This design comes from an exercise in tuning for small area, a short achievable clock period and few clock cycles per item on the open sky130 flow, not from production work.
At most, simulation tests tie the RTL to the original design; equivalence was not proved.
Some runs may be left out. An edit can pass the tests and still lose a function that they never use.
No functional check of the RTL was part of run 2.

==> design/flow/design.v <==
module bitcoin_hash (input logic clk, reset_n, start, 
                     input logic [15:0] message_addr, output_addr, 
							output logic done, mem_we, 
							output logic [15:0] mem_addr, 
							output logic [31:0] mem_write_data, 
							input logic [31:0] mem_read_data); 
  localparam logic [2047:0] sha256_k = { 
     32'h428a2f98, 32'h71374491, 32'hb5c0fbcf, 32'he9b5dba5, 32'h3956c25b, 32'h59f111f1, 32'h923f82a4, 32'hab1c5ed5, 
	  32'hd807aa98, 32'h12835b01, 32'h243185be, 32'h550c7dc3, 32'h72be5d74, 32'h80deb1fe, 32'h9bdc06a7, 32'hc19bf174, 
	  32'he49b69c1, 32'hefbe4786, 32'h0fc19dc6, 32'h240ca1cc, 32'h2de92c6f, 32'h4a7484aa, 32'h5cb0a9dc, 32'h76f988da, 
	  32'h983e5152, 32'ha831c66d, 32'hb00327c8, 32'hbf597fc7, 32'hc6e00bf3, 32'hd5a79147, 32'h06ca6351, 32'h14292967, 
	  32'h27b70a85, 32'h2e1b2138, 32'h4d2c6dfc, 32'h53380d13, 32'h650a7354, 32'h766a0abb, 32'h81c2c92e, 32'h92722c85, 
	  32'ha2bfe8a1, 32'ha81a664b, 32'hc24b8b70, 32'hc76c51a3, 32'hd192e819, 32'hd6990624, 32'hf40e3585, 32'h106aa070, 
	  32'h19a4c116, 32'h1e376c08, 32'h2748774c, 32'h34b0bcb5, 32'h391c0cb3, 32'h4ed8aa4a, 32'h5b9cca4f, 32'h682e6ff3, 
	  32'h748f82ee, 32'h78a5636f, 32'h84c87814, 32'h8cc70208, 32'h90befffa, 32'ha4506ceb, 32'hbef9a3f7, 32'hc67178f2 
  }; 
  function logic [255:0] sha256_op(input logic [31:0] a, b, c, d, e, f, g, h, w,
                                   input logic [7:0] t);
    logic [31:0] S1, S0, ch, maj, t1, t2;  
  begin
      S1 = rrot(e, 6) ^ rrot(e, 11) ^ rrot(e, 25);
      ch = (e & f) ^ ((~e) & g);
      t1 = h + S1 + ch + sha256_k[(6'd63 - t[5:0])*32 +: 32] + w;
      S0 = rrot(a, 2) ^ rrot(a, 13) ^ rrot(a, 22);
      maj = (a & b) ^ (a & c) ^ (b & c);
      t2 = S0 + maj;
      sha256_op = {t1 + t2, a, b, c, d + t1, e, f, g};
  end
  endfunction
  function logic [31:0] rrot (input logic [31:0] x,
                              input logic [7:0] r);
  begin
    rrot = (x >> r) | (x << (32-r));
  end
  endfunction
  enum logic [3:0] {IDLE=4'b0000, READ0=4'b0001, READ1=4'b0010, COMPUTEFIRSTBLOCK=4'b0011, FIRSTBLOCKCONT=4'b0100, FIRSTBLOCKRESULTS=4'b0101, 
					     READSECOND0=4'b0110, READSECOND1=4'b0111, READSECOND2=4'b1000, SHAUNDER16=4'b1001, SHAOVER16=4'b1010, 
						  FIRSTHASH=4'b1011, WRITE=4'b1100, FINISH=4'b1101} state;
  logic [31:0] w[0:15];
  logic [31:0] H[0:7];
  logic [31:0] end1, end2, end3;
  logic [31:0] nonce;
  logic [31:0] a, b, c, d, e, f, g, h;
  logic [31:0] wtxnew;
  logic [7:0] rc, wc, t, i;
  logic [1:0] isSecond;
	function logic [31:0] wtnew(input logic [31:0] w0, w1, w9, w14);
	  logic [31:0] s0, s1; 
	begin
	  s0 = rrot(w1,7)^rrot(w1,18)^(w1>>3); 
	  s1 = rrot(w14,17)^rrot(w14,19)^(w14>>10); 
	  wtnew = w0 + s0 + w9 + s1; 
	end
	endfunction
  always_ff @(posedge clk)
  begin
    if (!reset_n) begin
		state <= IDLE;
		done <= 0;
		mem_we <= 0;
    end else begin
      mem_we <= 0;
      case (state)
        IDLE:
          if (start) begin
				{H[0], H[1], H[2], H[3], H[4], H[5], H[6], H[7]} <= {32'h6a09e667, 32'hbb67ae85, 32'h3c6ef372, 32'ha54ff53a, 32'h510e527f, 32'h9b05688c, 32'h1f83d9ab, 32'h5be0cd19};
			   mem_addr <= message_addr; 
				mem_we <= 0;
				rc <= 1;
				wc <= 0;
				isSecond <= 0;
				done <= 0;
            state <= READ0;
          end
        READ0: begin
			 mem_addr <= message_addr + rc; 
			 rc <= rc + 1; 
		    state <= READ1;
		  end
		  READ1: begin
		    w[15] <= mem_read_data; 
			 mem_addr <= message_addr + rc; 
			 rc <= rc + 1; 
			 t = 0;
			 a <= H[0]; b <= H[1]; c <= H[2]; d <= H[3]; e <= H[4]; f <= H[5]; g <= H[6]; h <= H[7];
		    state <= COMPUTEFIRSTBLOCK;
		  end
		  COMPUTEFIRSTBLOCK: begin
		    {a, b, c, d, e, f, g, h} <= sha256_op(a, b, c, d, e, f, g, h, w[15], t); 
			 for( i = 0; i < 15; i++ ) w[i] <= w[i+1];
			 if (t < 15 ) w[15] <= mem_read_data;
			 else w[15] <= wtnew(w[0], w[1], w[9], w[14]); 
			 if( rc < 16 ) begin 
			   mem_addr <= message_addr + rc; 
			   rc <= rc + 1; 
			 end
			 t = t + 1;
			 if( t > 62 ) state <= FIRSTBLOCKCONT;
		  end
		  FIRSTBLOCKCONT: begin
		    {a, b, c, d, e, f, g, h} <= sha256_op(a, b, c, d, e, f, g, h, w[15], t);
			 mem_addr <= message_addr + rc;
			 rc <= rc + 1;
			 state <= FIRSTBLOCKRESULTS;
		  end
		  FIRSTBLOCKRESULTS: begin
		    H[0] <= H[0] + a; H[1] <= H[1] + b; H[2] <= H[2] + c; H[3] <= H[3] + d; H[4] <= H[4] + e; H[5] <= H[5] + f; H[6] <= H[6] + g; H[7] <= H[7] + h;
			 t = 0;
			 mem_addr <= message_addr + rc; 
			 rc <= rc + 1;
			 state <= READSECOND0;
		  end
		  READSECOND0: begin
		    a <= H[0]; b <= H[1]; c <= H[2]; d <= H[3]; e <= H[4]; f <= H[5]; g <= H[6]; h <= H[7];
		    mem_addr <= message_addr + rc; 
			 end1 <= mem_read_data;
			 rc <= rc + 1;
			 w[0] <= mem_read_data;
			 state <= READSECOND1;
		  end
		  READSECOND1: begin
		    mem_addr <= message_addr + rc;
			 end2 <= mem_read_data;
			 w[1] <= mem_read_data; 
			 state <= READSECOND2;
		  end
		  READSECOND2: begin
		    end3 <= mem_read_data;
			 w[2] <= mem_read_data;
			 nonce <= 0;
			 w[3] <= 0;
			 w[4] <= 32'h80000000;
			 for (i = 5; i < 15; i++) w[i] <= 32'h00000000;
			 w[15] <= 32'd640;
			 state <= SHAUNDER16;
		  end
		  SHAUNDER16: begin
		    {a, b, c, d, e, f, g, h} <= sha256_op(a, b, c, d, e, f, g, h, w[t], t); 
			 t = t + 1;
			 if( t > 15 ) state <= SHAOVER16;
		  end
		  SHAOVER16: begin  
			 for (i = 0; i < 15; i++) w[i] <= w[i+1];
			 wtxnew = wtnew(w[0], w[1], w[9], w[14]);
			 w[15] <= wtxnew; 
			 {a, b, c, d, e, f, g, h} <= sha256_op(a, b, c, d, e, f, g, h, wtxnew, t);
			 t = t + 1;
			 if( t > 63 ) begin 
			   state <= FIRSTHASH;
				if( isSecond == 1 ) state <= WRITE;
			 end
		  end
		  FIRSTHASH: begin
		    w[0] <= H[0] + a; w[1] <= H[1] + b; w[2] <= H[2] + c; w[3] <= H[3] + d; w[4] <= H[4] + e; w[5] <= H[5] + f; w[6] <= H[6] + g; w[7] <= H[7] + h;
			 w[8] <= 32'h80000000;
			 for (i = 9; i < 15; i++) w[i] <= 32'h00000000;
			 w[15] <= 32'd256;
			 {a,b,c,d,e,f,g,h} <= {32'h6a09e667, 32'hbb67ae85, 32'h3c6ef372, 32'ha54ff53a, 32'h510e527f, 32'h9b05688c, 32'h1f83d9ab, 32'h5be0cd19};
			 t = 0; 
			 isSecond <= 1;
			 state <= SHAUNDER16;
		  end
		  WRITE: begin
			mem_we <= 1;
		   mem_addr <= output_addr + wc;
			wc <= wc + 1;
			mem_write_data <= a + 32'h6a09e667;
			if( nonce == 15 ) state <= FINISH;
			else state <= SHAUNDER16;
			a <= H[0]; b <= H[1]; c <= H[2]; d <= H[3]; e <= H[4]; f <= H[5]; g <= H[6]; h <= H[7];
			w[0] <= end1; w[1] <= end2; w[2] <= end3; 
			w[3] <= nonce + 1;
			w[4] <= 32'h80000000;
			for (i = 5; i < 15; i++) w[i] <= 32'h00000000;
			w[15] <= 32'd640;
			isSecond <= 0;
			nonce <= nonce + 1;
			t = 0;
		  end
		  FINISH: begin
			done <= 1;
			state <= IDLE;
		  end
      endcase
    end
  end
endmodule
==> design/flow/run.sh <==
#!/bin/bash
# synth_recipe.tcl (not shown) runs the flow's synth.tcl, then flattens the netlist and writes it again
# the make line also repeats each setting of config.mk as NAME=value (left out here)
make -C /OpenROAD-flow-scripts/flow DESIGN_CONFIG=/design/flow/config.mk WORK_HOME=/design/flow/orfs CLKGATE_MAP_FILE= SYNTH_SCRIPT=/design/flow/synth_recipe.tcl finish
==> design/flow/config.mk <==
export PLATFORM = sky130hd
export DESIGN_NAME = bitcoin_hash
export DESIGN_NICKNAME = bitcoin_hash
export VERILOG_FILES = /design/flow/design.v
export SDC_FILE = /design/flow/constraint.sdc
export NUM_CORES = 4
export LEC_CHECK = 0
export CAP_MARGIN = 20
export CORE_MARGIN = 2
export CORE_UTILIZATION = 40
export PLACE_DENSITY = 0.6
export SLEW_MARGIN = 20
==> design/flow/constraint.sdc <==
create_clock -name core_clock -period 12.0 [get_ports {clk}]
set_input_delay 2.4000 -clock core_clock [delete_from_list [all_inputs] [get_ports {clk}]]
set_output_delay 2.4000 -clock core_clock [all_outputs]
set_load 0.01 [all_outputs]
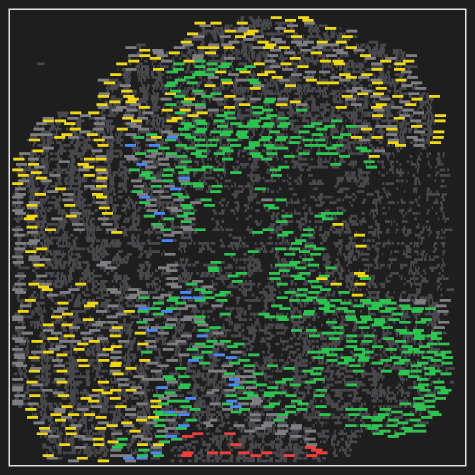
*Sequential cells grouped by signal name, run 1*
Scale: 1 px per µm. Other sequential cells in the stronger gray, the rest of the logic in the fainter gray.
Key: mem_addr = red [placed flops 16, where bottom middle]; w = green [placed flops 512]; H = yellow [placed flops 256, where spread over the die]; end2 = blue [placed flops 32]

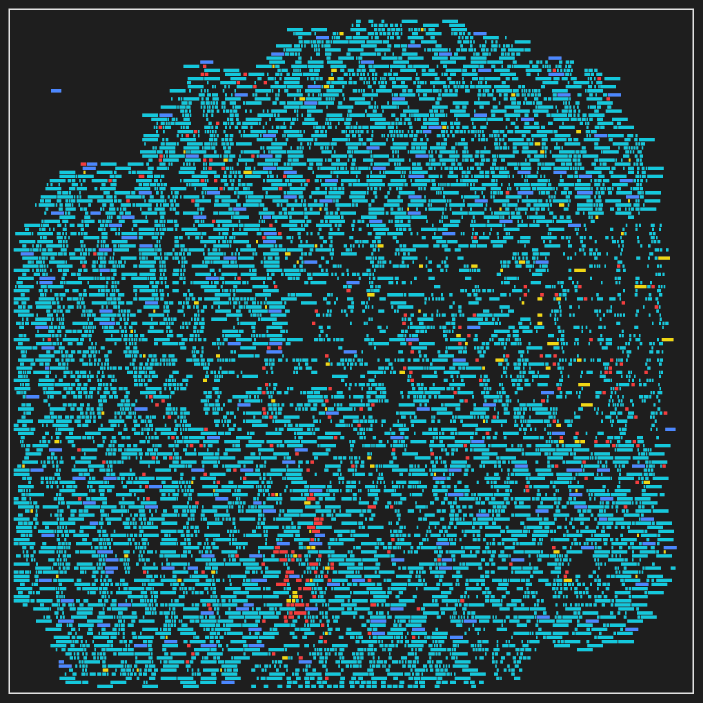
*Cells by drive strength, run 1*
Scale: 1.5 px per µm.
Key: x3 and x4 = red [cells 228, share 2.9%]; x1 and smaller = cyan [cells 7387, share 93%]; x6 and larger = blue [cells 182, share 2.3%]; x2 = yellow [cells 107, share 1.4%]

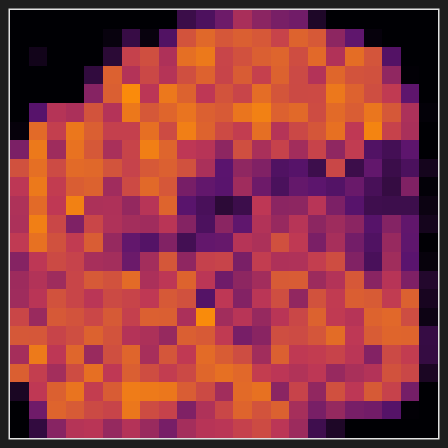
*Cell density map, run 1*
The die is cut into 23 by 23 equal tiles; black is low, pale yellow is high, 0 to 100% covered.
11% of the tiles are nearly empty. The emptiest ninth of the die: top left. The fullest tile reaches 75%. The mean over all tiles is 42%.

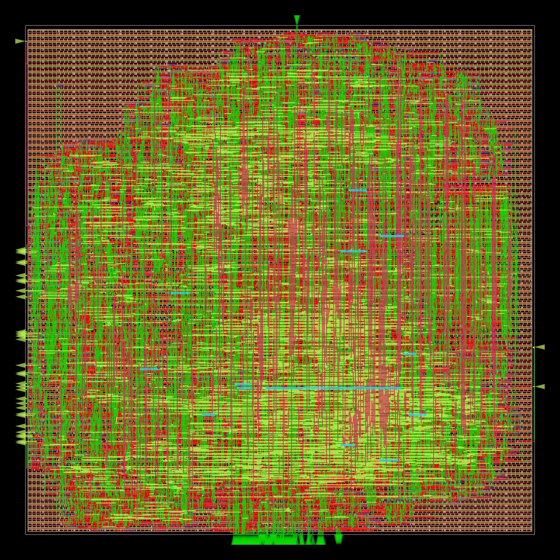
*Signal routing as the flow saved it, run 1*
top routing layer in use: met5
WL per Instance: 36.63 µm
met2 wire len: 163600 µm
met3 wire length: 46940 µm

==> metrics.md, run 1 <==
| Metric | Value |
|---|---|
| Outcome | complete, no violations |
| Most frequent cell after synthesis | edfxtp_1 |
| Multi-input combinational area share | roughly 46% |
| Vias per std cell | approximately 6.5 |
| Initial antenna violation count | 32 |
| Synth Area in XOR/XNOR | around 8.2% |
| Hold path start | done$_SDFFE_PN0P_ |
| Critical path peak fanout | 13 |
| Bufs on Longest Clock Path | 3 |
| Crit path from | t[0]$_SDFFCE_PN0P_ |
| CP Launch Type | register |
| CTS HTree Levels | 4 |
| Fill count | roughly 19000 |
| Number of post-CTS setup repair buffers | 0 |
| Synth top area share | ~45% |
| Top post-synthesis cells by area | edfxtp_1, ha_1, xnor2_1 |
| R2r endpoint | e[30]$_DFFE_PP_ |
| # clk buffers | between 150 and 200 |
| Adder-cell share of the synthesized area | between 10 and 15% |
| Max_slew headroom | 1.115% |
| Die H | ~460 µm |
| Inserted Diodes | 15 |
| Max-cap violations | 0 |
| Fmax | around 90 MHz |
| Placed Area | approximately 86000 µm² |
| Clock tree from TritonCTS | done |
| Final Non-Filler Cells | roughly 11000 |
| Vias in the first global route | around 65000 |
| Met1 WL | approximately 150000 µm |
| Post-route cell area | approximately 90000 µm² |
| Final period utilization | between 90% and 100% |
| Num CTS Buffers | between 100 and 150 |
| Mapped Area | between 80000 and 90000 µm² |
| Synthesis-stage register bit count | 1231 |
| Asr flop ratio synth | 0% |
| Most frequent CP cell | a21oi_1 |
| Clock sinks | ~1200 |
| DRT iter0 DRCs | roughly 11000 |
| Arrival time worst endpoint | around 11 ns |
| Worst Hold End | done$_SDFFE_PN0P_ |
| Post-DP HPWL | approximately 300000 µm |
| Multi-Input Combinational | 5706 |
| Seq cells | roughly 1200 |
| Gr usage total | about 37% |
| Commonest cells post-synth | edfxtp_1, nand2_1, o21ai_0 |
| M2 GR Usage | a little over half |
| Synthesized area per cell | approximately 10 µm² |
| Syn_nets | 8481 |
| Clock-cell share | under 10% |
| Main combinational cell family by area after synthesis | compound AO/OA/AOI/OAI gates |
| Clock-pin slew on the worst setup and hold paths | 0.07 ns |
| Post-CTS Resized | 0 |
| M1 GR Usage | 46.14% |
| Via count | a little under 70000 |
| Top_reg_cell synth | edfxtp_1 |
| Area occupied by multi-input gates | 41650 µm² |
| Grt ovf | 0 |
| DRT antenna net count | 0 |
| Slowest stage delay, CP | 0.62 ns |
| Fraction of area in registers | around 40% |
| Post-synthesis mux area share | 1.007% |
| Die outline width | approximately 460 µm |
| Root buffer cell | clkbuf_16 |
| Largest registers | w: 512 flops, H: 256 flops |
| Final hold violation count | 0 |
| # hold bufs at CTS | 0 |
| Bufs and invs on worst path | 4 |
| Count of cell types in the netlist | 87 |
| EDFF count, synth | around 1200 |
| Crit Path Class | reg -> reg |
| Post-route core utilization | roughly 45% |
| Area grow syn2layout | 11.73% |
| GRT Max-Usage Layer | met2 |
| Die Area | about 210000 µm² |
| Num rows | 165 |
| Tap cells | approximately 2700 |
| IO Port Bufs | roughly 120 |
| Max reg flops | 512 |
| Cells after DPL | 10310 |
| Layout cell share with drive strength beyond 1 | 6.541% |
| First-pass GRT wire length | 525200 µm |
| RSZ-0062 raised after global routing | no |
| I/O pins | about 120 |
| Final nets | between 8000 and 9000 |
| NonClk Buf Share | under 10% |
| Worst-Skew Late Latency | roughly 0.85 ns |
| Crit. End Element | register |
| Period minus WS final | between 10 and 15 ns |
| Final setup fails | 0 |
| Non-clk bufs | 315 |
| Largest Register | w |
Testbench counts for the RTL of run 1, summed over its fixed seeds: cycles 34,432, jobs 16.
==> run 1: placed cells by master, fill, tap and decap left out, drive strengths merged, types with 82 or more instances in the layout <==
master and count:
a21oi 507, a21o 223, clkbuf 167, inv 386, nor3 111, nand3 147
o21ai 586, a22o 132, a22oi 153, fa 140, edfxtp 1225, buf 199
and3 263, ha 494, clkdlybuf4s50 116, a222oi 105, xor2 240, xnor2 514
nand2 585, o22a 106, nor2 443, o21bai 82
==> run 1: worst max path at each step <==
stage                            to  slack (ns)  depth (start not counted)
detailed placement  e[30]$_DFFE_PP_        1.42                         44
finish              e[30]$_DFFE_PP_        1.16                         44
CTS                 e[30]$_DFFE_PP_        1.35                         44
global route        e[30]$_DFFE_PP_        0.27                         44
floorplan            b[0]$_DFFE_PP_        0.53                          3
global placement    a[31]$_DFFE_PP_        1.36                         45
## Run 2: files that changed since run 1, shown whole
==> design/flow/design.v <==
module bitcoin_hash (input logic clk, reset_n, start,
                     input logic [15:0] message_addr, output_addr,
                     output logic done, mem_we,
                     output logic [15:0] mem_addr,
                     output logic [31:0] mem_write_data,
                     input logic [31:0] mem_read_data);
  localparam logic [31:0] IV0 = 32'h6a09e667, IV1 = 32'hbb67ae85,
                          IV2 = 32'h3c6ef372, IV3 = 32'ha54ff53a,
                          IV4 = 32'h510e527f, IV5 = 32'h9b05688c,
                          IV6 = 32'h1f83d9ab, IV7 = 32'h5be0cd19;
  localparam logic [2047:0] KTAB = {
    32'h428a2f98, 32'h71374491, 32'hb5c0fbcf, 32'he9b5dba5, 32'h3956c25b, 32'h59f111f1, 32'h923f82a4, 32'hab1c5ed5,
    32'hd807aa98, 32'h12835b01, 32'h243185be, 32'h550c7dc3, 32'h72be5d74, 32'h80deb1fe, 32'h9bdc06a7, 32'hc19bf174,
    32'he49b69c1, 32'hefbe4786, 32'h0fc19dc6, 32'h240ca1cc, 32'h2de92c6f, 32'h4a7484aa, 32'h5cb0a9dc, 32'h76f988da,
    32'h983e5152, 32'ha831c66d, 32'hb00327c8, 32'hbf597fc7, 32'hc6e00bf3, 32'hd5a79147, 32'h06ca6351, 32'h14292967,
    32'h27b70a85, 32'h2e1b2138, 32'h4d2c6dfc, 32'h53380d13, 32'h650a7354, 32'h766a0abb, 32'h81c2c92e, 32'h92722c85,
    32'ha2bfe8a1, 32'ha81a664b, 32'hc24b8b70, 32'hc76c51a3, 32'hd192e819, 32'hd6990624, 32'hf40e3585, 32'h106aa070,
    32'h19a4c116, 32'h1e376c08, 32'h2748774c, 32'h34b0bcb5, 32'h391c0cb3, 32'h4ed8aa4a, 32'h5b9cca4f, 32'h682e6ff3,
    32'h748f82ee, 32'h78a5636f, 32'h84c87814, 32'h8cc70208, 32'h90befffa, 32'ha4506ceb, 32'hbef9a3f7, 32'hc67178f2
  };
  function automatic logic [31:0] rotr(input logic [31:0] x, input int r);
    rotr = (x >> r) | (x << (32 - r));
  endfunction
  function automatic logic [63:0] csa(input logic [31:0] x, y, z);
    logic [31:0] s, c;
    s = x ^ y ^ z;
    c = (x & y) | (x & z) | (y & z);
    csa = {c[30:0], 1'b0, s};
  endfunction
  localparam logic [3:0] IDLE = 4'd0, FILL = 4'd1, LD1 = 4'd2, B1 = 4'd3, FF1 = 4'd4,
                         LD2F = 4'd5, B2 = 4'd6, LD3 = 4'd7, B3 = 4'd8, LD2N = 4'd9,
                         OUTX = 4'd10, OUTY = 4'd11;
  logic [3:0]  ph;
  logic [5:0]  t;
  logic [3:0]  n;
  logic [31:0] a, b, c, d, e, f, g, hkw;
  logic [31:0] W [0:15];
  logic [31:0] ma [0:3];
  logic [31:0] me [0:3];
  wire rnd  = (ph == B1) | (ph == B2) | (ph == B3);
  wire ldiv = (ph == LD1) | (ph == LD3);
  wire ldm  = (ph == LD2F) | (ph == LD2N);
  wire [31:0] S1 = rotr(e, 6) ^ rotr(e, 11) ^ rotr(e, 25);
  wire [31:0] S0 = rotr(a, 2) ^ rotr(a, 13) ^ rotr(a, 22);
  wire [31:0] ch = (e & f) ^ (~e & g);
  wire [31:0] mj = (a & b) | (c & (a | b));
  wire [63:0] pa1 = csa(hkw, ch, mj);
  wire [63:0] pa2 = csa(pa1[31:0], pa1[63:32], S1);
  wire [63:0] pa3 = csa(pa2[31:0], pa2[63:32], S0);
  wire [31:0] a_new = pa3[31:0] + pa3[63:32];
  wire [63:0] pe1 = csa(hkw, ch, d);
  wire [63:0] pe2 = csa(pe1[31:0], pe1[63:32], S1);
  wire [31:0] e_new = pe2[31:0] + pe2[63:32];
  wire [5:0]  kidx = t + 6'd1;
  wire [31:0] kw   = KTAB[(6'd63 - kidx) * 32 +: 32];
  wire [31:0] hx   = ldm ? me[3] : ldiv ? IV7 : g;
  wire [31:0] hy   = (ph == LD3) ? a : W[1];
  wire [31:0] hz   = (ph == LD3) ? ma[3] : 32'd0;
  wire [63:0] ph1  = csa(hx, kw, hy);
  wire [63:0] ph2  = csa(ph1[31:0], ph1[63:32], hz);
  wire [31:0] hkw_new = ph2[31:0] + ph2[63:32];
  wire [31:0] s0w = rotr(W[1], 7) ^ rotr(W[1], 18) ^ (W[1] >> 3);
  wire [31:0] s1w = rotr(W[14], 17) ^ rotr(W[14], 19) ^ (W[14] >> 10);
  wire [63:0] pw1 = csa(W[0], W[9], s0w);
  wire [63:0] pw2 = csa(pw1[31:0], pw1[63:32], s1w);
  wire [31:0] w_new = pw2[31:0] + pw2[63:32];
  wire        useM = (ph == B2) | (ph == LD3);
  wire [1:0]  k    = rnd ? (2'd0 - t[1:0]) : 2'd0;
  logic [31:0] iva, ive;
  always_comb begin
    case (k)
      2'd0: begin iva = IV0; ive = IV4; end
      2'd1: begin iva = IV1; ive = IV5; end
      2'd2: begin iva = IV2; ive = IV6; end
      default: begin iva = IV3; ive = IV7; end
    endcase
  end
  wire [31:0] fa = (useM ? ma[3] : iva) + a;
  wire [31:0] fe = (useM ? me[3] : ive) + e;
  wire ffw  = (t >= 6'd61);
  wire rot  = (rnd & ffw & (ph != B3)) | (ph == FF1) | (ph == LD3);
  wire rld  = (ph == B1) | (ph == FF1);
  wire        inj1 = (ph == B1) & (t >= 6'd50);
  wire        inj3 = (ph == B3) & (t >= 6'd49);
  wire [4:0]  j    = inj1 ? {1'b0, t[3:0]} - 5'd2 : inj3 ? {1'b0, t[3:0]} - 5'd1 :
                     (ph == FF1) ? 5'd14 : 5'd15;
  wire        inj  = inj1 | inj3 | (ph == FF1) | ldm;
  wire [3:0]  nn   = (ph == B1) ? 4'd0 : n + 4'd1;
  wire        c3   = ((ph == B2) & (t >= 6'd57)) | (ph == LD3);
  logic [31:0] w15;
  always_comb begin
    if ((ph == FILL) | (ph == LD1) | (inj & (j < 5'd3))) w15 = mem_read_data;
    else if (inj) begin
      if (j == 5'd3) w15 = {28'd0, nn};
      else if (j == 5'd4) w15 = 32'h80000000;
      else if (j == 5'd15) w15 = 32'd640;
      else w15 = 32'd0;
    end else if (c3) begin
      if (ph == LD3) w15 = 32'd256;
      else if (t == 6'd57) w15 = 32'h80000000;
      else w15 = 32'd0;
    end else w15 = w_new;
  end
  wire        wr_next = (ph == LD2N) | (ph == OUTX) | ((ph == B3) & (t == 6'd63));
  logic [4:0] off;
  always_comb begin
    if (ph == IDLE) off = 5'd0;
    else if (ph == FILL) off = {1'b0, t[3:0]} + 5'd1;
    else if (ph == B1) off = t[4:0] - 5'd0;       
    else off = t[4:0] + 5'd1;                     
  end
  wire [15:0] abase = wr_next ? output_addr : message_addr;
  wire [15:0] aoff  = wr_next ? {12'd0, (ph == OUTX) ? 4'd15 : n} : {11'd0, off};
  integer i;
  always_ff @(posedge clk) begin
    if (ldiv) begin
      a <= IV0; b <= IV1; c <= IV2; d <= IV3; e <= IV4; f <= IV5; g <= IV6;
    end else if (ldm) begin
      a <= ma[0]; b <= ma[1]; c <= ma[2]; d <= ma[3];
      e <= me[0]; f <= me[1]; g <= me[2];
    end else begin
      a <= a_new; b <= a; c <= b; d <= c;
      e <= e_new; f <= e; g <= f;
    end
    hkw <= hkw_new;
    for (i = 0; i < 15; i = i + 1) W[i] <= W[i+1];
    W[15] <= w15;
    if (ph == B2 && t == 6'd61) begin W[6] <= fa; W[10] <= fe; end
    if (ph == B2 && t == 6'd62) begin W[4] <= fa; W[8]  <= fe; end
    if (ph == B2 && t == 6'd63) begin W[2] <= fa; W[6]  <= fe; end
    if (ph == LD3)              begin W[0] <= fa; W[4]  <= fe; end
    if (rot) begin
      ma[1] <= ma[0]; ma[2] <= ma[1]; ma[3] <= ma[2];
      me[1] <= me[0]; me[2] <= me[1]; me[3] <= me[2];
      ma[0] <= rld ? fa : ma[3];
      me[0] <= rld ? fe : me[3];
    end
    mem_write_data <= fa;
    mem_addr <= abase + aoff;
    if (!reset_n) begin
      ph <= IDLE;
      done <= 1'b0;
      mem_we <= 1'b0;
    end else begin
      mem_we <= 1'b0;
      case (ph)
        IDLE: if (start) begin
          done <= 1'b0;
          ph <= FILL;
          t <= 6'd0;
          n <= 4'd0;
        end
        FILL: begin
          t <= t + 6'd1;
          if (t == 6'd15) begin ph <= LD1; t <= 6'd63; end
        end
        LD1: begin ph <= B1; t <= 6'd0; end
        B1: if (t == 6'd63) ph <= FF1; else t <= t + 6'd1;
        FF1: ph <= LD2F;
        LD2F: begin ph <= B2; t <= 6'd0; end
        B2: if (t == 6'd63) ph <= LD3; else t <= t + 6'd1;
        LD3: begin ph <= B3; t <= 6'd0; end
        B3: if (t == 6'd63) ph <= (n == 4'd15) ? OUTX : LD2N; else t <= t + 6'd1;
        LD2N: begin ph <= B2; t <= 6'd0; n <= n + 4'd1; mem_we <= 1'b1; end
        OUTX: begin ph <= OUTY; mem_we <= 1'b1; end
        OUTY: begin ph <= IDLE; done <= 1'b1; end
        default: ph <= IDLE;
      endcase
    end
  end
endmodule
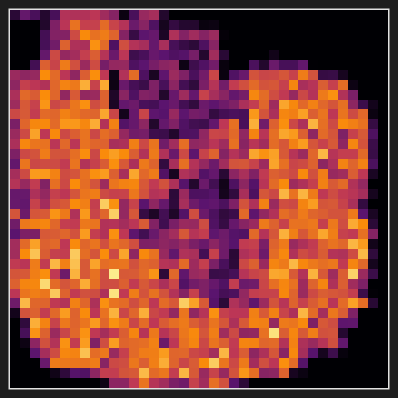
*Cell density map, run 2*
Scale: 1 px per µm. The die is cut into 38 by 38 equal tiles; black is low, pale yellow is high, 0 to 100% covered.
The fullest tile reaches 96%. 15% of the tiles are nearly empty. The mean over all tiles is 43%. The densest ninth of the die: left middle.

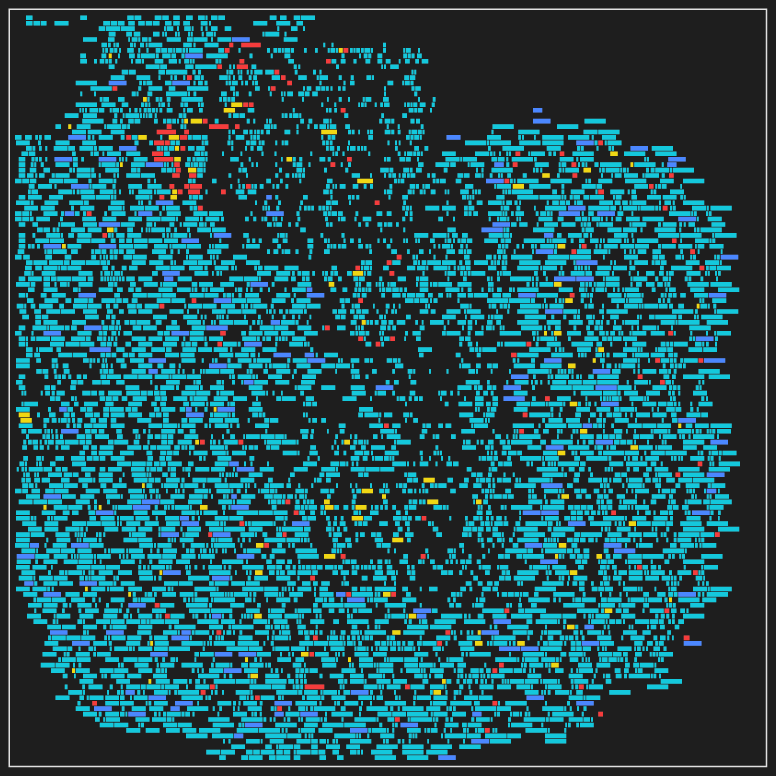
*Cells by drive strength, run 2*
Scale: 2 px per µm.
area grow syn2layout: 12.90%
Non-clk bufs: 228
post-route cell area: 63130 µm²
worst setup margin: 3.362 ns

==> metrics.md, run 2 <==
| Metric | Value |
|---|---|
| Outcome | complete, no violations |
| Root buffer cell | clkbuf_16 |
| Worst-Skew Late Latency | ~0.76 ns |
| Count of cell types in the netlist | 84 |
| Mapped Area | about 56000 µm² |
| Fill count | around 13000 |
| Synthesized area per cell | ~9.5 µm² |
| Num CTS Buffers | ~110 |
| Placed Area | between 50000 and 60000 µm² |
| Clock-pin slew on the worst setup and hold paths | 0.06 ns |
| I/O pins | roughly 120 |
| Clock tree from TritonCTS | done |
| EDFF count, synth | about 270 |
| Initial antenna violation count | 13 |
| First-pass GRT wire length | 295900 µm |
| Grt ovf | 0 |
| GRT Max-Usage Layer | met2 |
| Bufs and invs on worst path | 4 |
| Synthesis-stage register bit count | 1088 |
| WL per Instance | roughly 26 µm |
| Crit path from | t[0]$_DFFE_PP_ |
| Most common cell after layout, fill and taps aside | nand2_1 |
| M2 GR Usage | ~44% |
| Slowest stage delay, CP | between 0.8 and 0.9 ns |
| Hold path start | W[12][26]$_DFF_P_ |
| Area occupied by multi-input gates | between 20000 and 30000 µm² |
| Synth top area share | 29.43% |
| Worst Hold End | W[11][26]$_DFF_P_ |
| RSZ-0062 raised after global routing | no |
| Commonest cells post-synth | nand2_1, dfxtp_1, inv_1 |
| Number of post-CTS setup repair buffers | 0 |
| Bufs on Longest Clock Path | 3 |
| Crit Path Class | reg -> reg |
| Top post-synthesis cells by area | dfxtp_1, edfxtp_1, fa_1 |
| Largest Register | W |
| Asr flop ratio synth | 0% |
| Layout cell share with drive strength beyond 1 | ~6.5% |
| IO Port Bufs | 116 |
| Final nets | about 6400 |
| CP max-delay cell | a2111oi_0 |
| Gr usage total | between 20 and 30% |
| Crit. path cell count | 25 |
| Highest-count cells in the layout ignoring fill and taps | nand2_1, dfxtp_1, inv_1 |
| Final hold violation count | 0 |
| # hold bufs at CTS | 0 |
| Arrival time worst endpoint | about 9.2 ns |
| Yosys warnings | 4 |
| CTS HTree Levels | 3 |
| Most frequent cell after synthesis | nand2_1 |
| Num rows | approximately 140 |
| Cells after DPL | approximately 7600 |
| Period minus WS final | around 8.6 ns |
| Die outline width | approximately 380 µm |
| R2r endpoint | hkw[30]$_DFF_P_ |
| Most frequent CP cell | o21ai_0 |
| M1 GR Usage | around 40% |
| Clock sinks | approximately 1100 |
| Max_slew headroom | between 10% and 20% |
| Vias per std cell | approximately 5.6 |
| Die Area | 142800 µm² |
| Initial DRT Pass Iterations | 6 |
| Post-DP HPWL | approximately 160000 µm |
| DRT iter0 DRCs | between 4000 and 5000 |
| Critical path peak fanout | slightly above 60 |
| Final setup fails | 0 |
| DRT antenna net count | 0 |
| Top_reg_cell synth | dfxtp_1 |
| Vias in the first global route | 41450 |
| CP Launch Type | register |
| Syn_nets | 6429 |
| Final Non-Filler Cells | 7843 |
| Crit. End Element | register |
| Final period utilization | a little under three quarters |
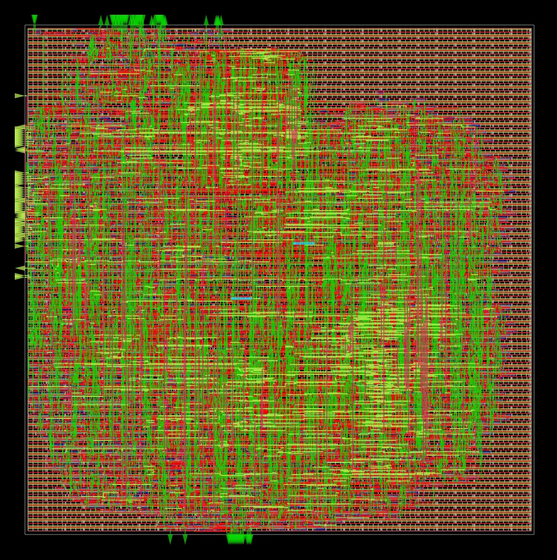
*Signal routing as the flow saved it, run 2*
met1 WL: 89510 µm
via count: 43540

==> run 2: cell count changes after synthesis, moves of 125 or more <==
cell      change
nand2_1     +419
xnor2_1     -178
ha_1        -276
xor2_1      -127
clkbuf_1    -126
and3_1      -231
fa_1        +141
o21ai_0     -244
nor2_1      -207
dfxtp_1     +816
a22oi_1     -125
edfxtp_1    -959
==> run 2: kinds of logic after synthesis <==
logic type / count (synthesis) / synth area share [%]
and+or+nand+nor: 1665 / 12.65
AOI/OAI and AO/OA: 1342 / 15.07
DFF: 1088 / 43.72
buffers and inverters: 740 / 5.039
adders and majority gates: 529 / 15.48
xor gates and xnor gates: 448 / 7.017
muxes: 51 / 1.025
==> run 2: final cells by class <==
class / instances / area share [%]
diodes: 2 / 0.007928
repair buffers: 228 / 3.191
clock buffers: 158 / 5.193
multi-input cells: 4035 / 45.76
clock inverters: 50 / 0.9949
flip-flops and latches: 1088 / 38.72
well taps: 1876 / 3.718
inverters: 406 / 2.414
==> run 2: routing by layer <==
metal	wire [µm]	vias to the layer above
met2	91420	1812
met5	26	-
met1	89510	21490
li1	-	19880
met3	16270	353
met4	8696	4
==> run 3: changes to the inputs <==
--- a/design/flow/design.v
+++ b/design/flow/design.v
@@ -51,8 +51,8 @@
   wire [63:0] pe1 = csa(hkw, ch, d);
   wire [63:0] pe2 = csa(pe1[31:0], pe1[63:32], S1);
   wire [31:0] e_new = pe2[31:0] + pe2[63:32];
-  wire [5:0]  kidx = t + 6'd1;
-  wire [31:0] kw   = KTAB[(6'd63 - kidx) * 32 +: 32];
+  wire [2047:0] KNEXT = {KTAB[2015:0], KTAB[2047:2016]};
+  wire [31:0] kw   = KNEXT[(6'd63 - t) * 32 +: 32];
   wire [31:0] hx   = ldm ? me[3] : ldiv ? IV7 : g;
   wire [31:0] hy   = (ph == LD3) ? a : W[1];
   wire [31:0] hz   = (ph == LD3) ? ma[3] : 32'd0;
--- a/design/flow/config.mk
+++ b/design/flow/config.mk
@@ -9,4 +9,5 @@
 export CORE_MARGIN = 2
 export CORE_UTILIZATION = 40
 export PLACE_DENSITY = 0.6
+export SETUP_SLACK_MARGIN = 5
 export SLEW_MARGIN = 20
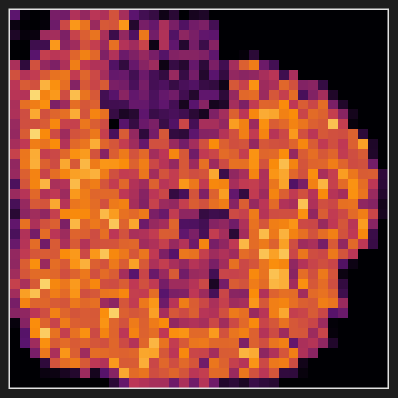
*Cell density map, run 3*
Scale: 1 px per µm. The die is cut into 38 by 38 equal tiles; black is low, pale yellow is high, 0 to 100% covered.
The fullest tile reaches 92%. The emptiest ninth of the die: top right. 7.7% of the tiles are over 75% full. The mean over all tiles is 43%. The densest ninth of the die: left middle. 17% of the tiles are nearly empty.

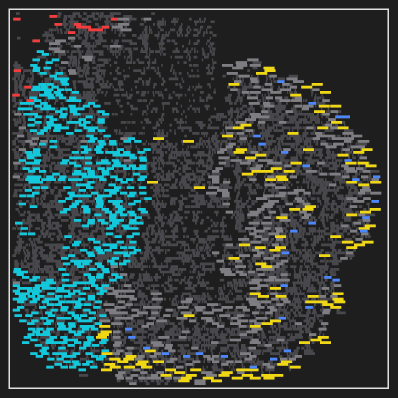
*Sequential cells grouped by signal name, run 3*
Scale: 1 px per µm. Other sequential cells in the stronger gray, the rest of the logic in the fainter gray.
fraction of area in registers: 38.72%
Sequential cell area: 24440 µm²
post-route core utilization: 45.42%

==> metrics.md, run 3 <==
| Metric | Value |
|---|---|
| Mapped Area | 55830 µm² |
| Grt ovf | 0 |
| Crit path from | t[0]$_DFFE_PP_ |
| I/O pins | around 120 |
| Asr flop ratio synth | 0% |
| CP max-delay cell | ha_1 |
| Top post-synthesis cells by area | dfxtp_1, edfxtp_1, fa_1 |
| Layout cell share with drive strength beyond 1 | 6.814% |
| WL per Instance | roughly 26 µm |
| Clock tree from TritonCTS | done |
| Hold path start | W[13][1]$_DFF_P_ |
| Bufs and invs on worst path | 3 |
| Fill count | 13290 |
| IO Port Bufs | ~120 |
| Gr usage total | ~28% |
| CTS HTree Levels | 3 |
| Max reg flops | ~500 |
| Most frequent CP cell | ha_1 |
| Worst Hold End | W[12][1]$_DFF_P_ |
| Yosys warnings | 4 |
| Final Non-Filler Cells | 7809 |
| Largest registers | W: 512 flops, ma: 128 flops, me: 128 flops |
| Die Area | around 140000 µm² |
| Top_reg_cell synth | dfxtp_1 |
| Post-CTS Resized | 5 |
| EDFF count, synth | ~270 |
| Slowest stage delay, CP | between 0.5 and 0.6 ns |
| Fmax | about 150 MHz |
| Crit Path Class | reg -> reg |
| Most common cell after layout, fill and taps aside | nand2_1 |
| Synthesized area per cell | 9.595 µm² |
| Highest-count cells in the layout ignoring fill and taps | nand2_1, dfxtp_1, inv_1 |
| Initial DRT Pass Iterations | 6 |
| Num rows | between 100 and 150 |
| Post-DP HPWL | about 150000 µm |
| Bufs on Longest Clock Path | 3 |
| Period minus WS final | between 6 and 7 ns |
| Max_slew headroom | around an eighth |
| Die H | between 300 and 400 µm |
| First-pass GRT wire length | 294000 µm |
| End of the critical path | hkw[30]$_DFF_P_ |
| Area grow syn2layout | 13.08% |
| Synth top area share | around 29% |
| Worst setup margin | 5.325 ns |
| RSZ-0062 raised after global routing | no |
| Via count | approximately 43000 |
| Area occupied by multi-input gates | ~29000 µm² |
| Crit. End Element | register |
| Crit. path cell count | 23 |
| R2r endpoint | hkw[30]$_DFF_P_ |
| Outcome | complete, no violations |
| Vias per std cell | 5.550 |
| # hold bufs at CTS | 0 |
| CP Launch Type | register |
| Root buffer cell | clkbuf_16 |
| Largest Register | W |
| Final period utilization | 55.62% |
| Clock-pin slew on the worst setup and hold paths | approximately 0.060 ns |
| Commonest cells post-synth | nand2_1, dfxtp_1, inv_1 |
| Synthesis-stage register bit count | about 1100 |
| Most frequent cell after synthesis | nand2_1 |
| Final nets | 6411 |
Testbench counts for the RTL of run 3, summed over its fixed seeds: cycles 34,640, jobs 16.
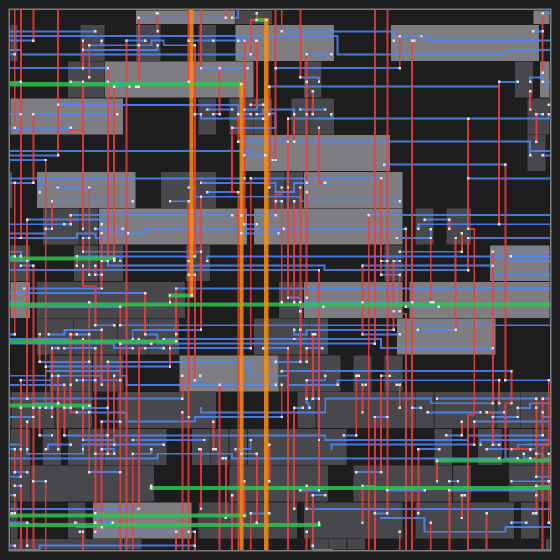
*Layout detail, run 3*
Window x 263 to 303, y 263 to 303 µm. Cells in gray, sequential cells in the stronger gray; small squares are vias.
Key: M4 = orange; M2 = red; M3 = green; M1 = blue
Netlist names of flops here include me (5), e (3), f (2). 83 logic cells have their middle in the window. Most frequent: inv_1 (12), nand2_1 (12). Sequential cells in the window: 15.

run 3: changes by cell type after synthesis, moves of 9 or more:
cell	delta
nand2_1	-31
xnor2_1	-17
nand3_1	-10
buf_2	-10
a311oi_1	-10
inv_1	-10
o21a_1	+12
nor2_1	+27
xor2_1	+9
ha_1	+13
a21o_1	-26
a21oi_1	-24
run 3: layout make-up:
cell class                      instances  share of cell area (%)
Clock buffer                          158                   5.095
Tap cell                             1876                   3.718
Multi-Input combinational cell       4008                   45.71
Clock inverter                         54                   1.136
Antenna cell                            4                 0.01585
Timing Repair Buffer                  224                   3.228
Sequential cell                      1088                   38.72
Inverter                              397                   2.382
run 3: routing by layer:
layer  routed length, µm  track usage [%]  vias to the layer above  part of all wire [%]
met5                  13                0                        -                0.0064
met3               16830            4.434                      351                   8.2
li1                    -                -                    19740                     -
met1               88360            39.76                    21360                    43
met2               89280            43.43                     1885                    44
met4                9628            11.87                        2                   4.7
run 3: cell families after synthesis:
logic type	after synthesis	share of synthesized area (%)
buffers and inverters	723	4.930
adder cells (fa/ha/maj)	542	15.79
flip-flops	1088	43.78
multiplexers	57	1.228
AO/OA/AOI/OAI	1304	14.69
XOR/XNOR	440	6.902
AND/OR/NAND/NOR	1665	12.68
==> run 4: changes to the inputs <==
--- a/design/flow/config.mk
+++ b/design/flow/config.mk
@@ -9,5 +9,4 @@
 export CORE_MARGIN = 2
 export CORE_UTILIZATION = 40
 export PLACE_DENSITY = 0.6
-export SETUP_SLACK_MARGIN = 5
 export SLEW_MARGIN = 20
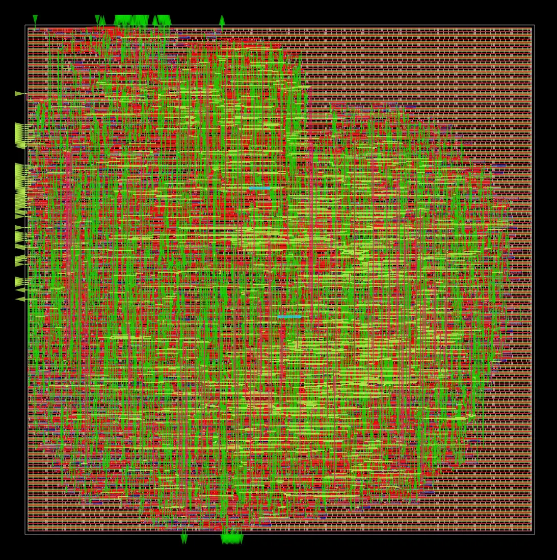
*Signal routing as the flow saved it, run 4*
Post-Route WL: 204200 µm
met3 wire length: 18710 µm
via count: 43320

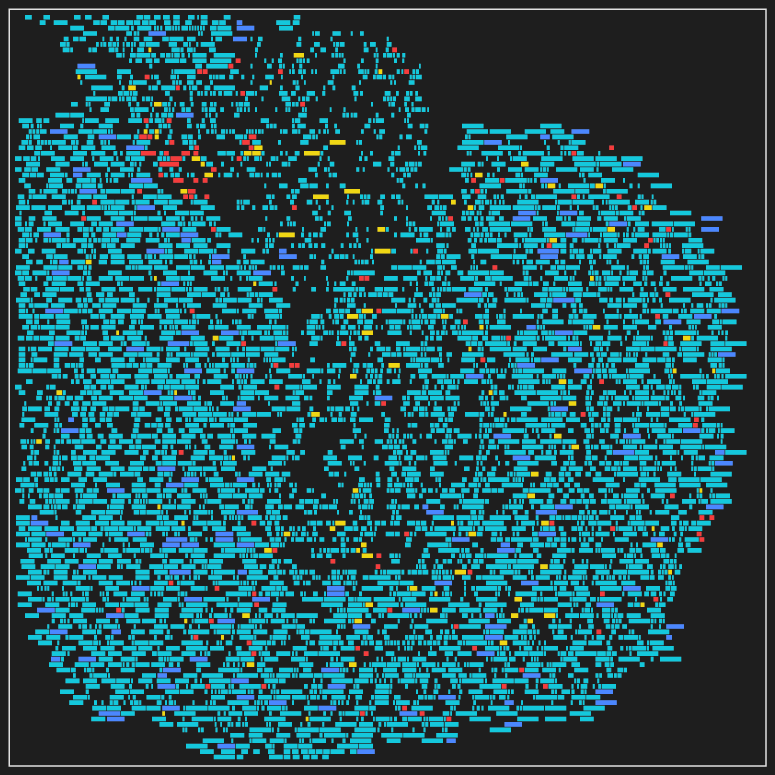
*Cells by drive strength, run 4*
Scale: 2 px per µm.
Key: x3 and x4 = red [cells 119, share 2.0%]; x1 and smaller = cyan [cells 5549, share 94%]; x6 and larger = blue [cells 159, share 2.7%]; x2 = yellow [cells 101, share 1.7%]

==> metrics.md, run 4 <==
| Metric | Value |
|---|---|
| Outcome | complete, no violations |
| Top routing layer in use | met5 |
| Grt met3 use | between 5 and 6% |
| Clock tree from TritonCTS | done |
| Period minus WS final | roughly 7.5 ns |
| IO Port Bufs | around 120 |
| Max_slew headroom | 17.88% |
| Count of cell types in the netlist | 89 |
| CTS HTree Levels | 3 |
| Vias in the first global route | a little over 40000 |
| CP max-delay cell | ha_1 |
| Max-cap violations | 0 |
| Met2 wire len | roughly 90000 µm |
| Final nets | about 6400 |
| Mapped Area | approximately 56000 µm² |
| EDFF count, synth | about 270 |
| Worst setup margin | ~4.5 ns |
| Fill count | between 10000 and 15000 |
| Num CTS Buffers | between 100 and 150 |
| Bufs on Longest Clock Path | 3 |
| Bufs and invs on worst path | 4 |
| Most frequent CP cell | a21oi_1 |
| Grt ovf | 0 |
| Highest-count cells in the layout ignoring fill and taps | nand2_1, dfxtp_1, inv_1 |
| Final hold violation count | 0 |
| Initial antenna violation count | 17 |
| Synthesized area per cell | 9.595 µm² |
| Largest Register | W |
| Final Non-Filler Cells | a little under 8000 |
| Post-route core utilization | between 40% and 50% |
| Post-CTS Resized | 0 |
| GRT Max-Usage Layer | met2 |
| Asr flop ratio synth | 0% |
| Top_reg_cell synth | dfxtp_1 |
| Slowest stage delay, CP | 0.83 ns |
| Die H | 377.6 µm |
| Synth top area share | 29.47% |
| R2r endpoint | hkw[30]$_DFF_P_ |
| Vias per std cell | ~5.5 |
| Layout cell share with drive strength beyond 1 | 6.393% |
| Worst-Skew Late Latency | 0.78 ns |
| Area grow syn2layout | 12.86% |
| Largest registers | W: 512 flops, ma: 128 flops, me: 128 flops |
| M1 GR Usage | 39.04% |
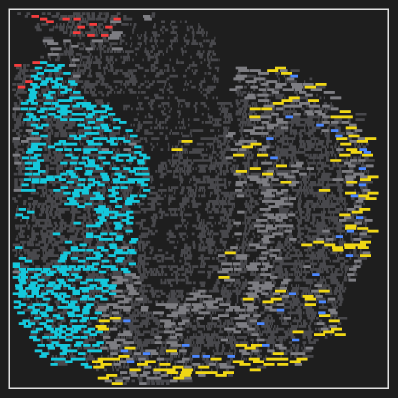
*Sequential cells grouped by signal name, run 4*
Scale: 1 px per µm. Other sequential cells in the stronger gray, the rest of the logic in the fainter gray.
Key: mem_addr = red [placed flops 16, where top left]; ma = yellow [placed flops 128, where spread over the die]; W = cyan [placed flops 512]; d = blue [placed flops 32]
Another 400 sequential cells are not colored.

run 4: cell types whose count changed in the layout (fill, tap and decap cells not counted), moves of 3 or more:
cell       before  now
o21ai_0       325  329
clkbuf_1       23   27
a21oi_2         4    0
buf_4         103  100
o21ai_1        10    7
a21oi_1       369  373
clkbuf_8       22   17
clkbuf_16     114  120
clkinv_1        3    7
run 4: cell families (layout without fill, tap and decap cells):
kind of cell | after synthesis | count (layout) | share of synthesized area, %
other cells | 0 | 6 | 0
xor+xnor | 440 | 440 | 6.902
flops | 1088 | 1088 | 43.78
mux | 57 | 57 | 1.228
compound gates | 1304 | 1304 | 14.69
simple gates | 1665 | 1665 | 12.68
fa+ha+maj | 542 | 542 | 15.79
buf+inv | 723 | 832 | 4.930
run 4: layout make-up:
type | instances | area, µm² | share of cell area (%)
Antenna cell | 6 | 15.01 | 0.02383
Clock buffer | 164 | 3338 | 5.298
Inverter | 397 | 1490 | 2.365
Clock inverter | 53 | 654.4 | 1.038
Sequential cell | 1088 | 24440 | 38.79
Timing Repair Buffer | 218 | 1952 | 3.098
Multi-Input combinational cell | 4008 | 28770 | 45.66
Tap cell | 1876 | 2347 | 3.725
==> run 5: changes to the inputs <==
--- a/design/flow/design.v
+++ b/design/flow/design.v
@@ -37,9 +37,12 @@
   logic [31:0] W [0:15];
   logic [31:0] ma [0:3];
   logic [31:0] me [0:3];
+  logic f_ldiv, f_ldm, f_ld3, f_useM;
+  logic [1:0] f_k;
+  logic [31:0] kr;    
   wire rnd  = (ph == B1) | (ph == B2) | (ph == B3);
-  wire ldiv = (ph == LD1) | (ph == LD3);
-  wire ldm  = (ph == LD2F) | (ph == LD2N);
+  wire ldiv = f_ldiv;
+  wire ldm  = f_ldm;
   wire [31:0] S1 = rotr(e, 6) ^ rotr(e, 11) ^ rotr(e, 25);
   wire [31:0] S0 = rotr(a, 2) ^ rotr(a, 13) ^ rotr(a, 22);
   wire [31:0] ch = (e & f) ^ (~e & g);
@@ -51,21 +54,18 @@
   wire [63:0] pe1 = csa(hkw, ch, d);
   wire [63:0] pe2 = csa(pe1[31:0], pe1[63:32], S1);
   wire [31:0] e_new = pe2[31:0] + pe2[63:32];
-  wire [2047:0] KNEXT = {KTAB[2015:0], KTAB[2047:2016]};
-  wire [31:0] kw   = KNEXT[(6'd63 - t) * 32 +: 32];
-  wire [31:0] hx   = ldm ? me[3] : ldiv ? IV7 : g;
-  wire [31:0] hy   = (ph == LD3) ? a : W[1];
-  wire [31:0] hz   = (ph == LD3) ? ma[3] : 32'd0;
-  wire [63:0] ph1  = csa(hx, kw, hy);
-  wire [63:0] ph2  = csa(ph1[31:0], ph1[63:32], hz);
-  wire [31:0] hkw_new = ph2[31:0] + ph2[63:32];
+  localparam logic [2047:0] KNEXT = {KTAB[2015:0], KTAB[2047:2016]};
+  wire [31:0] hx   = ldm ? me[3] : f_ld3 ? (IV7 + 32'h428a2f98) : ldiv ? IV7 : g;
+  wire [31:0] hy   = f_ld3 ? a : W[1];
+  wire [63:0] ph1  = csa(hx, kr, hy);
+  wire [31:0] hkw_new = ph1[31:0] + ph1[63:32];
   wire [31:0] s0w = rotr(W[1], 7) ^ rotr(W[1], 18) ^ (W[1] >> 3);
   wire [31:0] s1w = rotr(W[14], 17) ^ rotr(W[14], 19) ^ (W[14] >> 10);
   wire [63:0] pw1 = csa(W[0], W[9], s0w);
   wire [63:0] pw2 = csa(pw1[31:0], pw1[63:32], s1w);
   wire [31:0] w_new = pw2[31:0] + pw2[63:32];
-  wire        useM = (ph == B2) | (ph == LD3);
-  wire [1:0]  k    = rnd ? (2'd0 - t[1:0]) : 2'd0;
+  wire        useM = f_useM;
+  wire [1:0]  k    = f_k;
   logic [31:0] iva, ive;
   always_comb begin
     case (k)
@@ -111,6 +111,26 @@
   end
   wire [15:0] abase = wr_next ? output_addr : message_addr;
   wire [15:0] aoff  = wr_next ? {12'd0, (ph == OUTX) ? 4'd15 : n} : {11'd0, off};
+  logic [3:0] ph_nx;
+  logic [5:0] t_nx;
+  always_comb begin
+    ph_nx = ph; t_nx = t;
+    case (ph)
+      IDLE: if (start) begin ph_nx = FILL; t_nx = 6'd0; end
+      FILL: if (t == 6'd15) begin ph_nx = LD1; t_nx = 6'd63; end else t_nx = t + 6'd1;
+      LD1:  begin ph_nx = B1; t_nx = 6'd0; end
+      B1:   if (t == 6'd63) ph_nx = FF1; else t_nx = t + 6'd1;
+      FF1:  ph_nx = LD2F;
+      LD2F: begin ph_nx = B2; t_nx = 6'd0; end
+      B2:   if (t == 6'd63) ph_nx = LD3; else t_nx = t + 6'd1;
+      LD3:  begin ph_nx = B3; t_nx = 6'd0; end
+      B3:   if (t == 6'd63) ph_nx = (n == 4'd15) ? OUTX : LD2N; else t_nx = t + 6'd1;
+      LD2N: begin ph_nx = B2; t_nx = 6'd0; end
+      OUTX: ph_nx = OUTY;
+      OUTY: ph_nx = IDLE;
+      default: ph_nx = IDLE;
+    endcase
+  end
   integer i;
   always_ff @(posedge clk) begin
     if (ldiv) begin
@@ -142,30 +162,19 @@
       done <= 1'b0;
       mem_we <= 1'b0;
     end else begin
-      mem_we <= 1'b0;
-      case (ph)
-        IDLE: if (start) begin
-          done <= 1'b0;
-          ph <= FILL;
-          t <= 6'd0;
-          n <= 4'd0;
-        end
-        FILL: begin
-          t <= t + 6'd1;
-          if (t == 6'd15) begin ph <= LD1; t <= 6'd63; end
-        end
-        LD1: begin ph <= B1; t <= 6'd0; end
-        B1: if (t == 6'd63) ph <= FF1; else t <= t + 6'd1;
-        FF1: ph <= LD2F;
-        LD2F: begin ph <= B2; t <= 6'd0; end
-        B2: if (t == 6'd63) ph <= LD3; else t <= t + 6'd1;
-        LD3: begin ph <= B3; t <= 6'd0; end
-        B3: if (t == 6'd63) ph <= (n == 4'd15) ? OUTX : LD2N; else t <= t + 6'd1;
-        LD2N: begin ph <= B2; t <= 6'd0; n <= n + 4'd1; mem_we <= 1'b1; end
-        OUTX: begin ph <= OUTY; mem_we <= 1'b1; end
-        OUTY: begin ph <= IDLE; done <= 1'b1; end
-        default: ph <= IDLE;
-      endcase
+      ph <= ph_nx;
+      mem_we <= (ph == LD2N) | (ph == OUTX);
+      if (ph == IDLE && start) done <= 1'b0;
+      if (ph == OUTY) done <= 1'b1;
     end
+    t <= t_nx;
+    if (ph == IDLE) n <= 4'd0;
+    else if (ph == LD2N) n <= n + 4'd1;
+    f_ldiv <= (ph_nx == LD1) | (ph_nx == LD3);
+    f_ldm  <= (ph_nx == LD2F) | (ph_nx == LD2N);
+    f_ld3  <= (ph_nx == LD3);
+    f_useM <= (ph_nx == B2) | (ph_nx == LD3);
+    f_k    <= ((ph_nx == B1) | (ph_nx == B2) | (ph_nx == B3)) ? (2'd0 - t_nx[1:0]) : 2'd0;
+    kr     <= (ph_nx == LD3) ? ma[2] : KNEXT[(6'd63 - t_nx) * 32 +: 32];
   end
 endmodule
==> design/flow/flow/run.sh (new file) <==
#!/bin/bash
# Standard ORFS layout (standard.sh), with the timing repair asked to
# overshoot the clock constraint so the achieved period is as short as it can be.
set -euo pipefail
bash standard.sh SETUP_SLACK_MARGIN=8 finish > flow_make.log 2>&1
==> design/flow/standard.sh (new file) <==
#!/bin/bash
# synth_recipe.tcl (not shown) runs the flow's synth.tcl, then flattens the netlist and writes it again
# the make line also repeats each setting of config.mk as NAME=value (left out here)
make -C /OpenROAD-flow-scripts/flow DESIGN_CONFIG=/design/flow/config.mk WORK_HOME=/design/flow/orfs CLKGATE_MAP_FILE= SYNTH_SCRIPT=/design/flow/synth_recipe.tcl "${@:-finish}"
removed: design/flow/run.sh
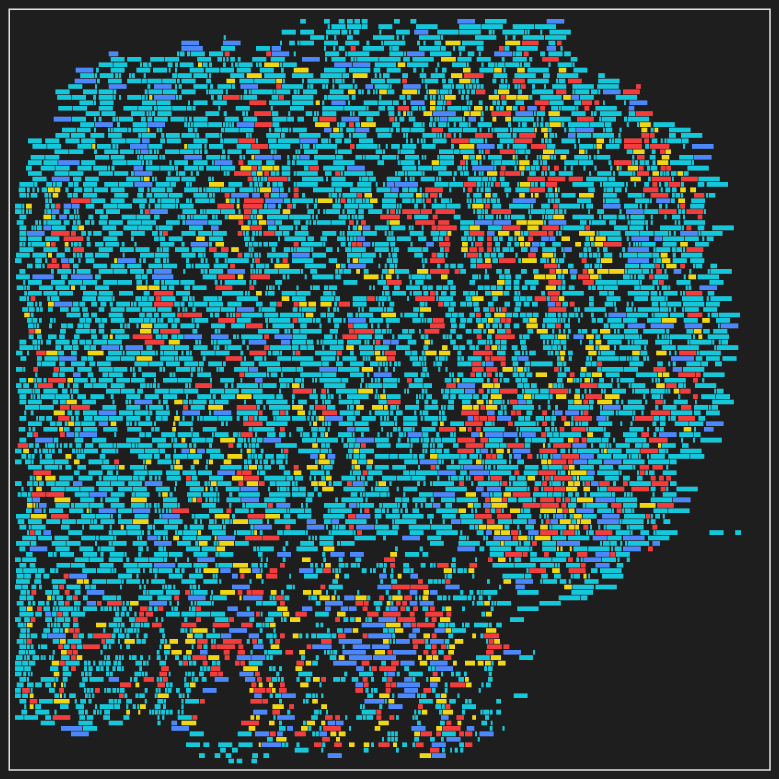
*Cells by drive strength, run 5*
Scale: 2 px per µm.
Key: x2 = yellow [cells 532, share 8.6%]; x3 and x4 = red [cells 633, share 10%]; x6 and larger = blue [cells 352, share 5.7%]; x1 and smaller = cyan [cells 4693, share 76%]

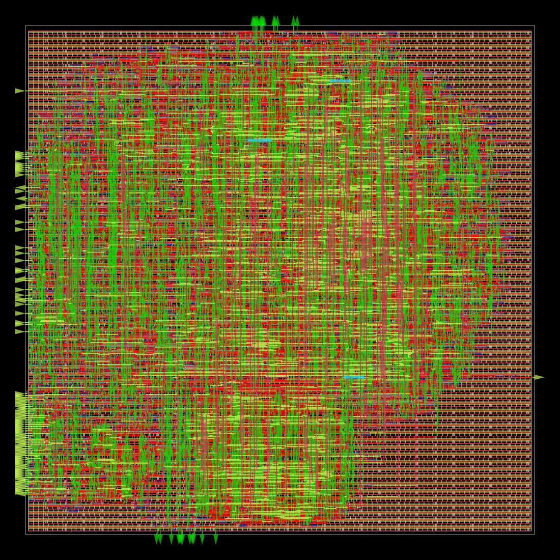
*Signal routing as the flow saved it, run 5*
met1 WL: 88280 µm
met3 wire length: 19460 µm
via count: 45740
met2 wire len: 97340 µm
WL per Instance: 27.23 µm

==> metrics.md, run 5 <==
| Metric | Value |
|---|---|
| Outcome | complete, no violations |
| Grt met3 use | under 10% |
| Clock sinks | about 1100 |
| Post-CTS Resized | between 700 and 800 |
| Worst-Skew Late Latency | approximately 0.8 ns |
| DRT antenna net count | 0 |
| Post-synthesis mux area share | 4.725% |
| Final period utilization | just over 40% |
| Cells after DPL | ~7400 |
| Post-route core utilization | 52.06% |
| Die outline width | about 380 µm |
| Most frequent CP cell | fa_1 |
| Final nets | ~6600 |
| RSZ-0062 raised after global routing | yes |
| Highest-count cells in the layout ignoring fill and taps | dfxtp_1, nand2_1, inv_1 |
| Top_reg_cell synth | dfxtp_1 |
| Clock tree from TritonCTS | done |
| CTS HTree Levels | 3 |
| Fmax | roughly 210 MHz |
| M2 GR Usage | between 40 and 50% |
| Mapped Area | 56430 µm² |
| Final Non-Filler Cells | 8090 |
| Main combinational cell family by area after synthesis | compound AO/OA/AOI/OAI gates |
| CP max-delay cell | fa_1 |
| Asr flop ratio synth | 0% |
| Num CTS Buffers | 121 |
| Root buffer cell | clkbuf_16 |
| Syn_nets | ~6300 |
| GRT Max-Usage Layer | met2 |
| Die H | between 300 and 400 µm |
| Post-Route WL | between 200000 and 250000 µm |
| Synthesis-stage register bit count | 1126 |
| Worst setup margin | 7.165 ns |
| Arrival time worst endpoint | roughly 5.5 ns |
| Final setup fails | 0 |
| Die Area | around 140000 µm² |
| Adder-cell share of the synthesized area | ~14% |
| Vias per std cell | 5.654 |
| First-pass GRT wire length | just over 300000 µm |
| Slowest stage delay, CP | roughly 0.54 ns |
| Critical path peak fanout | 4 |
| Largest Register | W |
| Bufs and invs on worst path | 4 |
| Largest registers | W: 512 flops, ma: 128 flops, me: 128 flops |
| # hold bufs at CTS | 0 |
| Placed Area | 59860 µm² |
| Number of post-CTS setup repair buffers | approximately 250 |
| Commonest cells post-synth | dfxtp_1, nand2_1, inv_1 |
| Crit. End Element | register |
| Initial DRT Pass Iterations | 5 |
| Bufs on Longest Clock Path | 3 |
| Period minus WS final | just under 5 ns |
| Initial antenna violation count | 16 |
| I/O pins | about 120 |
| Num rows | ~140 |
| Post-route cell area | about 73000 µm² |
| Count of cell types in the netlist | 95 |
| Clock-pin slew on the worst setup and hold paths | 0.07 ns |
| EDFF count, synth | about 260 |
| Final hold violation count | 0 |
| Crit Path Class | reg -> reg |
| Simple-gate share of the synthesized area | between 10% and 20% |
| Post-synthesis compound-gate area fraction | 14.62% |
| Synthesized area per cell | ~10 µm² |
| Yosys warnings | 4 |
| Synth top area share | between 30% and 40% |
| Most common cell after layout, fill and taps aside | dfxtp_1 |
| Synth Area in XOR/XNOR | under 10% |
Testbench counts for the RTL of run 5, summed over its fixed seeds: cycles 34,640, jobs 16.
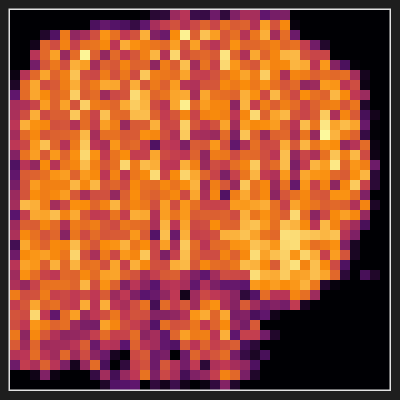
*Cell density map, run 5*
Scale: 1 px per µm. The die is cut into 38 by 38 equal tiles; black is low, pale yellow is high, 0 to 100% covered.
18% of the tiles are nearly empty. The emptiest ninth of the die: bottom right. The fullest tile reaches 99%. The mean over all tiles is 49%. 19% of the tiles are over 75% full.

==> run 5: cell count changes after synthesis, moves of 26 or more <==
cell,change
nor2_1,+64
o21ai_1,+33
nand2_1,-307
mux2i_1,+190
nand3_1,-82
inv_1,+37
o21ai_0,+52
dfxtp_1,+48
fa_1,-30
buf_2,+26
a21boi_0,-34
clkbuf_1,-28
==> run 5: path summary, 6_finish.rpt <==
path,to,slack [ns],startpoint,cells after the start
worst max-delay path,a[29]$_SDFF_PP1_,7.17,e[2]$_SDFF_PP1_,19
worst min-delay path,W[11][30]$_DFF_P_,0.32,W[12][30]$_DFF_P_,0
worst max register to register,a[29]$_SDFF_PP1_,7.17,e[2]$_SDFF_PP1_,19
worst min register to register,W[11][30]$_DFF_P_,0.32,W[12][30]$_DFF_P_,0
==> run 5: final cells by class <==
class / instances / area [µm²]
fill: 12320 / 66970
multi-input combinational: 3825 / 32860
sequential: 1126 / 25340
timing repair buffer: 596 / 6247
clock buffer: 162 / 3426
tap: 1876 / 2347
inverter: 436 / 1698
clock inverter: 64 / 789.5
antenna: 4 / 10.01
timing repair inverter: 1 / 8.758
--- run 6 (changed files replaced; the others as in run 5) ---
==> design/flow/design.v <==
module bitcoin_hash (input logic clk, reset_n, start,
                     input logic [15:0] message_addr, output_addr,
                     output logic done, mem_we,
                     output logic [15:0] mem_addr,
                     output logic [31:0] mem_write_data,
                     input logic [31:0] mem_read_data);
  localparam logic [31:0] IV0 = 32'h6a09e667, IV1 = 32'hbb67ae85,
                          IV2 = 32'h3c6ef372, IV3 = 32'ha54ff53a,
                          IV4 = 32'h510e527f, IV5 = 32'h9b05688c,
                          IV6 = 32'h1f83d9ab, IV7 = 32'h5be0cd19;
  localparam logic [31:0] K0  = 32'h428a2f98;
  localparam logic [2047:0] KTAB = {
    32'h428a2f98, 32'h71374491, 32'hb5c0fbcf, 32'he9b5dba5, 32'h3956c25b, 32'h59f111f1, 32'h923f82a4, 32'hab1c5ed5,
    32'hd807aa98, 32'h12835b01, 32'h243185be, 32'h550c7dc3, 32'h72be5d74, 32'h80deb1fe, 32'h9bdc06a7, 32'hc19bf174,
    32'he49b69c1, 32'hefbe4786, 32'h0fc19dc6, 32'h240ca1cc, 32'h2de92c6f, 32'h4a7484aa, 32'h5cb0a9dc, 32'h76f988da,
    32'h983e5152, 32'ha831c66d, 32'hb00327c8, 32'hbf597fc7, 32'hc6e00bf3, 32'hd5a79147, 32'h06ca6351, 32'h14292967,
    32'h27b70a85, 32'h2e1b2138, 32'h4d2c6dfc, 32'h53380d13, 32'h650a7354, 32'h766a0abb, 32'h81c2c92e, 32'h92722c85,
    32'ha2bfe8a1, 32'ha81a664b, 32'hc24b8b70, 32'hc76c51a3, 32'hd192e819, 32'hd6990624, 32'hf40e3585, 32'h106aa070,
    32'h19a4c116, 32'h1e376c08, 32'h2748774c, 32'h34b0bcb5, 32'h391c0cb3, 32'h4ed8aa4a, 32'h5b9cca4f, 32'h682e6ff3,
    32'h748f82ee, 32'h78a5636f, 32'h84c87814, 32'h8cc70208, 32'h90befffa, 32'ha4506ceb, 32'hbef9a3f7, 32'hc67178f2
  };
  localparam logic [2047:0] KNEXT = {KTAB[2015:0], KTAB[2047:2016]};
  function automatic logic [31:0] rotr(input logic [31:0] x, input int r);
    rotr = (x >> r) | (x << (32 - r));
  endfunction
  function automatic logic [63:0] csa(input logic [31:0] x, y, z);
    logic [31:0] s, c;
    s = x ^ y ^ z;
    c = (x & y) | (x & z) | (y & z);
    csa = {c[30:0], 1'b0, s};
  endfunction
  localparam logic [3:0] IDLE = 4'd0, FILL = 4'd1, LD1 = 4'd2, B1 = 4'd3, FF1 = 4'd4,
                         LD2F = 4'd5, B2 = 4'd6, LD3 = 4'd7, B3 = 4'd8, LD2N = 4'd9,
                         OUTX = 4'd10, OUTY = 4'd11;
  logic [3:0]  ph;
  logic [5:0]  t;
  logic [3:0]  n;
  logic [31:0] a, b, c, d, e, f, g, hkw;
  logic [31:0] W [0:15];
  logic [31:0] ra1 [0:1];    
  logic [31:0] ra2 [0:1];    
  logic [31:0] re1 [0:1];    
  logic [31:0] re2 [0:1];    
  logic [31:0] kr;           
  logic f_ldiv, f_ldm, f_ld3, f_useM, f_r1, f_rld1, f_rld2;
  logic f_wmem, f_wsch, f_fw61, f_fw62, f_fw63;
  logic [1:0]  f_k;
  logic [31:0] cw;           
  logic [3:0] ph_nx;
  logic [5:0] t_nx;
  always_comb begin
    ph_nx = ph; t_nx = t;
    case (ph)
      IDLE: if (start) begin ph_nx = FILL; t_nx = 6'd0; end
      FILL: if (t == 6'd15) begin ph_nx = LD1; t_nx = 6'd63; end else t_nx = t + 6'd1;
      LD1:  begin ph_nx = B1; t_nx = 6'd0; end
      B1:   if (t == 6'd63) ph_nx = FF1; else t_nx = t + 6'd1;
      FF1:  ph_nx = LD2F;
      LD2F: begin ph_nx = B2; t_nx = 6'd0; end
      B2:   if (t == 6'd63) ph_nx = LD3; else t_nx = t + 6'd1;
      LD3:  begin ph_nx = B3; t_nx = 6'd0; end
      B3:   if (t == 6'd63) ph_nx = (n == 4'd15) ? OUTX : LD2N; else t_nx = t + 6'd1;
      LD2N: begin ph_nx = B2; t_nx = 6'd0; end
      OUTX: ph_nx = OUTY;
      OUTY: ph_nx = IDLE;
      default: ph_nx = IDLE;
    endcase
  end
  wire nrnd  = (ph_nx == B1) | (ph_nx == B2) | (ph_nx == B3);
  wire ff_hi = (t_nx >= 6'd61);
  wire       ninj1 = (ph_nx == B1) & (t_nx >= 6'd50);
  wire       ninj3 = (ph_nx == B3) & (t_nx >= 6'd49);
  wire       ninj  = ninj1 | ninj3 | (ph_nx == FF1) | (ph_nx == LD2F) | (ph_nx == LD2N);
  wire [4:0] nj    = ninj1 ? {1'b0, t_nx[3:0]} - 5'd2 : ninj3 ? {1'b0, t_nx[3:0]} - 5'd1 :
                     (ph_nx == FF1) ? 5'd14 : 5'd15;
  wire [3:0] nn    = (ph_nx == B1) ? 4'd0 : n + 4'd1;
  wire       nc3   = ((ph_nx == B2) & (t_nx >= 6'd57)) | (ph_nx == LD3);
  logic [31:0] ncw;
  always_comb begin
    ncw = 32'd0;
    if (ninj) begin
      if (nj == 5'd3) ncw = {28'd0, nn};
      else if (nj == 5'd4) ncw = 32'h80000000;
      else if (nj == 5'd15) ncw = 32'd640;
    end else if (nc3) begin
      if (ph_nx == LD3) ncw = 32'd256;
      else if (t_nx == 6'd57) ncw = 32'h80000000;
    end
  end
  wire [31:0] S1 = rotr(e, 6) ^ rotr(e, 11) ^ rotr(e, 25);
  wire [31:0] S0 = rotr(a, 2) ^ rotr(a, 13) ^ rotr(a, 22);
  wire [31:0] ch = (e & f) ^ (~e & g);
  wire [31:0] mj = (a & b) | (c & (a | b));
  wire [63:0] pa1 = csa(hkw, ch, mj);
  wire [63:0] pa2 = csa(pa1[31:0], pa1[63:32], S1);
  wire [63:0] pa3 = csa(pa2[31:0], pa2[63:32], S0);
  wire [31:0] a_new = pa3[31:0] + pa3[63:32];
  wire [63:0] pe1 = csa(hkw, ch, d);
  wire [63:0] pe2 = csa(pe1[31:0], pe1[63:32], S1);
  wire [31:0] e_new = pe2[31:0] + pe2[63:32];
  wire [31:0] hx = f_ldm ? re1[1] : f_ldiv ? (IV7 + K0) : g;
  wire [31:0] hy = f_ld3 ? a : W[1];
  wire [63:0] ph1 = csa(hx, kr, hy);
  wire [31:0] hkw_new = ph1[31:0] + ph1[63:32];
  wire [31:0] s0w = rotr(W[1], 7) ^ rotr(W[1], 18) ^ (W[1] >> 3);
  wire [31:0] s1w = rotr(W[14], 17) ^ rotr(W[14], 19) ^ (W[14] >> 10);
  wire [63:0] pw1 = csa(W[0], W[9], s0w);
  wire [63:0] pw2 = csa(pw1[31:0], pw1[63:32], s1w);
  wire [31:0] w_new = pw2[31:0] + pw2[63:32];
  wire [31:0] w15 = f_wmem ? mem_read_data : f_wsch ? w_new : cw;
  logic [31:0] iva, ive;
  always_comb begin
    case (f_k)
      2'd0: begin iva = IV0; ive = IV4; end
      2'd1: begin iva = IV1; ive = IV5; end
      2'd2: begin iva = IV2; ive = IV6; end
      default: begin iva = IV3; ive = IV7; end
    endcase
  end
  wire [31:0] fa = (f_useM ? (f_r1 ? ra1[1] : ra2[1]) : iva) + a;
  wire [31:0] fe = (f_useM ? (f_r1 ? re1[1] : re2[1]) : ive) + e;
  wire        wr_next = (ph == LD2N) | (ph == OUTX) | ((ph == B3) & (t == 6'd63));
  logic [4:0] off;
  always_comb begin
    if (ph == IDLE) off = 5'd0;
    else if (ph == FILL) off = {1'b0, t[3:0]} + 5'd1;
    else if (ph == B1) off = t[4:0];              
    else off = t[4:0] + 5'd1;                     
  end
  wire [15:0] abase = wr_next ? output_addr : message_addr;
  wire [15:0] aoff  = wr_next ? {12'd0, (ph == OUTX) ? 4'd15 : n} : {11'd0, off};
  wire        ld = f_ldiv | f_ldm;
  wire [31:0] la = f_ldiv ? IV0 : ra2[0];
  wire [31:0] lb = f_ldiv ? IV1 : ra2[1];
  wire [31:0] lc = f_ldiv ? IV2 : ra1[0];
  wire [31:0] ld_ = f_ldiv ? IV3 : ra1[1];
  wire [31:0] le = f_ldiv ? IV4 : re2[0];
  wire [31:0] lf = f_ldiv ? IV5 : re2[1];
  wire [31:0] lg = f_ldiv ? IV6 : re1[0];
  integer i;
  always_ff @(posedge clk) begin
    if (ld) begin
      a <= la; b <= lb; c <= lc; d <= ld_; e <= le; f <= lf; g <= lg;
    end else begin
      a <= a_new; b <= a; c <= b; d <= c;
      e <= e_new; f <= e; g <= f;
    end
    hkw <= hkw_new;
    for (i = 0; i < 15; i = i + 1) W[i] <= W[i+1];
    W[15] <= w15;
    if (f_fw61) begin W[6] <= fa; W[10] <= fe; end
    if (f_fw62) begin W[4] <= fa; W[8]  <= fe; end
    if (f_fw63) begin W[2] <= fa; W[6]  <= fe; end
    if (f_ld3)  begin W[0] <= fa; W[4]  <= fe; end
    ra1[1] <= ra1[0]; ra1[0] <= f_rld1 ? fa : ra1[1];
    re1[1] <= re1[0]; re1[0] <= f_rld1 ? fe : re1[1];
    ra2[1] <= ra2[0]; ra2[0] <= f_rld2 ? fa : ra2[1];
    re2[1] <= re2[0]; re2[0] <= f_rld2 ? fe : re2[1];
    mem_write_data <= fa;
    mem_addr <= abase + aoff;
    if (!reset_n) begin
      ph <= IDLE;
      done <= 1'b0;
      mem_we <= 1'b0;
    end else begin
      ph <= ph_nx;
      mem_we <= (ph == LD2N) | (ph == OUTX);
      if (ph == IDLE && start) done <= 1'b0;
      if (ph == OUTY) done <= 1'b1;
    end
    t <= t_nx;
    if (ph == IDLE) n <= 4'd0;
    else if (ph == LD2N) n <= n + 4'd1;
    f_ldiv <= (ph_nx == LD1) | (ph_nx == LD3);
    f_ldm  <= (ph_nx == LD2F) | (ph_nx == LD2N);
    f_ld3  <= (ph_nx == LD3);
    f_useM <= (ph_nx == B2) | (ph_nx == LD3);
    f_r1   <= (t_nx == 6'd61) | (t_nx == 6'd62);
    f_k    <= nrnd ? (2'd0 - t_nx[1:0]) : 2'd0;
    f_rld1 <= (ph_nx == B1) & ((t_nx == 6'd61) | (t_nx == 6'd62));
    f_rld2 <= ((ph_nx == B1) & (t_nx == 6'd63)) | (ph_nx == FF1);
    f_fw61 <= (ph_nx == B2) & (t_nx == 6'd61);
    f_fw62 <= (ph_nx == B2) & (t_nx == 6'd62);
    f_fw63 <= (ph_nx == B2) & (t_nx == 6'd63);
    f_wmem <= (ph_nx == FILL) | (ph_nx == LD1) | (ninj & (nj < 5'd3));
    f_wsch <= ~ninj & ~nc3;
    cw     <= ncw;
    kr     <= (ph_nx == LD3) ? ra2[0] : (ph_nx == LD1) ? 32'd0 : KNEXT[(6'd63 - t_nx) * 32 +: 32];
  end
endmodule
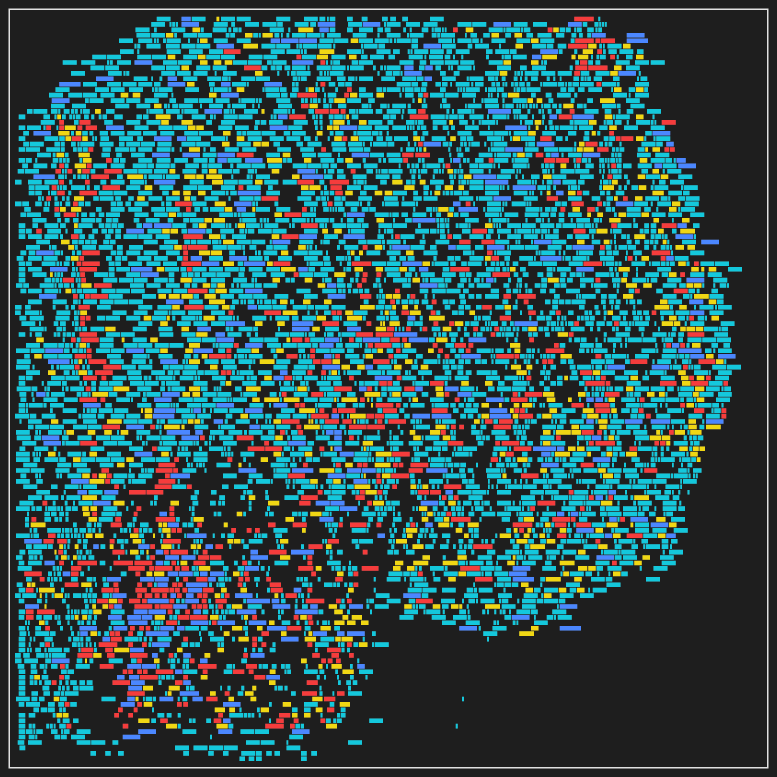
*Cells by drive strength, run 6*
Scale: 2 px per µm.
Non-clk bufs: 598
area grow syn2layout: 29.28%
worst setup margin: 7.084 ns

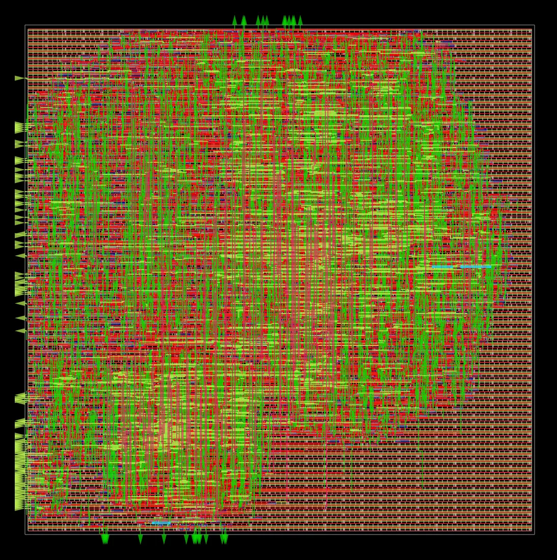
*Signal routing as the flow saved it, run 6*
gr usage total: 30.34%
met2 wire len: 94560 µm
met1 WL: 94880 µm
via count: 45570

==> metrics.md, run 6 <==
| Metric | Value |
|---|---|
| Outcome | complete, no violations |
| Largest Register | W |
| Period minus WS final | just under 5 ns |
| Post-DP HPWL | roughly 160000 µm |
| Final Non-Filler Cells | 8068 |
| DRT iter0 DRCs | 4299 |
| Slowest stage delay, CP | around 0.56 ns |
| Die Area | 143200 µm² |
| Die H | 378.5 µm |
| Layout cell share with drive strength beyond 1 | 26.72% |
| Final hold violation count | 0 |
| Die outline width | around 380 µm |
| Post-synthesis compound-gate area fraction | between 10% and 20% |
| IO Port Bufs | around 120 |
| Synth Area in XOR/XNOR | 6.355% |
| Cells after DPL | roughly 7400 |
| Clock sinks | approximately 1100 |
| Count of cell types in the netlist | a little over 100 |
| Top routing layer in use | met5 |
| Num CTS Buffers | 119 |
| Simple-gate share of the synthesized area | approximately a tenth |
| Max-cap violations | 0 |
| Clock tree from TritonCTS | done |
| Cells on worst reg2reg path | 16 |
| Vias per std cell | ~5.6 |
| Number of post-CTS setup repair buffers | approximately 230 |
| First-pass GRT wire length | ~310000 µm |
| # hold bufs at CTS | 0 |
| Fmax | 203.4 MHz |
| Post-synthesis mux area share | around a tenth |
| Post-route cell area | around 73000 µm² |
| Grt ovf | 0 |
| Most common cell after layout, fill and taps aside | dfxtp_1 |
| Final period utilization | 40.97% |
| Synthesis-stage register bit count | roughly 1100 |
| Worst reg-to-reg setup slack | between 7 and 8 ns |
| WL per Instance | between 20 and 30 µm |
| Bufs and invs on worst path | 2 |
| Worst Hold End | W[3][10]$_DFF_P_ |
| Initial DRT Pass Iterations | 5 |
| Root buffer cell | clkbuf_16 |
| M1 GR Usage | between 40% and 50% |
| Post-Route WL | around 220000 µm |
| Crit. End Element | register |
| Critical path peak fanout | 5 |
| RSZ-0062 raised after global routing | yes |
| EDFF count, synth | 0 |
| Max_slew headroom | under 10% |
| Highest-count cells in the layout ignoring fill and taps | dfxtp_1, nand2_1, inv_1 |
| Crit Path Class | reg -> reg |
| CP max-delay cell | fa_2 |
| CTS HTree Levels | 3 |
| Initial antenna violation count | 10 |
| Worst-Skew Late Latency | 0.78 ns |
| Main combinational cell family by area after synthesis | compound AO/OA/AOI/OAI gates |
| Max reg flops | 512 |
| Most frequent CP cell | fa_1 |
| Synth top area share | 40.72% |
| Commonest cells post-synth | dfxtp_1, nand2_1, inv_1 |
| Arrival time worst endpoint | ~5.6 ns |
| R2r endpoint | a[28]$_DFF_P_ |
| Final nets | ~6600 |
| Post-CTS Resized | between 600 and 700 |
| Adder-cell share of the synthesized area | between 10% and 20% |
| Top post-synthesis cells by area | dfxtp_1, fa_1, mux2i_1 |
| Mapped Area | between 50000 and 60000 µm² |
| Met3 wire length | roughly 19000 µm |
| Final setup fails | 0 |
| GRT Max-Usage Layer | met2 |
| R2R Path Start | e[2]$_DFF_P_ |
| CP Launch Type | register |
| Placed Area | about 60000 µm² |
| M2 GR Usage | between 40% and 50% |
| Fill count | roughly 12000 |
| Num rows | ~140 |
| Bufs on Longest Clock Path | 3 |
| Grt met3 use | under 10% |
| Worst hold path cell count | 0 |
Testbench counts for the RTL of run 6, summed over its fixed seeds: cycles 34,640, jobs 16.
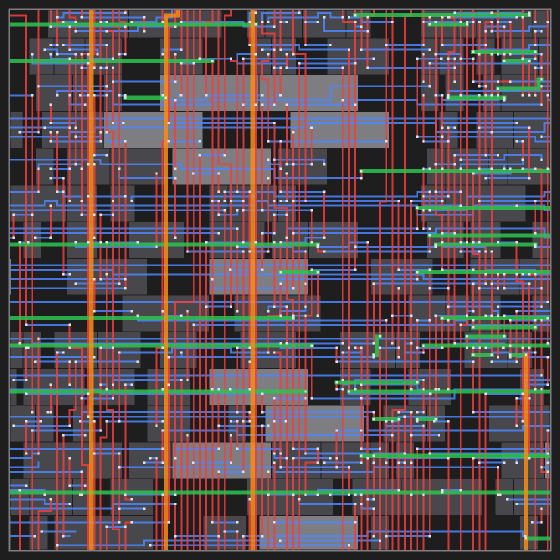
*Layout detail, run 6*
Window x 264 to 304, y 264 to 304 µm. Cells in gray, sequential cells in the stronger gray; small squares are vias.
Key: M3 = green; M1 = blue; M2 = red; M4 = orange
Sequential cells in the window: 10. 120 logic cells have their middle in the window. Most frequent: nor2_1 (11). Netlist names of flops here include re1 (4), e (2), f (2).

-- run 6: cell count changes in the layout (fill, tap and decap cells not counted), sizes merged, moves of 49 or more --
cell    change
a21o       +49
dfxtp     +271
edfxtp    -256
mux2      +177
mux2i      +78
nand2     -249
o21ai     -189
-- run 6: how the worst max path moves through the flow --
stage	slack [ns]	cells after the start	to
global placement	5.82	13	kr[23]$_DFF_P_
global route	6.99	19	a[23]$_DFF_P_
detailed placement	5.86	13	kr[23]$_DFF_P_
finish	7.08	16	a[28]$_DFF_P_
floorplan	7.38	14	cw[9]$_SDFF_PP0_
CTS	7.13	16	a[28]$_DFF_P_
-- run 6: layout make-up --
class / instances / area, µm² / area share, %
multi-input cells: 3828 / 34810 / 48.01
clock buffers: 162 / 3390 / 4.674
clock inverters: 61 / 957.2 / 1.320
flip-flops and latches: 1141 / 23030 / 31.76
repair buffers: 598 / 6370 / 8.784
inverters: 399 / 1602 / 2.209
diodes: 3 / 7.507 / 0.01035
well taps: 1876 / 2347 / 3.237
==> run 7: changes to the inputs <==
--- a/design/flow/config.mk
+++ b/design/flow/config.mk
@@ -5,8 +5,11 @@
 export SDC_FILE = /design/flow/constraint.sdc
 export NUM_CORES = 4
 export LEC_CHECK = 0
+export ABC_AREA = 1
 export CAP_MARGIN = 20
 export CORE_MARGIN = 2
 export CORE_UTILIZATION = 40
+export CTS_BUF_LIST = sky130_fd_sc_hd__clkbuf_8
+export CTS_CLUSTER_SIZE = 30
 export PLACE_DENSITY = 0.6
 export SLEW_MARGIN = 20
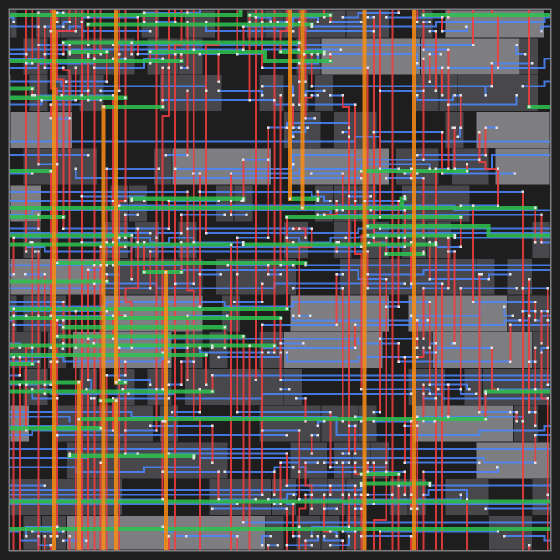
*Layout detail, run 7*
Window x 264 to 304, y 264 to 304 µm. Cells in gray, sequential cells in the stronger gray; small squares are vias.
Key: M1 = blue; M3 = green; M4 = orange; M2 = red
Sequential cells in the window: 19. Most frequent: nand2_1 (26), inv_1 (21), dfxtp_1 (19). 127 logic cells have their middle in the window. Netlist names of flops here include ra1 (4), b (3), hkw (3).

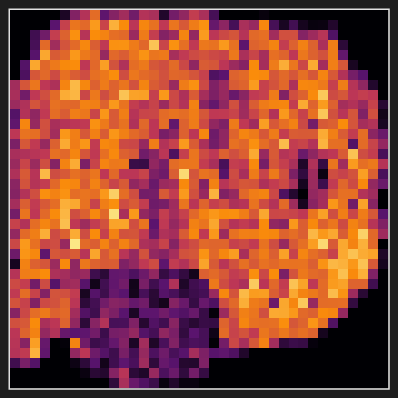
*Cell density map, run 7*
Scale: 1 px per µm. The die is cut into 38 by 38 equal tiles; black is low, pale yellow is high, 0 to 100% covered.
The fullest tile reaches 95%. The mean over all tiles is 46%. 9.1% of the tiles are over 75% full.

==> metrics.md, run 7 <==
| Metric | Value |
|---|---|
| Outcome | complete, no violations |
| Area grow syn2layout | 20.30% |
| EDFF count, synth | 0 |
| DRT iter0 DRCs | 5454 |
| Max-cap violations | 0 |
| Post-DP HPWL | 186000 µm |
| Fmax | approximately 230 MHz |
| M1 GR Usage | between 40 and 50% |
| Num rows | around 140 |
| Most common cell after layout, fill and taps aside | nand2_1 |
| Clock sinks | 1141 |
| Multi-Input Combinational | 4615 |
| Largest Register | W |
| Post-synthesis mux area share | less than 1% |
| CP Launch Type | register |
| RSZ-0062 raised after global routing | yes |
| Synthesis-stage register bit count | between 1000 and 1500 |
| Simple-gate share of the synthesized area | around 17% |
| Num CTS Buffers | 190 |
| Highest-count cells in the layout ignoring fill and taps | nand2_1, dfxtp_1, inv_1 |
| Initial DRT Pass Iterations | 6 |
| Vias per std cell | between 5 and 6 |
| Met2 wire len | about 100000 µm |
| Inverter count | about 930 |
| Most frequent cell after synthesis | nand2_1 |
| Sequential cell area | between 20000 and 25000 µm² |
| Final nets | slightly below 8000 |
| Arrival time worst endpoint | ~5.2 ns |
| Die H | roughly 380 µm |
| Main combinational cell family by area after synthesis | simple AND/OR/NAND/NOR gates |
| GRT Max-Usage Layer | met2 |
| Critical path peak fanout | 4 |
| Die outline width | 378.3 µm |
| Hold path start | W[12][8]$_DFF_P_ |
| Area occupied by multi-input gates | approximately 31000 µm² |
| R2r endpoint | a[29]$_DFF_P_ |
| DRT antenna net count | 0 |
| R2R Path Start | a[1]$_DFF_P_ |
| Via count | approximately 50000 |
| Fill count | about 14000 |
| Syn_nets | about 7500 |
| Vias in the first global route | approximately 48000 |
| Bufs and invs on worst path | 4 |
| First-pass GRT wire length | 341300 µm |
| Post-Route WL | roughly 240000 µm |
| Layout cell share with drive strength beyond 1 | between 10% and 20% |
| Cells on worst reg2reg path | 20 |
| Max_slew headroom | 32.22% |
| Final hold violation count | 0 |
| Yosys warnings | 6 |
| Synth Area in XOR/XNOR | between 5 and 6% |
| Root buffer cell | clkbuf_8 |
| Seq cells | ~1100 |
| Adder-cell share of the synthesized area | 14.07% |
| Gr usage total | 33.36% |
| # hold bufs at CTS | 0 |
| CTS HTree Levels | 4 |
| Multi-input combinational area share | between 40% and 50% |
| Grt met3 use | around 6.4% |
| Post-CTS Resized | slightly below 700 |
| Worst reg-to-reg setup slack | just under 8 ns |
| Worst-Skew Late Latency | ~1 ns |
| Final period utilization | between 30% and 40% |
| WL per Instance | roughly 26 µm |
| Fraction of area in registers | roughly 34% |
| # clk buffers | about 240 |
| Slowest stage delay, CP | between 0.5 and 0.6 ns |
| Asr flop ratio synth | 0% |
| NonClk Buf Share | ~4.4% |
| Synth top area share | about two fifths |
| Period minus WS final | 4.318 ns |
| IO Port Bufs | roughly 120 |
| Crit Path Class | reg -> reg |
| Number of post-CTS setup repair buffers | 72 |
| Met3 wire length | between 20000 and 25000 µm |
| Bufs on Longest Clock Path | 3 |
| Commonest cells post-synth | nand2_1, dfxtp_1, inv_1 |
| I/O pins | roughly 120 |
| CP max-delay cell | fa_1 |
| Worst Hold End | W[11][8]$_DFF_P_ |
| Tap cells | 1876 |
| Mapped Area | 56050 µm² |
| Top routing layer in use | met5 |
| Die Area | between 100000 and 150000 µm² |
| M2 GR Usage | between 50% and 60% |
| Count of cell types in the netlist | 61 |
| Inserted Diodes | 6 |
| Post-synthesis compound-gate area fraction | 14.72% |
| Grt ovf | 0 |
| Clock-pin slew on the worst setup and hold paths | ~0.070 ns |
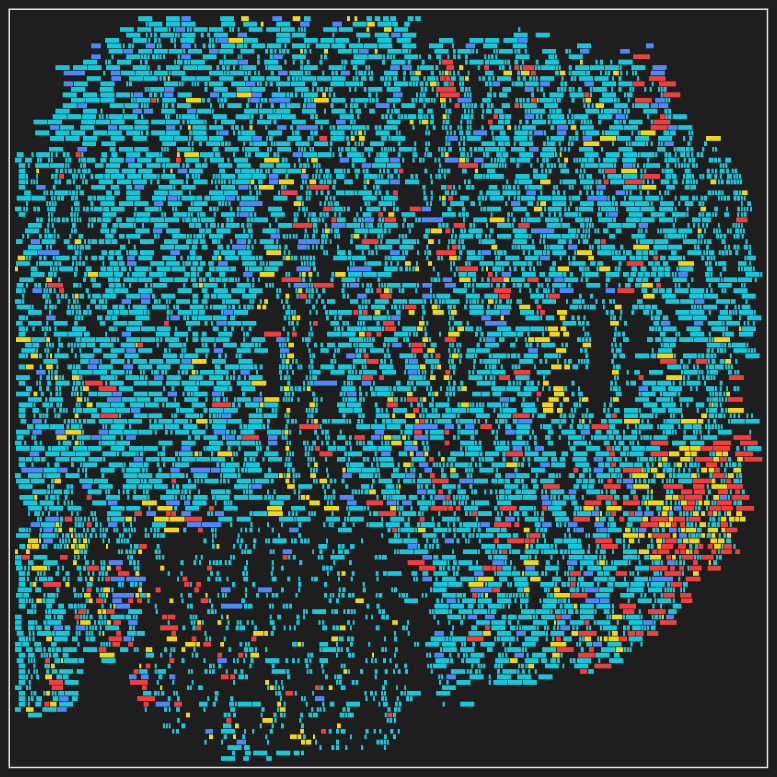
*Cells by drive strength, run 7*
Scale: 2 px per µm.
worst setup margin: 7.682 ns
Non-clk bufs: 299

## run 7: worst max path at each step
| stage | slack, ns | cells past startpoint | endpoint | startpoint |
|---|---|---|---|---|
| 4_1_cts | 7.74 | 20 | a[29]$_DFF_P_ | a[1]$_DFF_P_ |
| 3_5_place_dp | 6.11 | 13 | kr[25]$_DFF_P_ | start |
| 2_1_floorplan | 7.77 | 17 | cw[9]$_SDFF_PP0_ | start |
| 6_report | 7.68 | 20 | a[29]$_DFF_P_ | a[1]$_DFF_P_ |
| 3_3_place_gp | 6.07 | 13 | kr[25]$_DFF_P_ | start |
| 5_1_grt | 7.59 | 20 | a[29]$_DFF_P_ | a[1]$_DFF_P_ |
## run 7: stage by stage
step	util, %	area, µm²	cells
after global placement	42.46	59170	8743
after detailed placement	42.47	59180	8744
after global routing	48.37	67410	9209
after floorplan	-	56170	6940
final	48.38	67420	9214
after CTS	47.37	66020	9165
==> run 8: changes to the inputs <==
==> design/flow/flow/run.sh (replaced) <==
#!/bin/bash
# Standard ORFS layout (standard.sh) with two changes to how it is made:
#  - timing repair is asked to overshoot the clock constraint (setup margin 8 ns),
#    so the achieved period comes out as short as the repair can make it;
#  - clock tree: sink clusters of up to 30 flip-flops, clkbuf_8 buffers, no dummy loads.
set -euo pipefail
bash standard.sh SETUP_SLACK_MARGIN=8 \
  "CTS_ARGS=-sink_clustering_enable -repair_clock_nets -sink_clustering_size 30 -buf_list sky130_fd_sc_hd__clkbuf_8 -dont_use_dummy_load" \
  finish > flow_make.log 2>&1
--- a/design/flow/config.mk
+++ b/design/flow/config.mk
@@ -9,7 +9,5 @@
 export CAP_MARGIN = 20
 export CORE_MARGIN = 2
 export CORE_UTILIZATION = 40
-export CTS_BUF_LIST = sky130_fd_sc_hd__clkbuf_8
-export CTS_CLUSTER_SIZE = 30
 export PLACE_DENSITY = 0.6
 export SLEW_MARGIN = 20
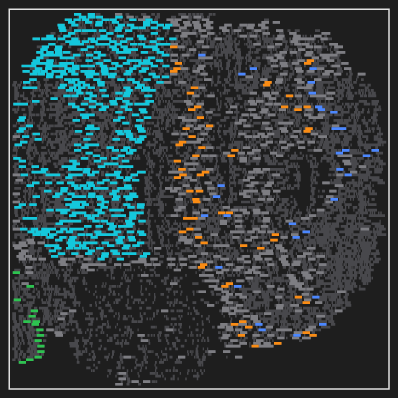
*Sequential cells grouped by signal name, run 8*
Scale: 1 px per µm. Other sequential cells in the stronger gray, the rest of the logic in the fainter gray.
Key: d = blue [placed flops 32]; mem_addr = green [placed flops 16, where bottom left]; W = cyan [placed flops 512]; ra1 = orange [placed flops 64]

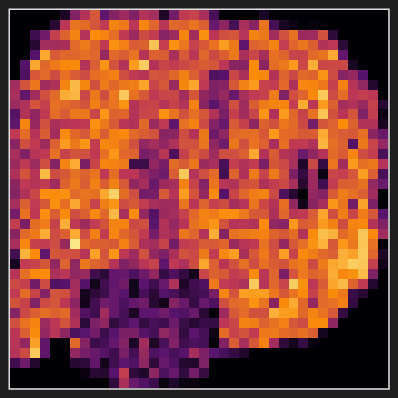
*Cell density map, run 8*
Scale: 1 px per µm. The die is cut into 38 by 38 equal tiles; black is low, pale yellow is high, 0 to 100% covered.
The densest ninth of the die: left middle. The mean over all tiles is 44%. 7.3% of the tiles are over 75% full. 13% of the tiles are nearly empty. The fullest tile reaches 95%.

==> metrics.md, run 8 <==
| Metric | Value |
|---|---|
| Worst hold path cell count | 0 |
| Die H | 378.3 µm |
| I/O pins | around 120 |
| Simple-gate share of the synthesized area | roughly 17% |
| Yosys warnings | 6 |
| Post-synthesis mux area share | less than 1% |
| DRT iter0 DRCs | about 5300 |
| Num CTS Buffers | 190 |
| Synthesis-stage register bit count | 1141 |
| Period minus WS final | between 4 and 5 ns |
| Crit. path cell count | 20 |
| Bufs and invs on worst path | 5 |
| Clock sinks | approximately 1100 |
| Die outline width | around 380 µm |
| Multi-input combinational area share | 47.46% |
| Fill count | roughly 14000 |
| Post-route core utilization | 47.26% |
| Final hold violation count | 0 |
| Root buffer cell | clkbuf_8 |
| Syn_nets | ~7500 |
| Fmax | ~230 MHz |
| Mapped Area | approximately 56000 µm² |
| Max reg flops | just over 500 |
| Arrival time worst endpoint | between 5 and 6 ns |
| CP Launch Type | register |
| Num rows | ~140 |
| IO Port Bufs | 116 |
| Vias in the first global route | 47390 |
| Max_slew headroom | between 30% and 40% |
| Final setup fails | 0 |
| Seq cells | roughly 1100 |
| Critical path peak fanout | 4 |
| Crit Path Class | reg -> reg |
| Main combinational cell family by area after synthesis | simple AND/OR/NAND/NOR gates |
| # clk buffers | 190 |
| Final nets | roughly 7700 |
| CP max-delay cell | fa_1 |
| Synth top area share | roughly two fifths |
| Area grow syn2layout | 17.52% |
| Initial DRT Pass Iterations | 6 |
| WL per Instance | 26.69 µm |
| Post-synthesis compound-gate area fraction | about 15% |
| Most common cell after layout, fill and taps aside | nand2_1 |
| Clock-pin slew on the worst setup and hold paths | 0.06 ns |
| Grt ovf | 0 |
| Highest-count cells in the layout ignoring fill and taps | nand2_1, dfxtp_1, inv_1 |
| Largest Register | W |
| Inserted Diodes | 5 |
| DRT antenna net count | 0 |
| Count of cell types in the netlist | between 60 and 70 |
| Worst Hold End | W[14][8]$_DFF_P_ |
| Outcome | complete, no violations |
| Synth Area in XOR/XNOR | under 10% |
| Non-clk bufs | slightly above 300 |
| Worst reg-to-reg setup slack | 7.70 ns |
| Most frequent cell after synthesis | nand2_1 |
| Die Area | 143100 µm² |
| Initial antenna violation count | 14 |
| Crit. End Element | register |
| Commonest cells post-synth | nand2_1, dfxtp_1, inv_1 |
| Post-Route WL | between 200000 and 250000 µm |
| Area occupied by multi-input gates | approximately 31000 µm² |
| CTS HTree Levels | 4 |
| Multi-Input Combinational | between 4000 and 5000 |
| Max-cap violations | 0 |
| Clock tree from TritonCTS | done |
| Hold path start | W[15][8]$_DFF_P_ |
| Leading cell kind | multi-input gates |
| Crit path from | a[1]$_DFF_P_ |
| Asr flop ratio synth | 0% |
| Post-DP HPWL | 186000 µm |
| RSZ-0062 raised after global routing | yes |
| First-pass GRT wire length | ~340000 µm |
| Adder-cell share of the synthesized area | 14.07% |
| Via count | 49620 |
| Final period utilization | 35.79% |
| Gr usage total | approximately 33% |
| Top post-synthesis cells by area | dfxtp_1, nand2_1, fa_1 |
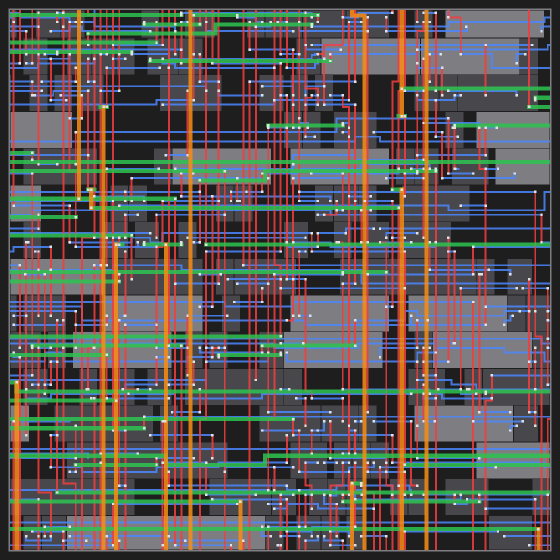
*Layout detail, run 8*
Window x 264 to 304, y 264 to 304 µm. Cells in gray, sequential cells in the stronger gray; small squares are vias.

-- run 8: cell counts after synthesis --
No cell type changed its count.
-- run 8: through the flow --
stage	area [µm²]	worst slack [ns]	instances	hold WS, ns
5_1_grt	65850	7.608	9063	0.2419
6_report	65860	7.705	9067	0.2422
2_1_floorplan	56170	7.772	6940	0.3096
4_1_cts	64280	7.734	8999	0.2381
3_5_place_dp	59180	6.108	8744	0.3121
3_3_place_gp	59170	6.072	8743	0.3096
-- run 8: routing by layer --
metal	track usage, %	vias up	share of wire, %
li1	-	22680	-
met1	44.67	23970	42
met3	6.744	516	9.3
met2	49.66	2440	43
met5	0	-	0.031
met4	17.71	12	6.3
-- run 8: timing repair --
action,in CTS,in global routing
pin swaps,54,84
hold buffers,0,0
setup buffers,60,61
endpoints found under the setup margin,481,268
cloned,5,2
gates resized for setup,642,284
==> run 9: changes to the inputs <==
--- a/design/flow/config.mk
+++ b/design/flow/config.mk
@@ -8,6 +8,6 @@
 export ABC_AREA = 1
 export CAP_MARGIN = 20
 export CORE_MARGIN = 2
-export CORE_UTILIZATION = 40
-export PLACE_DENSITY = 0.6
+export CORE_UTILIZATION = 55
+export PLACE_DENSITY = 0.7
 export SLEW_MARGIN = 20
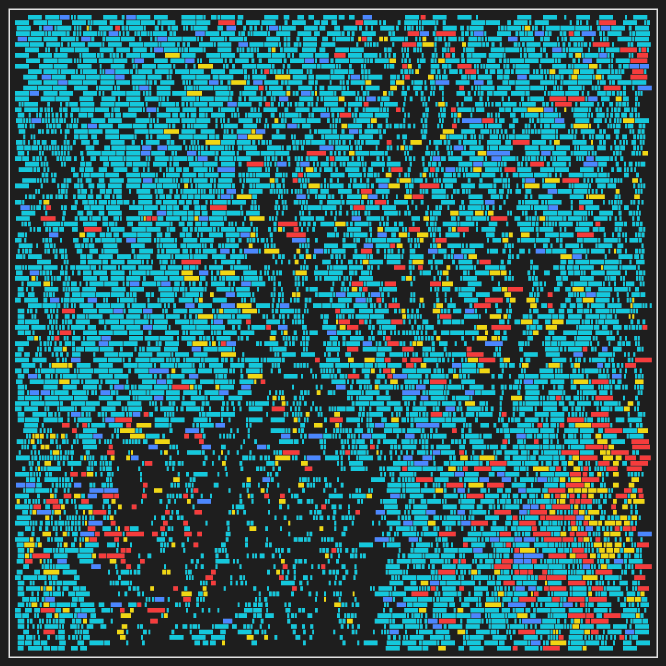
*Cells by drive strength, run 9*
Scale: 2 px per µm.
Key: x2 = yellow [cells 408, share 5.7%]; x6 and larger = blue [cells 240, share 3.3%]; x3 and x4 = red [cells 332, share 4.6%]; x1 and smaller = cyan [cells 6191, share 86%]

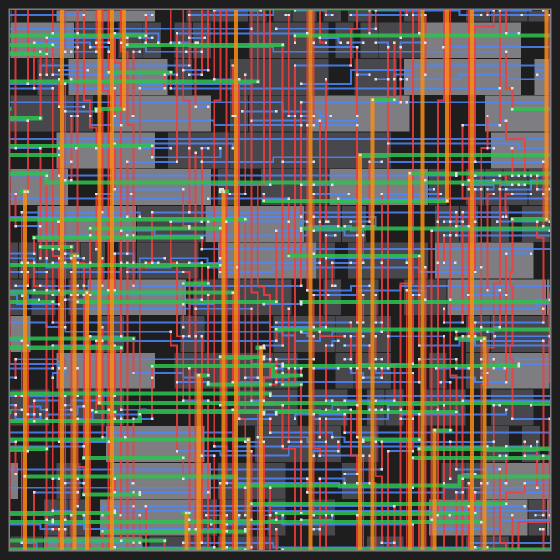
*Layout detail, run 9*
Window x 222 to 262, y 222 to 262 µm. Cells in gray, sequential cells in the stronger gray; small squares are vias.
Key: M2 = red; M4 = orange; M1 = blue; M3 = green
116 logic cells have their middle in the window. Sequential cells in the window: 25. Most frequent: nand2_1 (24), dfxtp_1 (23). Netlist names of flops here include re1 (7), re2 (6), f (3).

==> metrics.md, run 9 <==
| Metric | Value |
|---|---|
| Initial antenna violation count | 17 |
| Post-DP HPWL | approximately 180000 µm |
| Clock-cell share | between 3 and 4% |
| Worst hold slack | 0.2748 ns |
| Initial DRT Pass Iterations | 8 |
| Max reg flops | 512 |
| M1 GR Usage | 57.11% |
| Num rows | around 120 |
| Top routing layer in use | met5 |
| Top_reg_cell synth | dfxtp_1 |
| Post-CTS Resized | between 500 and 600 |
| Final Non-Filler Cells | 8551 |
| Yosys warnings | 6 |
| Non-clk bufs | 298 |
| Hold path start | re1[0][28]$_DFF_P_ |
| Vias per std cell | 6.020 |
| Inverter count | between 900 and 1000 |
| Area grow syn2layout | 16.11% |
| WL per Instance | between 20 and 30 µm |
| Count of cell types in the netlist | a little over 60 |
| CP Launch Type | register |
| Max-cap violations | 0 |
| Crit path from | a[12]$_DFF_P_ |
| Most common cell after layout, fill and taps aside | nand2_1 |
| NonClk Buf Share | under 10% |
| Cells after DPL | between 8000 and 9000 |
| Clock sinks | 1141 |
| Most frequent cell after synthesis | nand2_1 |
| Final nets | 7711 |
| Crit. End Element | register |
| Highest-count cells in the layout ignoring fill and taps | nand2_1, dfxtp_1, inv_1 |
| M2 GR Usage | approximately two thirds |
| Met1 WL | 89330 µm |
| Met3 wire length | around 28000 µm |
| Number of post-CTS setup repair buffers | 68 |
| Synthesis-stage register bit count | between 1000 and 1500 |
| # hold bufs at CTS | 0 |
| Outcome | complete, no violations |
| Synth top area share | approximately two fifths |
| DRT iter0 DRCs | approximately 6800 |
| Post-route core utilization | about 64% |
| Period minus WS final | between 4 and 5 ns |
| Vias in the first global route | approximately 49000 |
| Fraction of area in registers | between 30% and 40% |
| Mapped Area | roughly 56000 µm² |
| Seq cells | 1141 |
| End of the critical path | a[31]$_DFF_P_ |
| Critical path peak fanout | 6 |
| Root buffer cell | clkbuf_8 |
| Fill count | 8736 |
| Die outline width | between 300 and 400 µm |
| Placed Area | 58460 µm² |
| Seq/Total Area, Yosys | about two fifths |
| First-pass GRT wire length | ~330000 µm |
| I/O pins | 117 |
| Gr usage total | approximately 45% |
| Final hold violation count | 0 |
| Worst hold path cell count | 0 |
| Cells on worst reg2reg path | 17 |
| DRT antenna net count | 0 |
| R2r endpoint | a[31]$_DFF_P_ |
| Asr flop ratio synth | 0% |
| Worst Hold End | re1[1][28]$_DFF_P_ |
| Place WS | approximately 6.4 ns |
| Bufs on Longest Clock Path | 3 |
| Layout cell share with drive strength beyond 1 | a little over an eighth |
| Top post-synthesis cells by area | dfxtp_1, nand2_1, fa_1 |
| IO Port Bufs | 116 |
| Worst setup margin | just under 8 ns |
| Multi-Input Combinational | 4615 |
| Syn_nets | approximately 7500 |
| Final period utilization | between 30 and 40% |
| Arrival time worst endpoint | about 5 ns |
| Synthesized area per cell | between 8 and 9 µm² |
| R2R Path Start | a[12]$_DFF_P_ |
| Worst reg-to-reg setup slack | a little under 8 ns |
| Max_slew headroom | a little under a quarter |
| Num CTS Buffers | between 150 and 200 |
| Grt ovf | 0 |
| Crit Path Class | reg -> reg |
| Grt met3 use | 10.19% |
| Leading cell kind | multi-input gates |
| Clock-pin slew on the worst setup and hold paths | ~0.060 ns |
| GRT Max-Usage Layer | met2 |
| Clock tree from TritonCTS | done |
| EDFF count, synth | 0 |
| Multi-input combinational area share | ~48% |
| Area occupied by multi-input gates | 31220 µm² |
| Met2 wire len | about 100000 µm |
| Post-route cell area | 65080 µm² |
| CTS HTree Levels | 4 |
| Largest Register | W |
| # clk buffers | about 180 |
| Die Area | approximately 100000 µm² |
| Commonest cells post-synth | nand2_1, dfxtp_1, inv_1 |
| Tap cells | between 1000 and 1500 |
| Final setup fails | 0 |
| Via count | just over 50000 |
| Worst-Skew Late Latency | 0.91 ns |
| Die H | 323.2 µm |
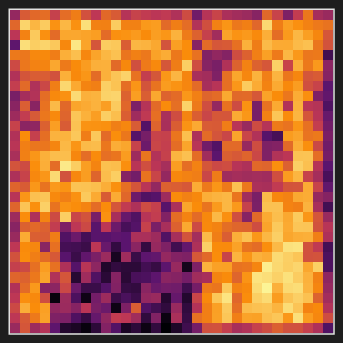
*Cell density map, run 9*
Scale: 1 px per µm. The die is cut into 32 by 32 equal tiles; black is low, pale yellow is high, 0 to 100% covered.
initial core utilization: 55.25%
core footprint: 101400 µm²

## run 9: logic make-up (layout without fill, tap and decap cells)
family / Yosys count / in the layout / share of synthesized area, %
AOI/OAI and AO/OA: 1488 / 1488 / 14.72
xor gates and xnor gates: 349 / 349 / 5.454
adders and majority gates: 482 / 482 / 14.07
buffers and inverters: 1184 / 1415 / 8.046
DFF: 1141 / 1141 / 40.75
muxes: 3 / 3 / 0.05358
other: 0 / 12 / 0
and+or+nand+nor: 2293 / 2293 / 16.90
## run 9: worst max-delay path, cell delays in order (launching register included)
cell	delay [ns]
dfxtp_4	0.41
o21ai_2	0.20
o21ai_4	0.12
fa_1	0.52
inv_1	0.05
fa_1	0.53
inv_1	0.07
fa_1	0.54
ha_4	0.24
a21oi_1	0.22
o21ai_0	0.20
a21oi_2	0.20
o21ai_4	0.10
buf_4	0.14
buf_6	0.12
a21oi_4	0.25
xnor2_2	0.19
o21ai_1	0.09
==> run 10: changes to the inputs <==
--- a/design/flow/config.mk
+++ b/design/flow/config.mk
@@ -8,6 +8,6 @@
 export ABC_AREA = 1
 export CAP_MARGIN = 20
 export CORE_MARGIN = 2
-export CORE_UTILIZATION = 55
-export PLACE_DENSITY = 0.7
+export CORE_UTILIZATION = 65
+export PLACE_DENSITY = 0.8
 export SLEW_MARGIN = 20
==> metrics.md, run 10 <==
| Metric | Value |
|---|---|
| Num CTS Buffers | 174 |
| Grt met3 use | roughly 57% |
| # hold bufs at CTS | 0 |
| Top post-synthesis cells by area | dfxtp_1, nand2_1, fa_1 |
| Synthesis-stage register bit count | between 1000 and 1500 |
| CTS HTree Levels | 4 |
| Synth top area share | about two fifths |
| Root buffer cell | clkbuf_8 |
| IO Port Bufs | approximately 120 |
| GRT Max-Usage Layer | met2 |
| Count of cell types in the netlist | between 60 and 70 |
| Bufs on Longest Clock Path | 3 |
| Largest net degree at the start of global routing | 90 |
| Outcome | did not finish |
| Stage reached | global routing |
| Yosys warnings | 6 |
| M2 GR Usage | 90.28% |
| I/O pins | 117 |
| Die outline width | between 200 and 300 µm |
| Most frequent cell after synthesis | nand2_1 |
| Post-GRT worst EP | a[27]$_DFF_P_/D |
| Grt ovf | 34 |
| Cells after DPL | approximately 8000 |
| Initial core utilization | between 60% and 70% |
| Routability congestion estimate | 1.094 |
| Num rows | 107 |
| Synthesized area per cell | roughly 8 µm² |
| Gr usage total | roughly 73% |
| Post-DP HPWL | 182400 µm |
| Placed Area | between 50000 and 60000 µm² |
| Die H | between 200 and 300 µm |
| Worst-path endpoint category | register data pin |
| Clock sinks | roughly 1100 |
| Syn_nets | around 7500 |
| Mapped Cells | 6940 |
| Stop Error | [ERROR GRT-0232] Routing congestion too high. Check the congestion heatmap in the GUI. |
| Asr flop ratio synth | 0% |
| Place WS | between 6 and 7 ns |
| Mapped Area | 56050 µm² |
| M1 GR Usage | 72.82% |
| Seq/Total Area, Yosys | about two fifths |
| Area leader, netlist | dfxtp_1 |
| EDFF count, synth | 0 |
| Top_reg_cell synth | dfxtp_1 |
| Commonest cells post-synth | nand2_1, dfxtp_1, inv_1 |
run 10: logic make-up after synthesis:
group / count (synthesis) / synth area share [%]
mux: 3 / 0.05358
flops: 1141 / 40.75
xor+xnor: 349 / 5.454
compound gates: 1488 / 14.72
fa+ha+maj: 482 / 14.07
simple gates: 2293 / 16.90
buf+inv: 1184 / 8.046
run 10: repair_timing:
action | CTS
resized for setup | 596
gates cloned | 8
setup endpoints to repair | 455
pin swaps | 48
setup buffers | 74
run 10: worst min path at each step:
stage / from / end / slack, ns / cells after the start
after CTS: W[15][0]$_DFF_P_ / W[14][0]$_DFF_P_ / 0.28 / 0
after detailed placement: W[12][11]$_DFF_P_ / W[11][11]$_DFF_P_ / 0.31 / 0
after global placement: W[4][27]$_DFF_P_ / W[3][27]$_DFF_P_ / 0.31 / 0
after floorplan: W[12][0]$_DFF_P_ / W[11][0]$_DFF_P_ / 0.31 / 0
==> run 11: changes to the inputs <==
==> design/flow/flow/run.sh (replaced) <==
#!/bin/bash
# Standard ORFS layout (standard.sh) with two changes to how it is made:
#  - timing repair is asked to overshoot the clock constraint (setup margin 7.7 ns),
#    so the achieved period comes out as short as the repair can make it;
#  - clock tree: sink clusters of up to 30 flip-flops, clkbuf_8 buffers, no dummy loads.
set -euo pipefail
bash standard.sh SETUP_SLACK_MARGIN=7.7 \
  "CTS_ARGS=-sink_clustering_enable -repair_clock_nets -sink_clustering_size 30 -buf_list sky130_fd_sc_hd__clkbuf_8 -dont_use_dummy_load" \
  finish > flow_make.log 2>&1
--- a/design/flow/config.mk
+++ b/design/flow/config.mk
@@ -8,6 +8,6 @@
 export ABC_AREA = 1
 export CAP_MARGIN = 20
 export CORE_MARGIN = 2
-export CORE_UTILIZATION = 65
-export PLACE_DENSITY = 0.8
+export CORE_UTILIZATION = 55
+export PLACE_DENSITY = 0.7
 export SLEW_MARGIN = 20
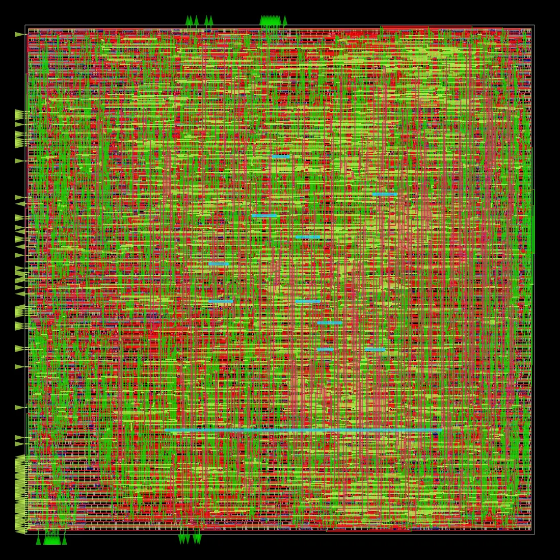
*Signal routing as the flow saved it, run 11*
met1 WL: 87880 µm
Post-Route WL: 236000 µm
met2 wire len: 101100 µm
gr usage total: 44.35%
via count: 50490

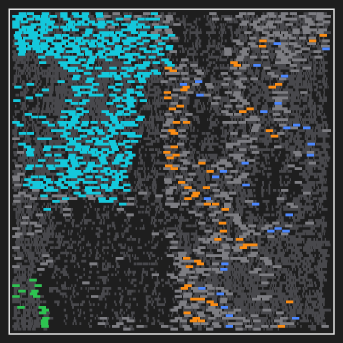
*Sequential cells grouped by signal name, run 11*
Scale: 1 px per µm. Other sequential cells in the stronger gray, the rest of the logic in the fainter gray.
Key: mem_addr = green [placed flops 16, where bottom left]; W = cyan [placed flops 512]; d = blue [placed flops 32]; ra1 = orange [placed flops 64]
Another 517 sequential cells are not colored.

==> metrics.md, run 11 <==
| Metric | Value |
|---|---|
| Initial core utilization | a little under three fifths |
| Num CTS Buffers | 180 |
| Post-route cell area | approximately 63000 µm² |
| Clock sinks | ~1100 |
| Synthesized area per cell | 8.076 µm² |
| Final period utilization | between 30% and 40% |
| DRT antenna net count | 0 |
| Die Area | ~100000 µm² |
| Top routing layer in use | met5 |
| Multi-Input Combinational | approximately 4600 |
| Placed Area | a little under 60000 µm² |
| Fmax | 228.3 MHz |
| Post-synthesis mux area share | less than 1% |
| # hold bufs at CTS | 0 |
| Final Non-Filler Cells | approximately 8500 |
| Die H | approximately 320 µm |
| Initial DRT Pass Iterations | 9 |
| Post-route core utilization | between 60% and 70% |
| Simple-gate share of the synthesized area | between 10% and 20% |
| Outcome | complete, no violations |
| Clock-cell share | between 3 and 4% |
| Mapped Area | between 50000 and 60000 µm² |
| Clock-pin slew on the worst setup and hold paths | about 0.060 ns |
| Final setup fails | 0 |
| Post-DP HPWL | ~180000 µm |
| Most common cell after layout, fill and taps aside | nand2_1 |
| Crit. End Element | register |
| Multi-input combinational area share | roughly 48% |
| Fraction of area in registers | ~37% |
| Vias per std cell | 5.975 |
| Largest net degree at the start of global routing | 117 |
| Most frequent cell after synthesis | nand2_1 |
| Area occupied by multi-input gates | roughly 30000 µm² |
| Highest-count cells in the layout ignoring fill and taps | nand2_1, dfxtp_1, inv_1 |
| Clock tree from TritonCTS | done |
| Routability congestion estimate | approximately 1.1 |
| Core footprint | 101400 µm² |
| M2 GR Usage | 66.97% |
| Synthesis-stage register bit count | roughly 1100 |
| Area grow syn2layout | 12.06% |
| Worst-Skew Late Latency | around 0.90 ns |
| CP max-delay cell | a31oi_1 |
| Arrival time worst endpoint | roughly 5.1 ns |
| Place WS | roughly 6.4 ns |
| I/O pins | about 120 |
| Final nets | about 7600 |
| Max reg flops | about 510 |
| Main combinational cell family by area after synthesis | simple AND/OR/NAND/NOR gates |
| Largest Register | W |
| Tap cells | 1368 |
| Initial antenna violation count | 23 |
| Non-clk bufs | just over 200 |
| Die outline width | about 320 µm |
| Sequential cell area | ~23000 µm² |
| Area leader, netlist | dfxtp_1 |
| Crit Path Class | reg -> reg |
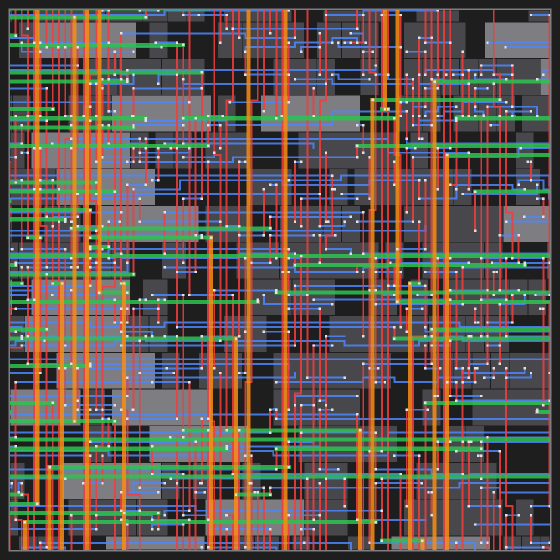
*Layout detail, run 11*
Window x 222 to 262, y 222 to 262 µm. Cells in gray, sequential cells in the stronger gray; small squares are vias.

## run 11: cell counts after synthesis
No cell type changed its count.
## run 11: worst reg2reg max path, delay by kind of cell (launching register included)
kind	cells	cell delay, ns
compound gates	5	1.33
fa+ha+maj	2	0.46
buf+inv	3	0.51
flops	1	0.35
simple gates	5	1.55
## run 11: final timing paths
| check | slack (ns) | startpoint | depth (start not counted) | to |
|---|---|---|---|---|
| max reg2reg | 7.62 | f_k[0]$_SDFF_PN0_ | 15 | W[8][12]$_DFF_P_ |
| min | 0.22 | W[12][3]$_DFF_P_ | 0 | W[11][3]$_DFF_P_ |
| min reg2reg | 0.22 | W[12][3]$_DFF_P_ | 0 | W[11][3]$_DFF_P_ |
| max | 7.62 | f_k[0]$_SDFF_PN0_ | 15 | W[8][12]$_DFF_P_ |
## run 11: what timing repair did
item / CTS / global route
cloned: 2 / 3
buffers inserted: 19 / 16
hold endpoints to repair: 0 / 0
setup endpoints to repair: 217 / 213
pin swaps: 18 / 25
gates resized for setup: 304 / 207
## run 11: kinds of logic after synthesis
kind of cell               Yosys count
DFF                               1141
AOI/OAI and AO/OA                 1488
buffers and inverters             1184
muxes                                3
adders and majority gates          482
and+or+nand+nor                   2293
xor gates and xnor gates           349

==> screenshots <==
Signal routing as the flow saved it.
image #1
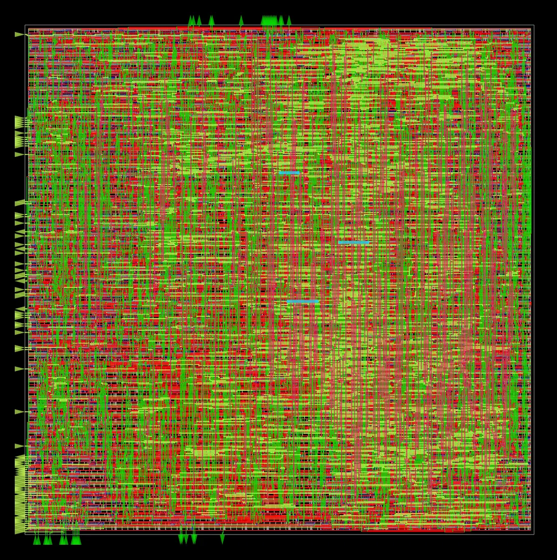
image #2
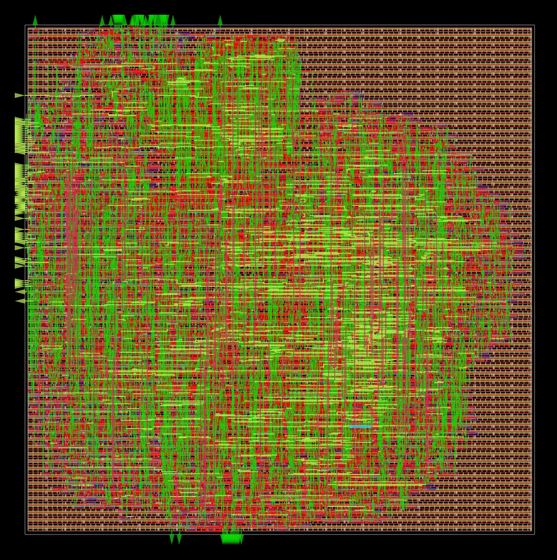
image #3
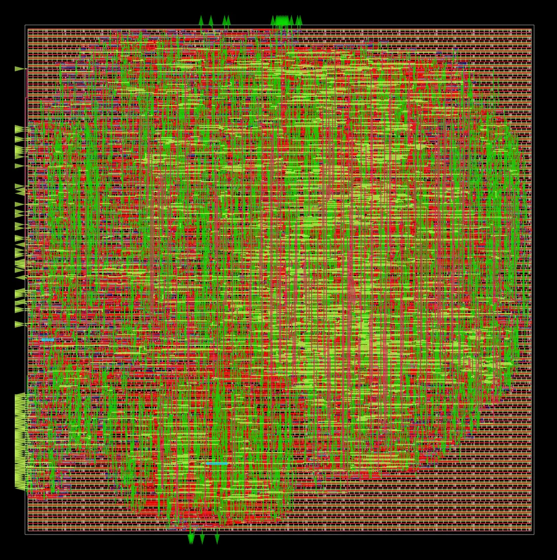
image #2: run 3
image #1: run 9
image #3: run 7
Of these, lowest track usage: image #2
Of these, least wire: image #2


==> notes/layouts.md <==
Pictures saved along the way, in no particular order.

Cell density map.
panel A
Scale: 1 px per µm. The die is cut into 38 by 38 equal tiles; black is low, pale yellow is high, 0 to 100% covered.
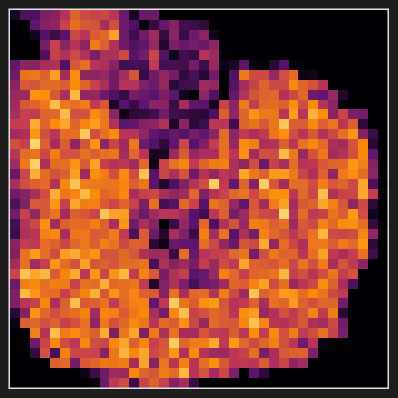
panel B
Scale: 1 px per µm. The die is cut into 38 by 38 equal tiles; black is low, pale yellow is high, 0 to 100% covered.
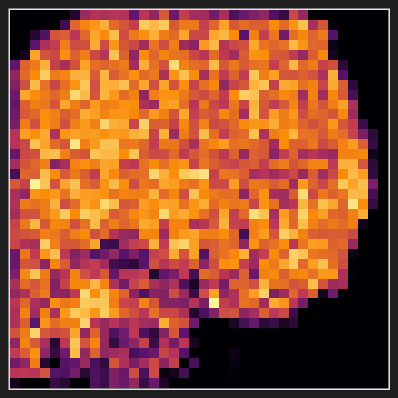
panel C
Scale: 1 px per µm. The die is cut into 32 by 32 equal tiles; black is low, pale yellow is high, 0 to 100% covered.
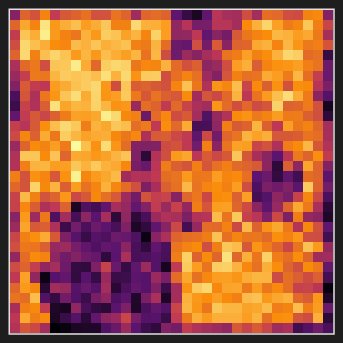
Of these, smallest die: panel C
For run 11, see panel C.
For run 4, see panel A.
For run 6, see panel B.

## what the ideal ports hide
How much do the figures lean on ideal ports? The routed layouts below were timed once more, with nothing changed but the port constraints. Step 1 sets driving cells, clkbuf_16 on the clock port and buf_2 on the other inputs (assumed; they add their load-dependent delay and slew). Step 2 moves the port delays by t, midway between the first and last clock arrival at a register: inputs arrive t later, outputs are due t later. That takes back most of the time a late clock gives input paths. Three values: no drivers, after step 1, after step 2; two values: the first two.
run | shift t [ns] | setup WS [ns] | worst setup path after step 2 | worst data-port slew with drivers (ns)
run 1 | 0.912 | 1.165 / 1.165 / 1.165 | register to register | 0.11
run 2 | 0.788 | 3.362 / 3.362 / 3.362 | register to register | 0.07
run 3 | 0.811 | 5.325 / 5.325 / 5.325 | register to register | 0.07
run 4 | 0.820 | 4.520 / 4.520 / 4.520 | register to register | 0.06
run 5 | 0.827 | 7.165 / 7.165 / 7.047 | input to register | 0.08
run 6 | 0.830 | 7.084 / 7.084 / 6.970 | input to register | 0.06
run 7 | 1.019 | 7.682 / 7.682 / 7.131 | input to register | 0.04
run 8 | 0.969 | 7.705 / 7.705 / 7.146 | input to register | 0.04
run 9 | 0.921 | 7.752 / 7.752 / 7.233 | input to register | 0.05
run 11 | 0.894 | 7.621 / 7.621 / 7.059 | input to register | 0.05
After both steps every run listed still meets setup and hold. For run 11, which loses most, drivers alone change the setup slack by 0.000 ns; drivers and shift together by -0.562 ns.
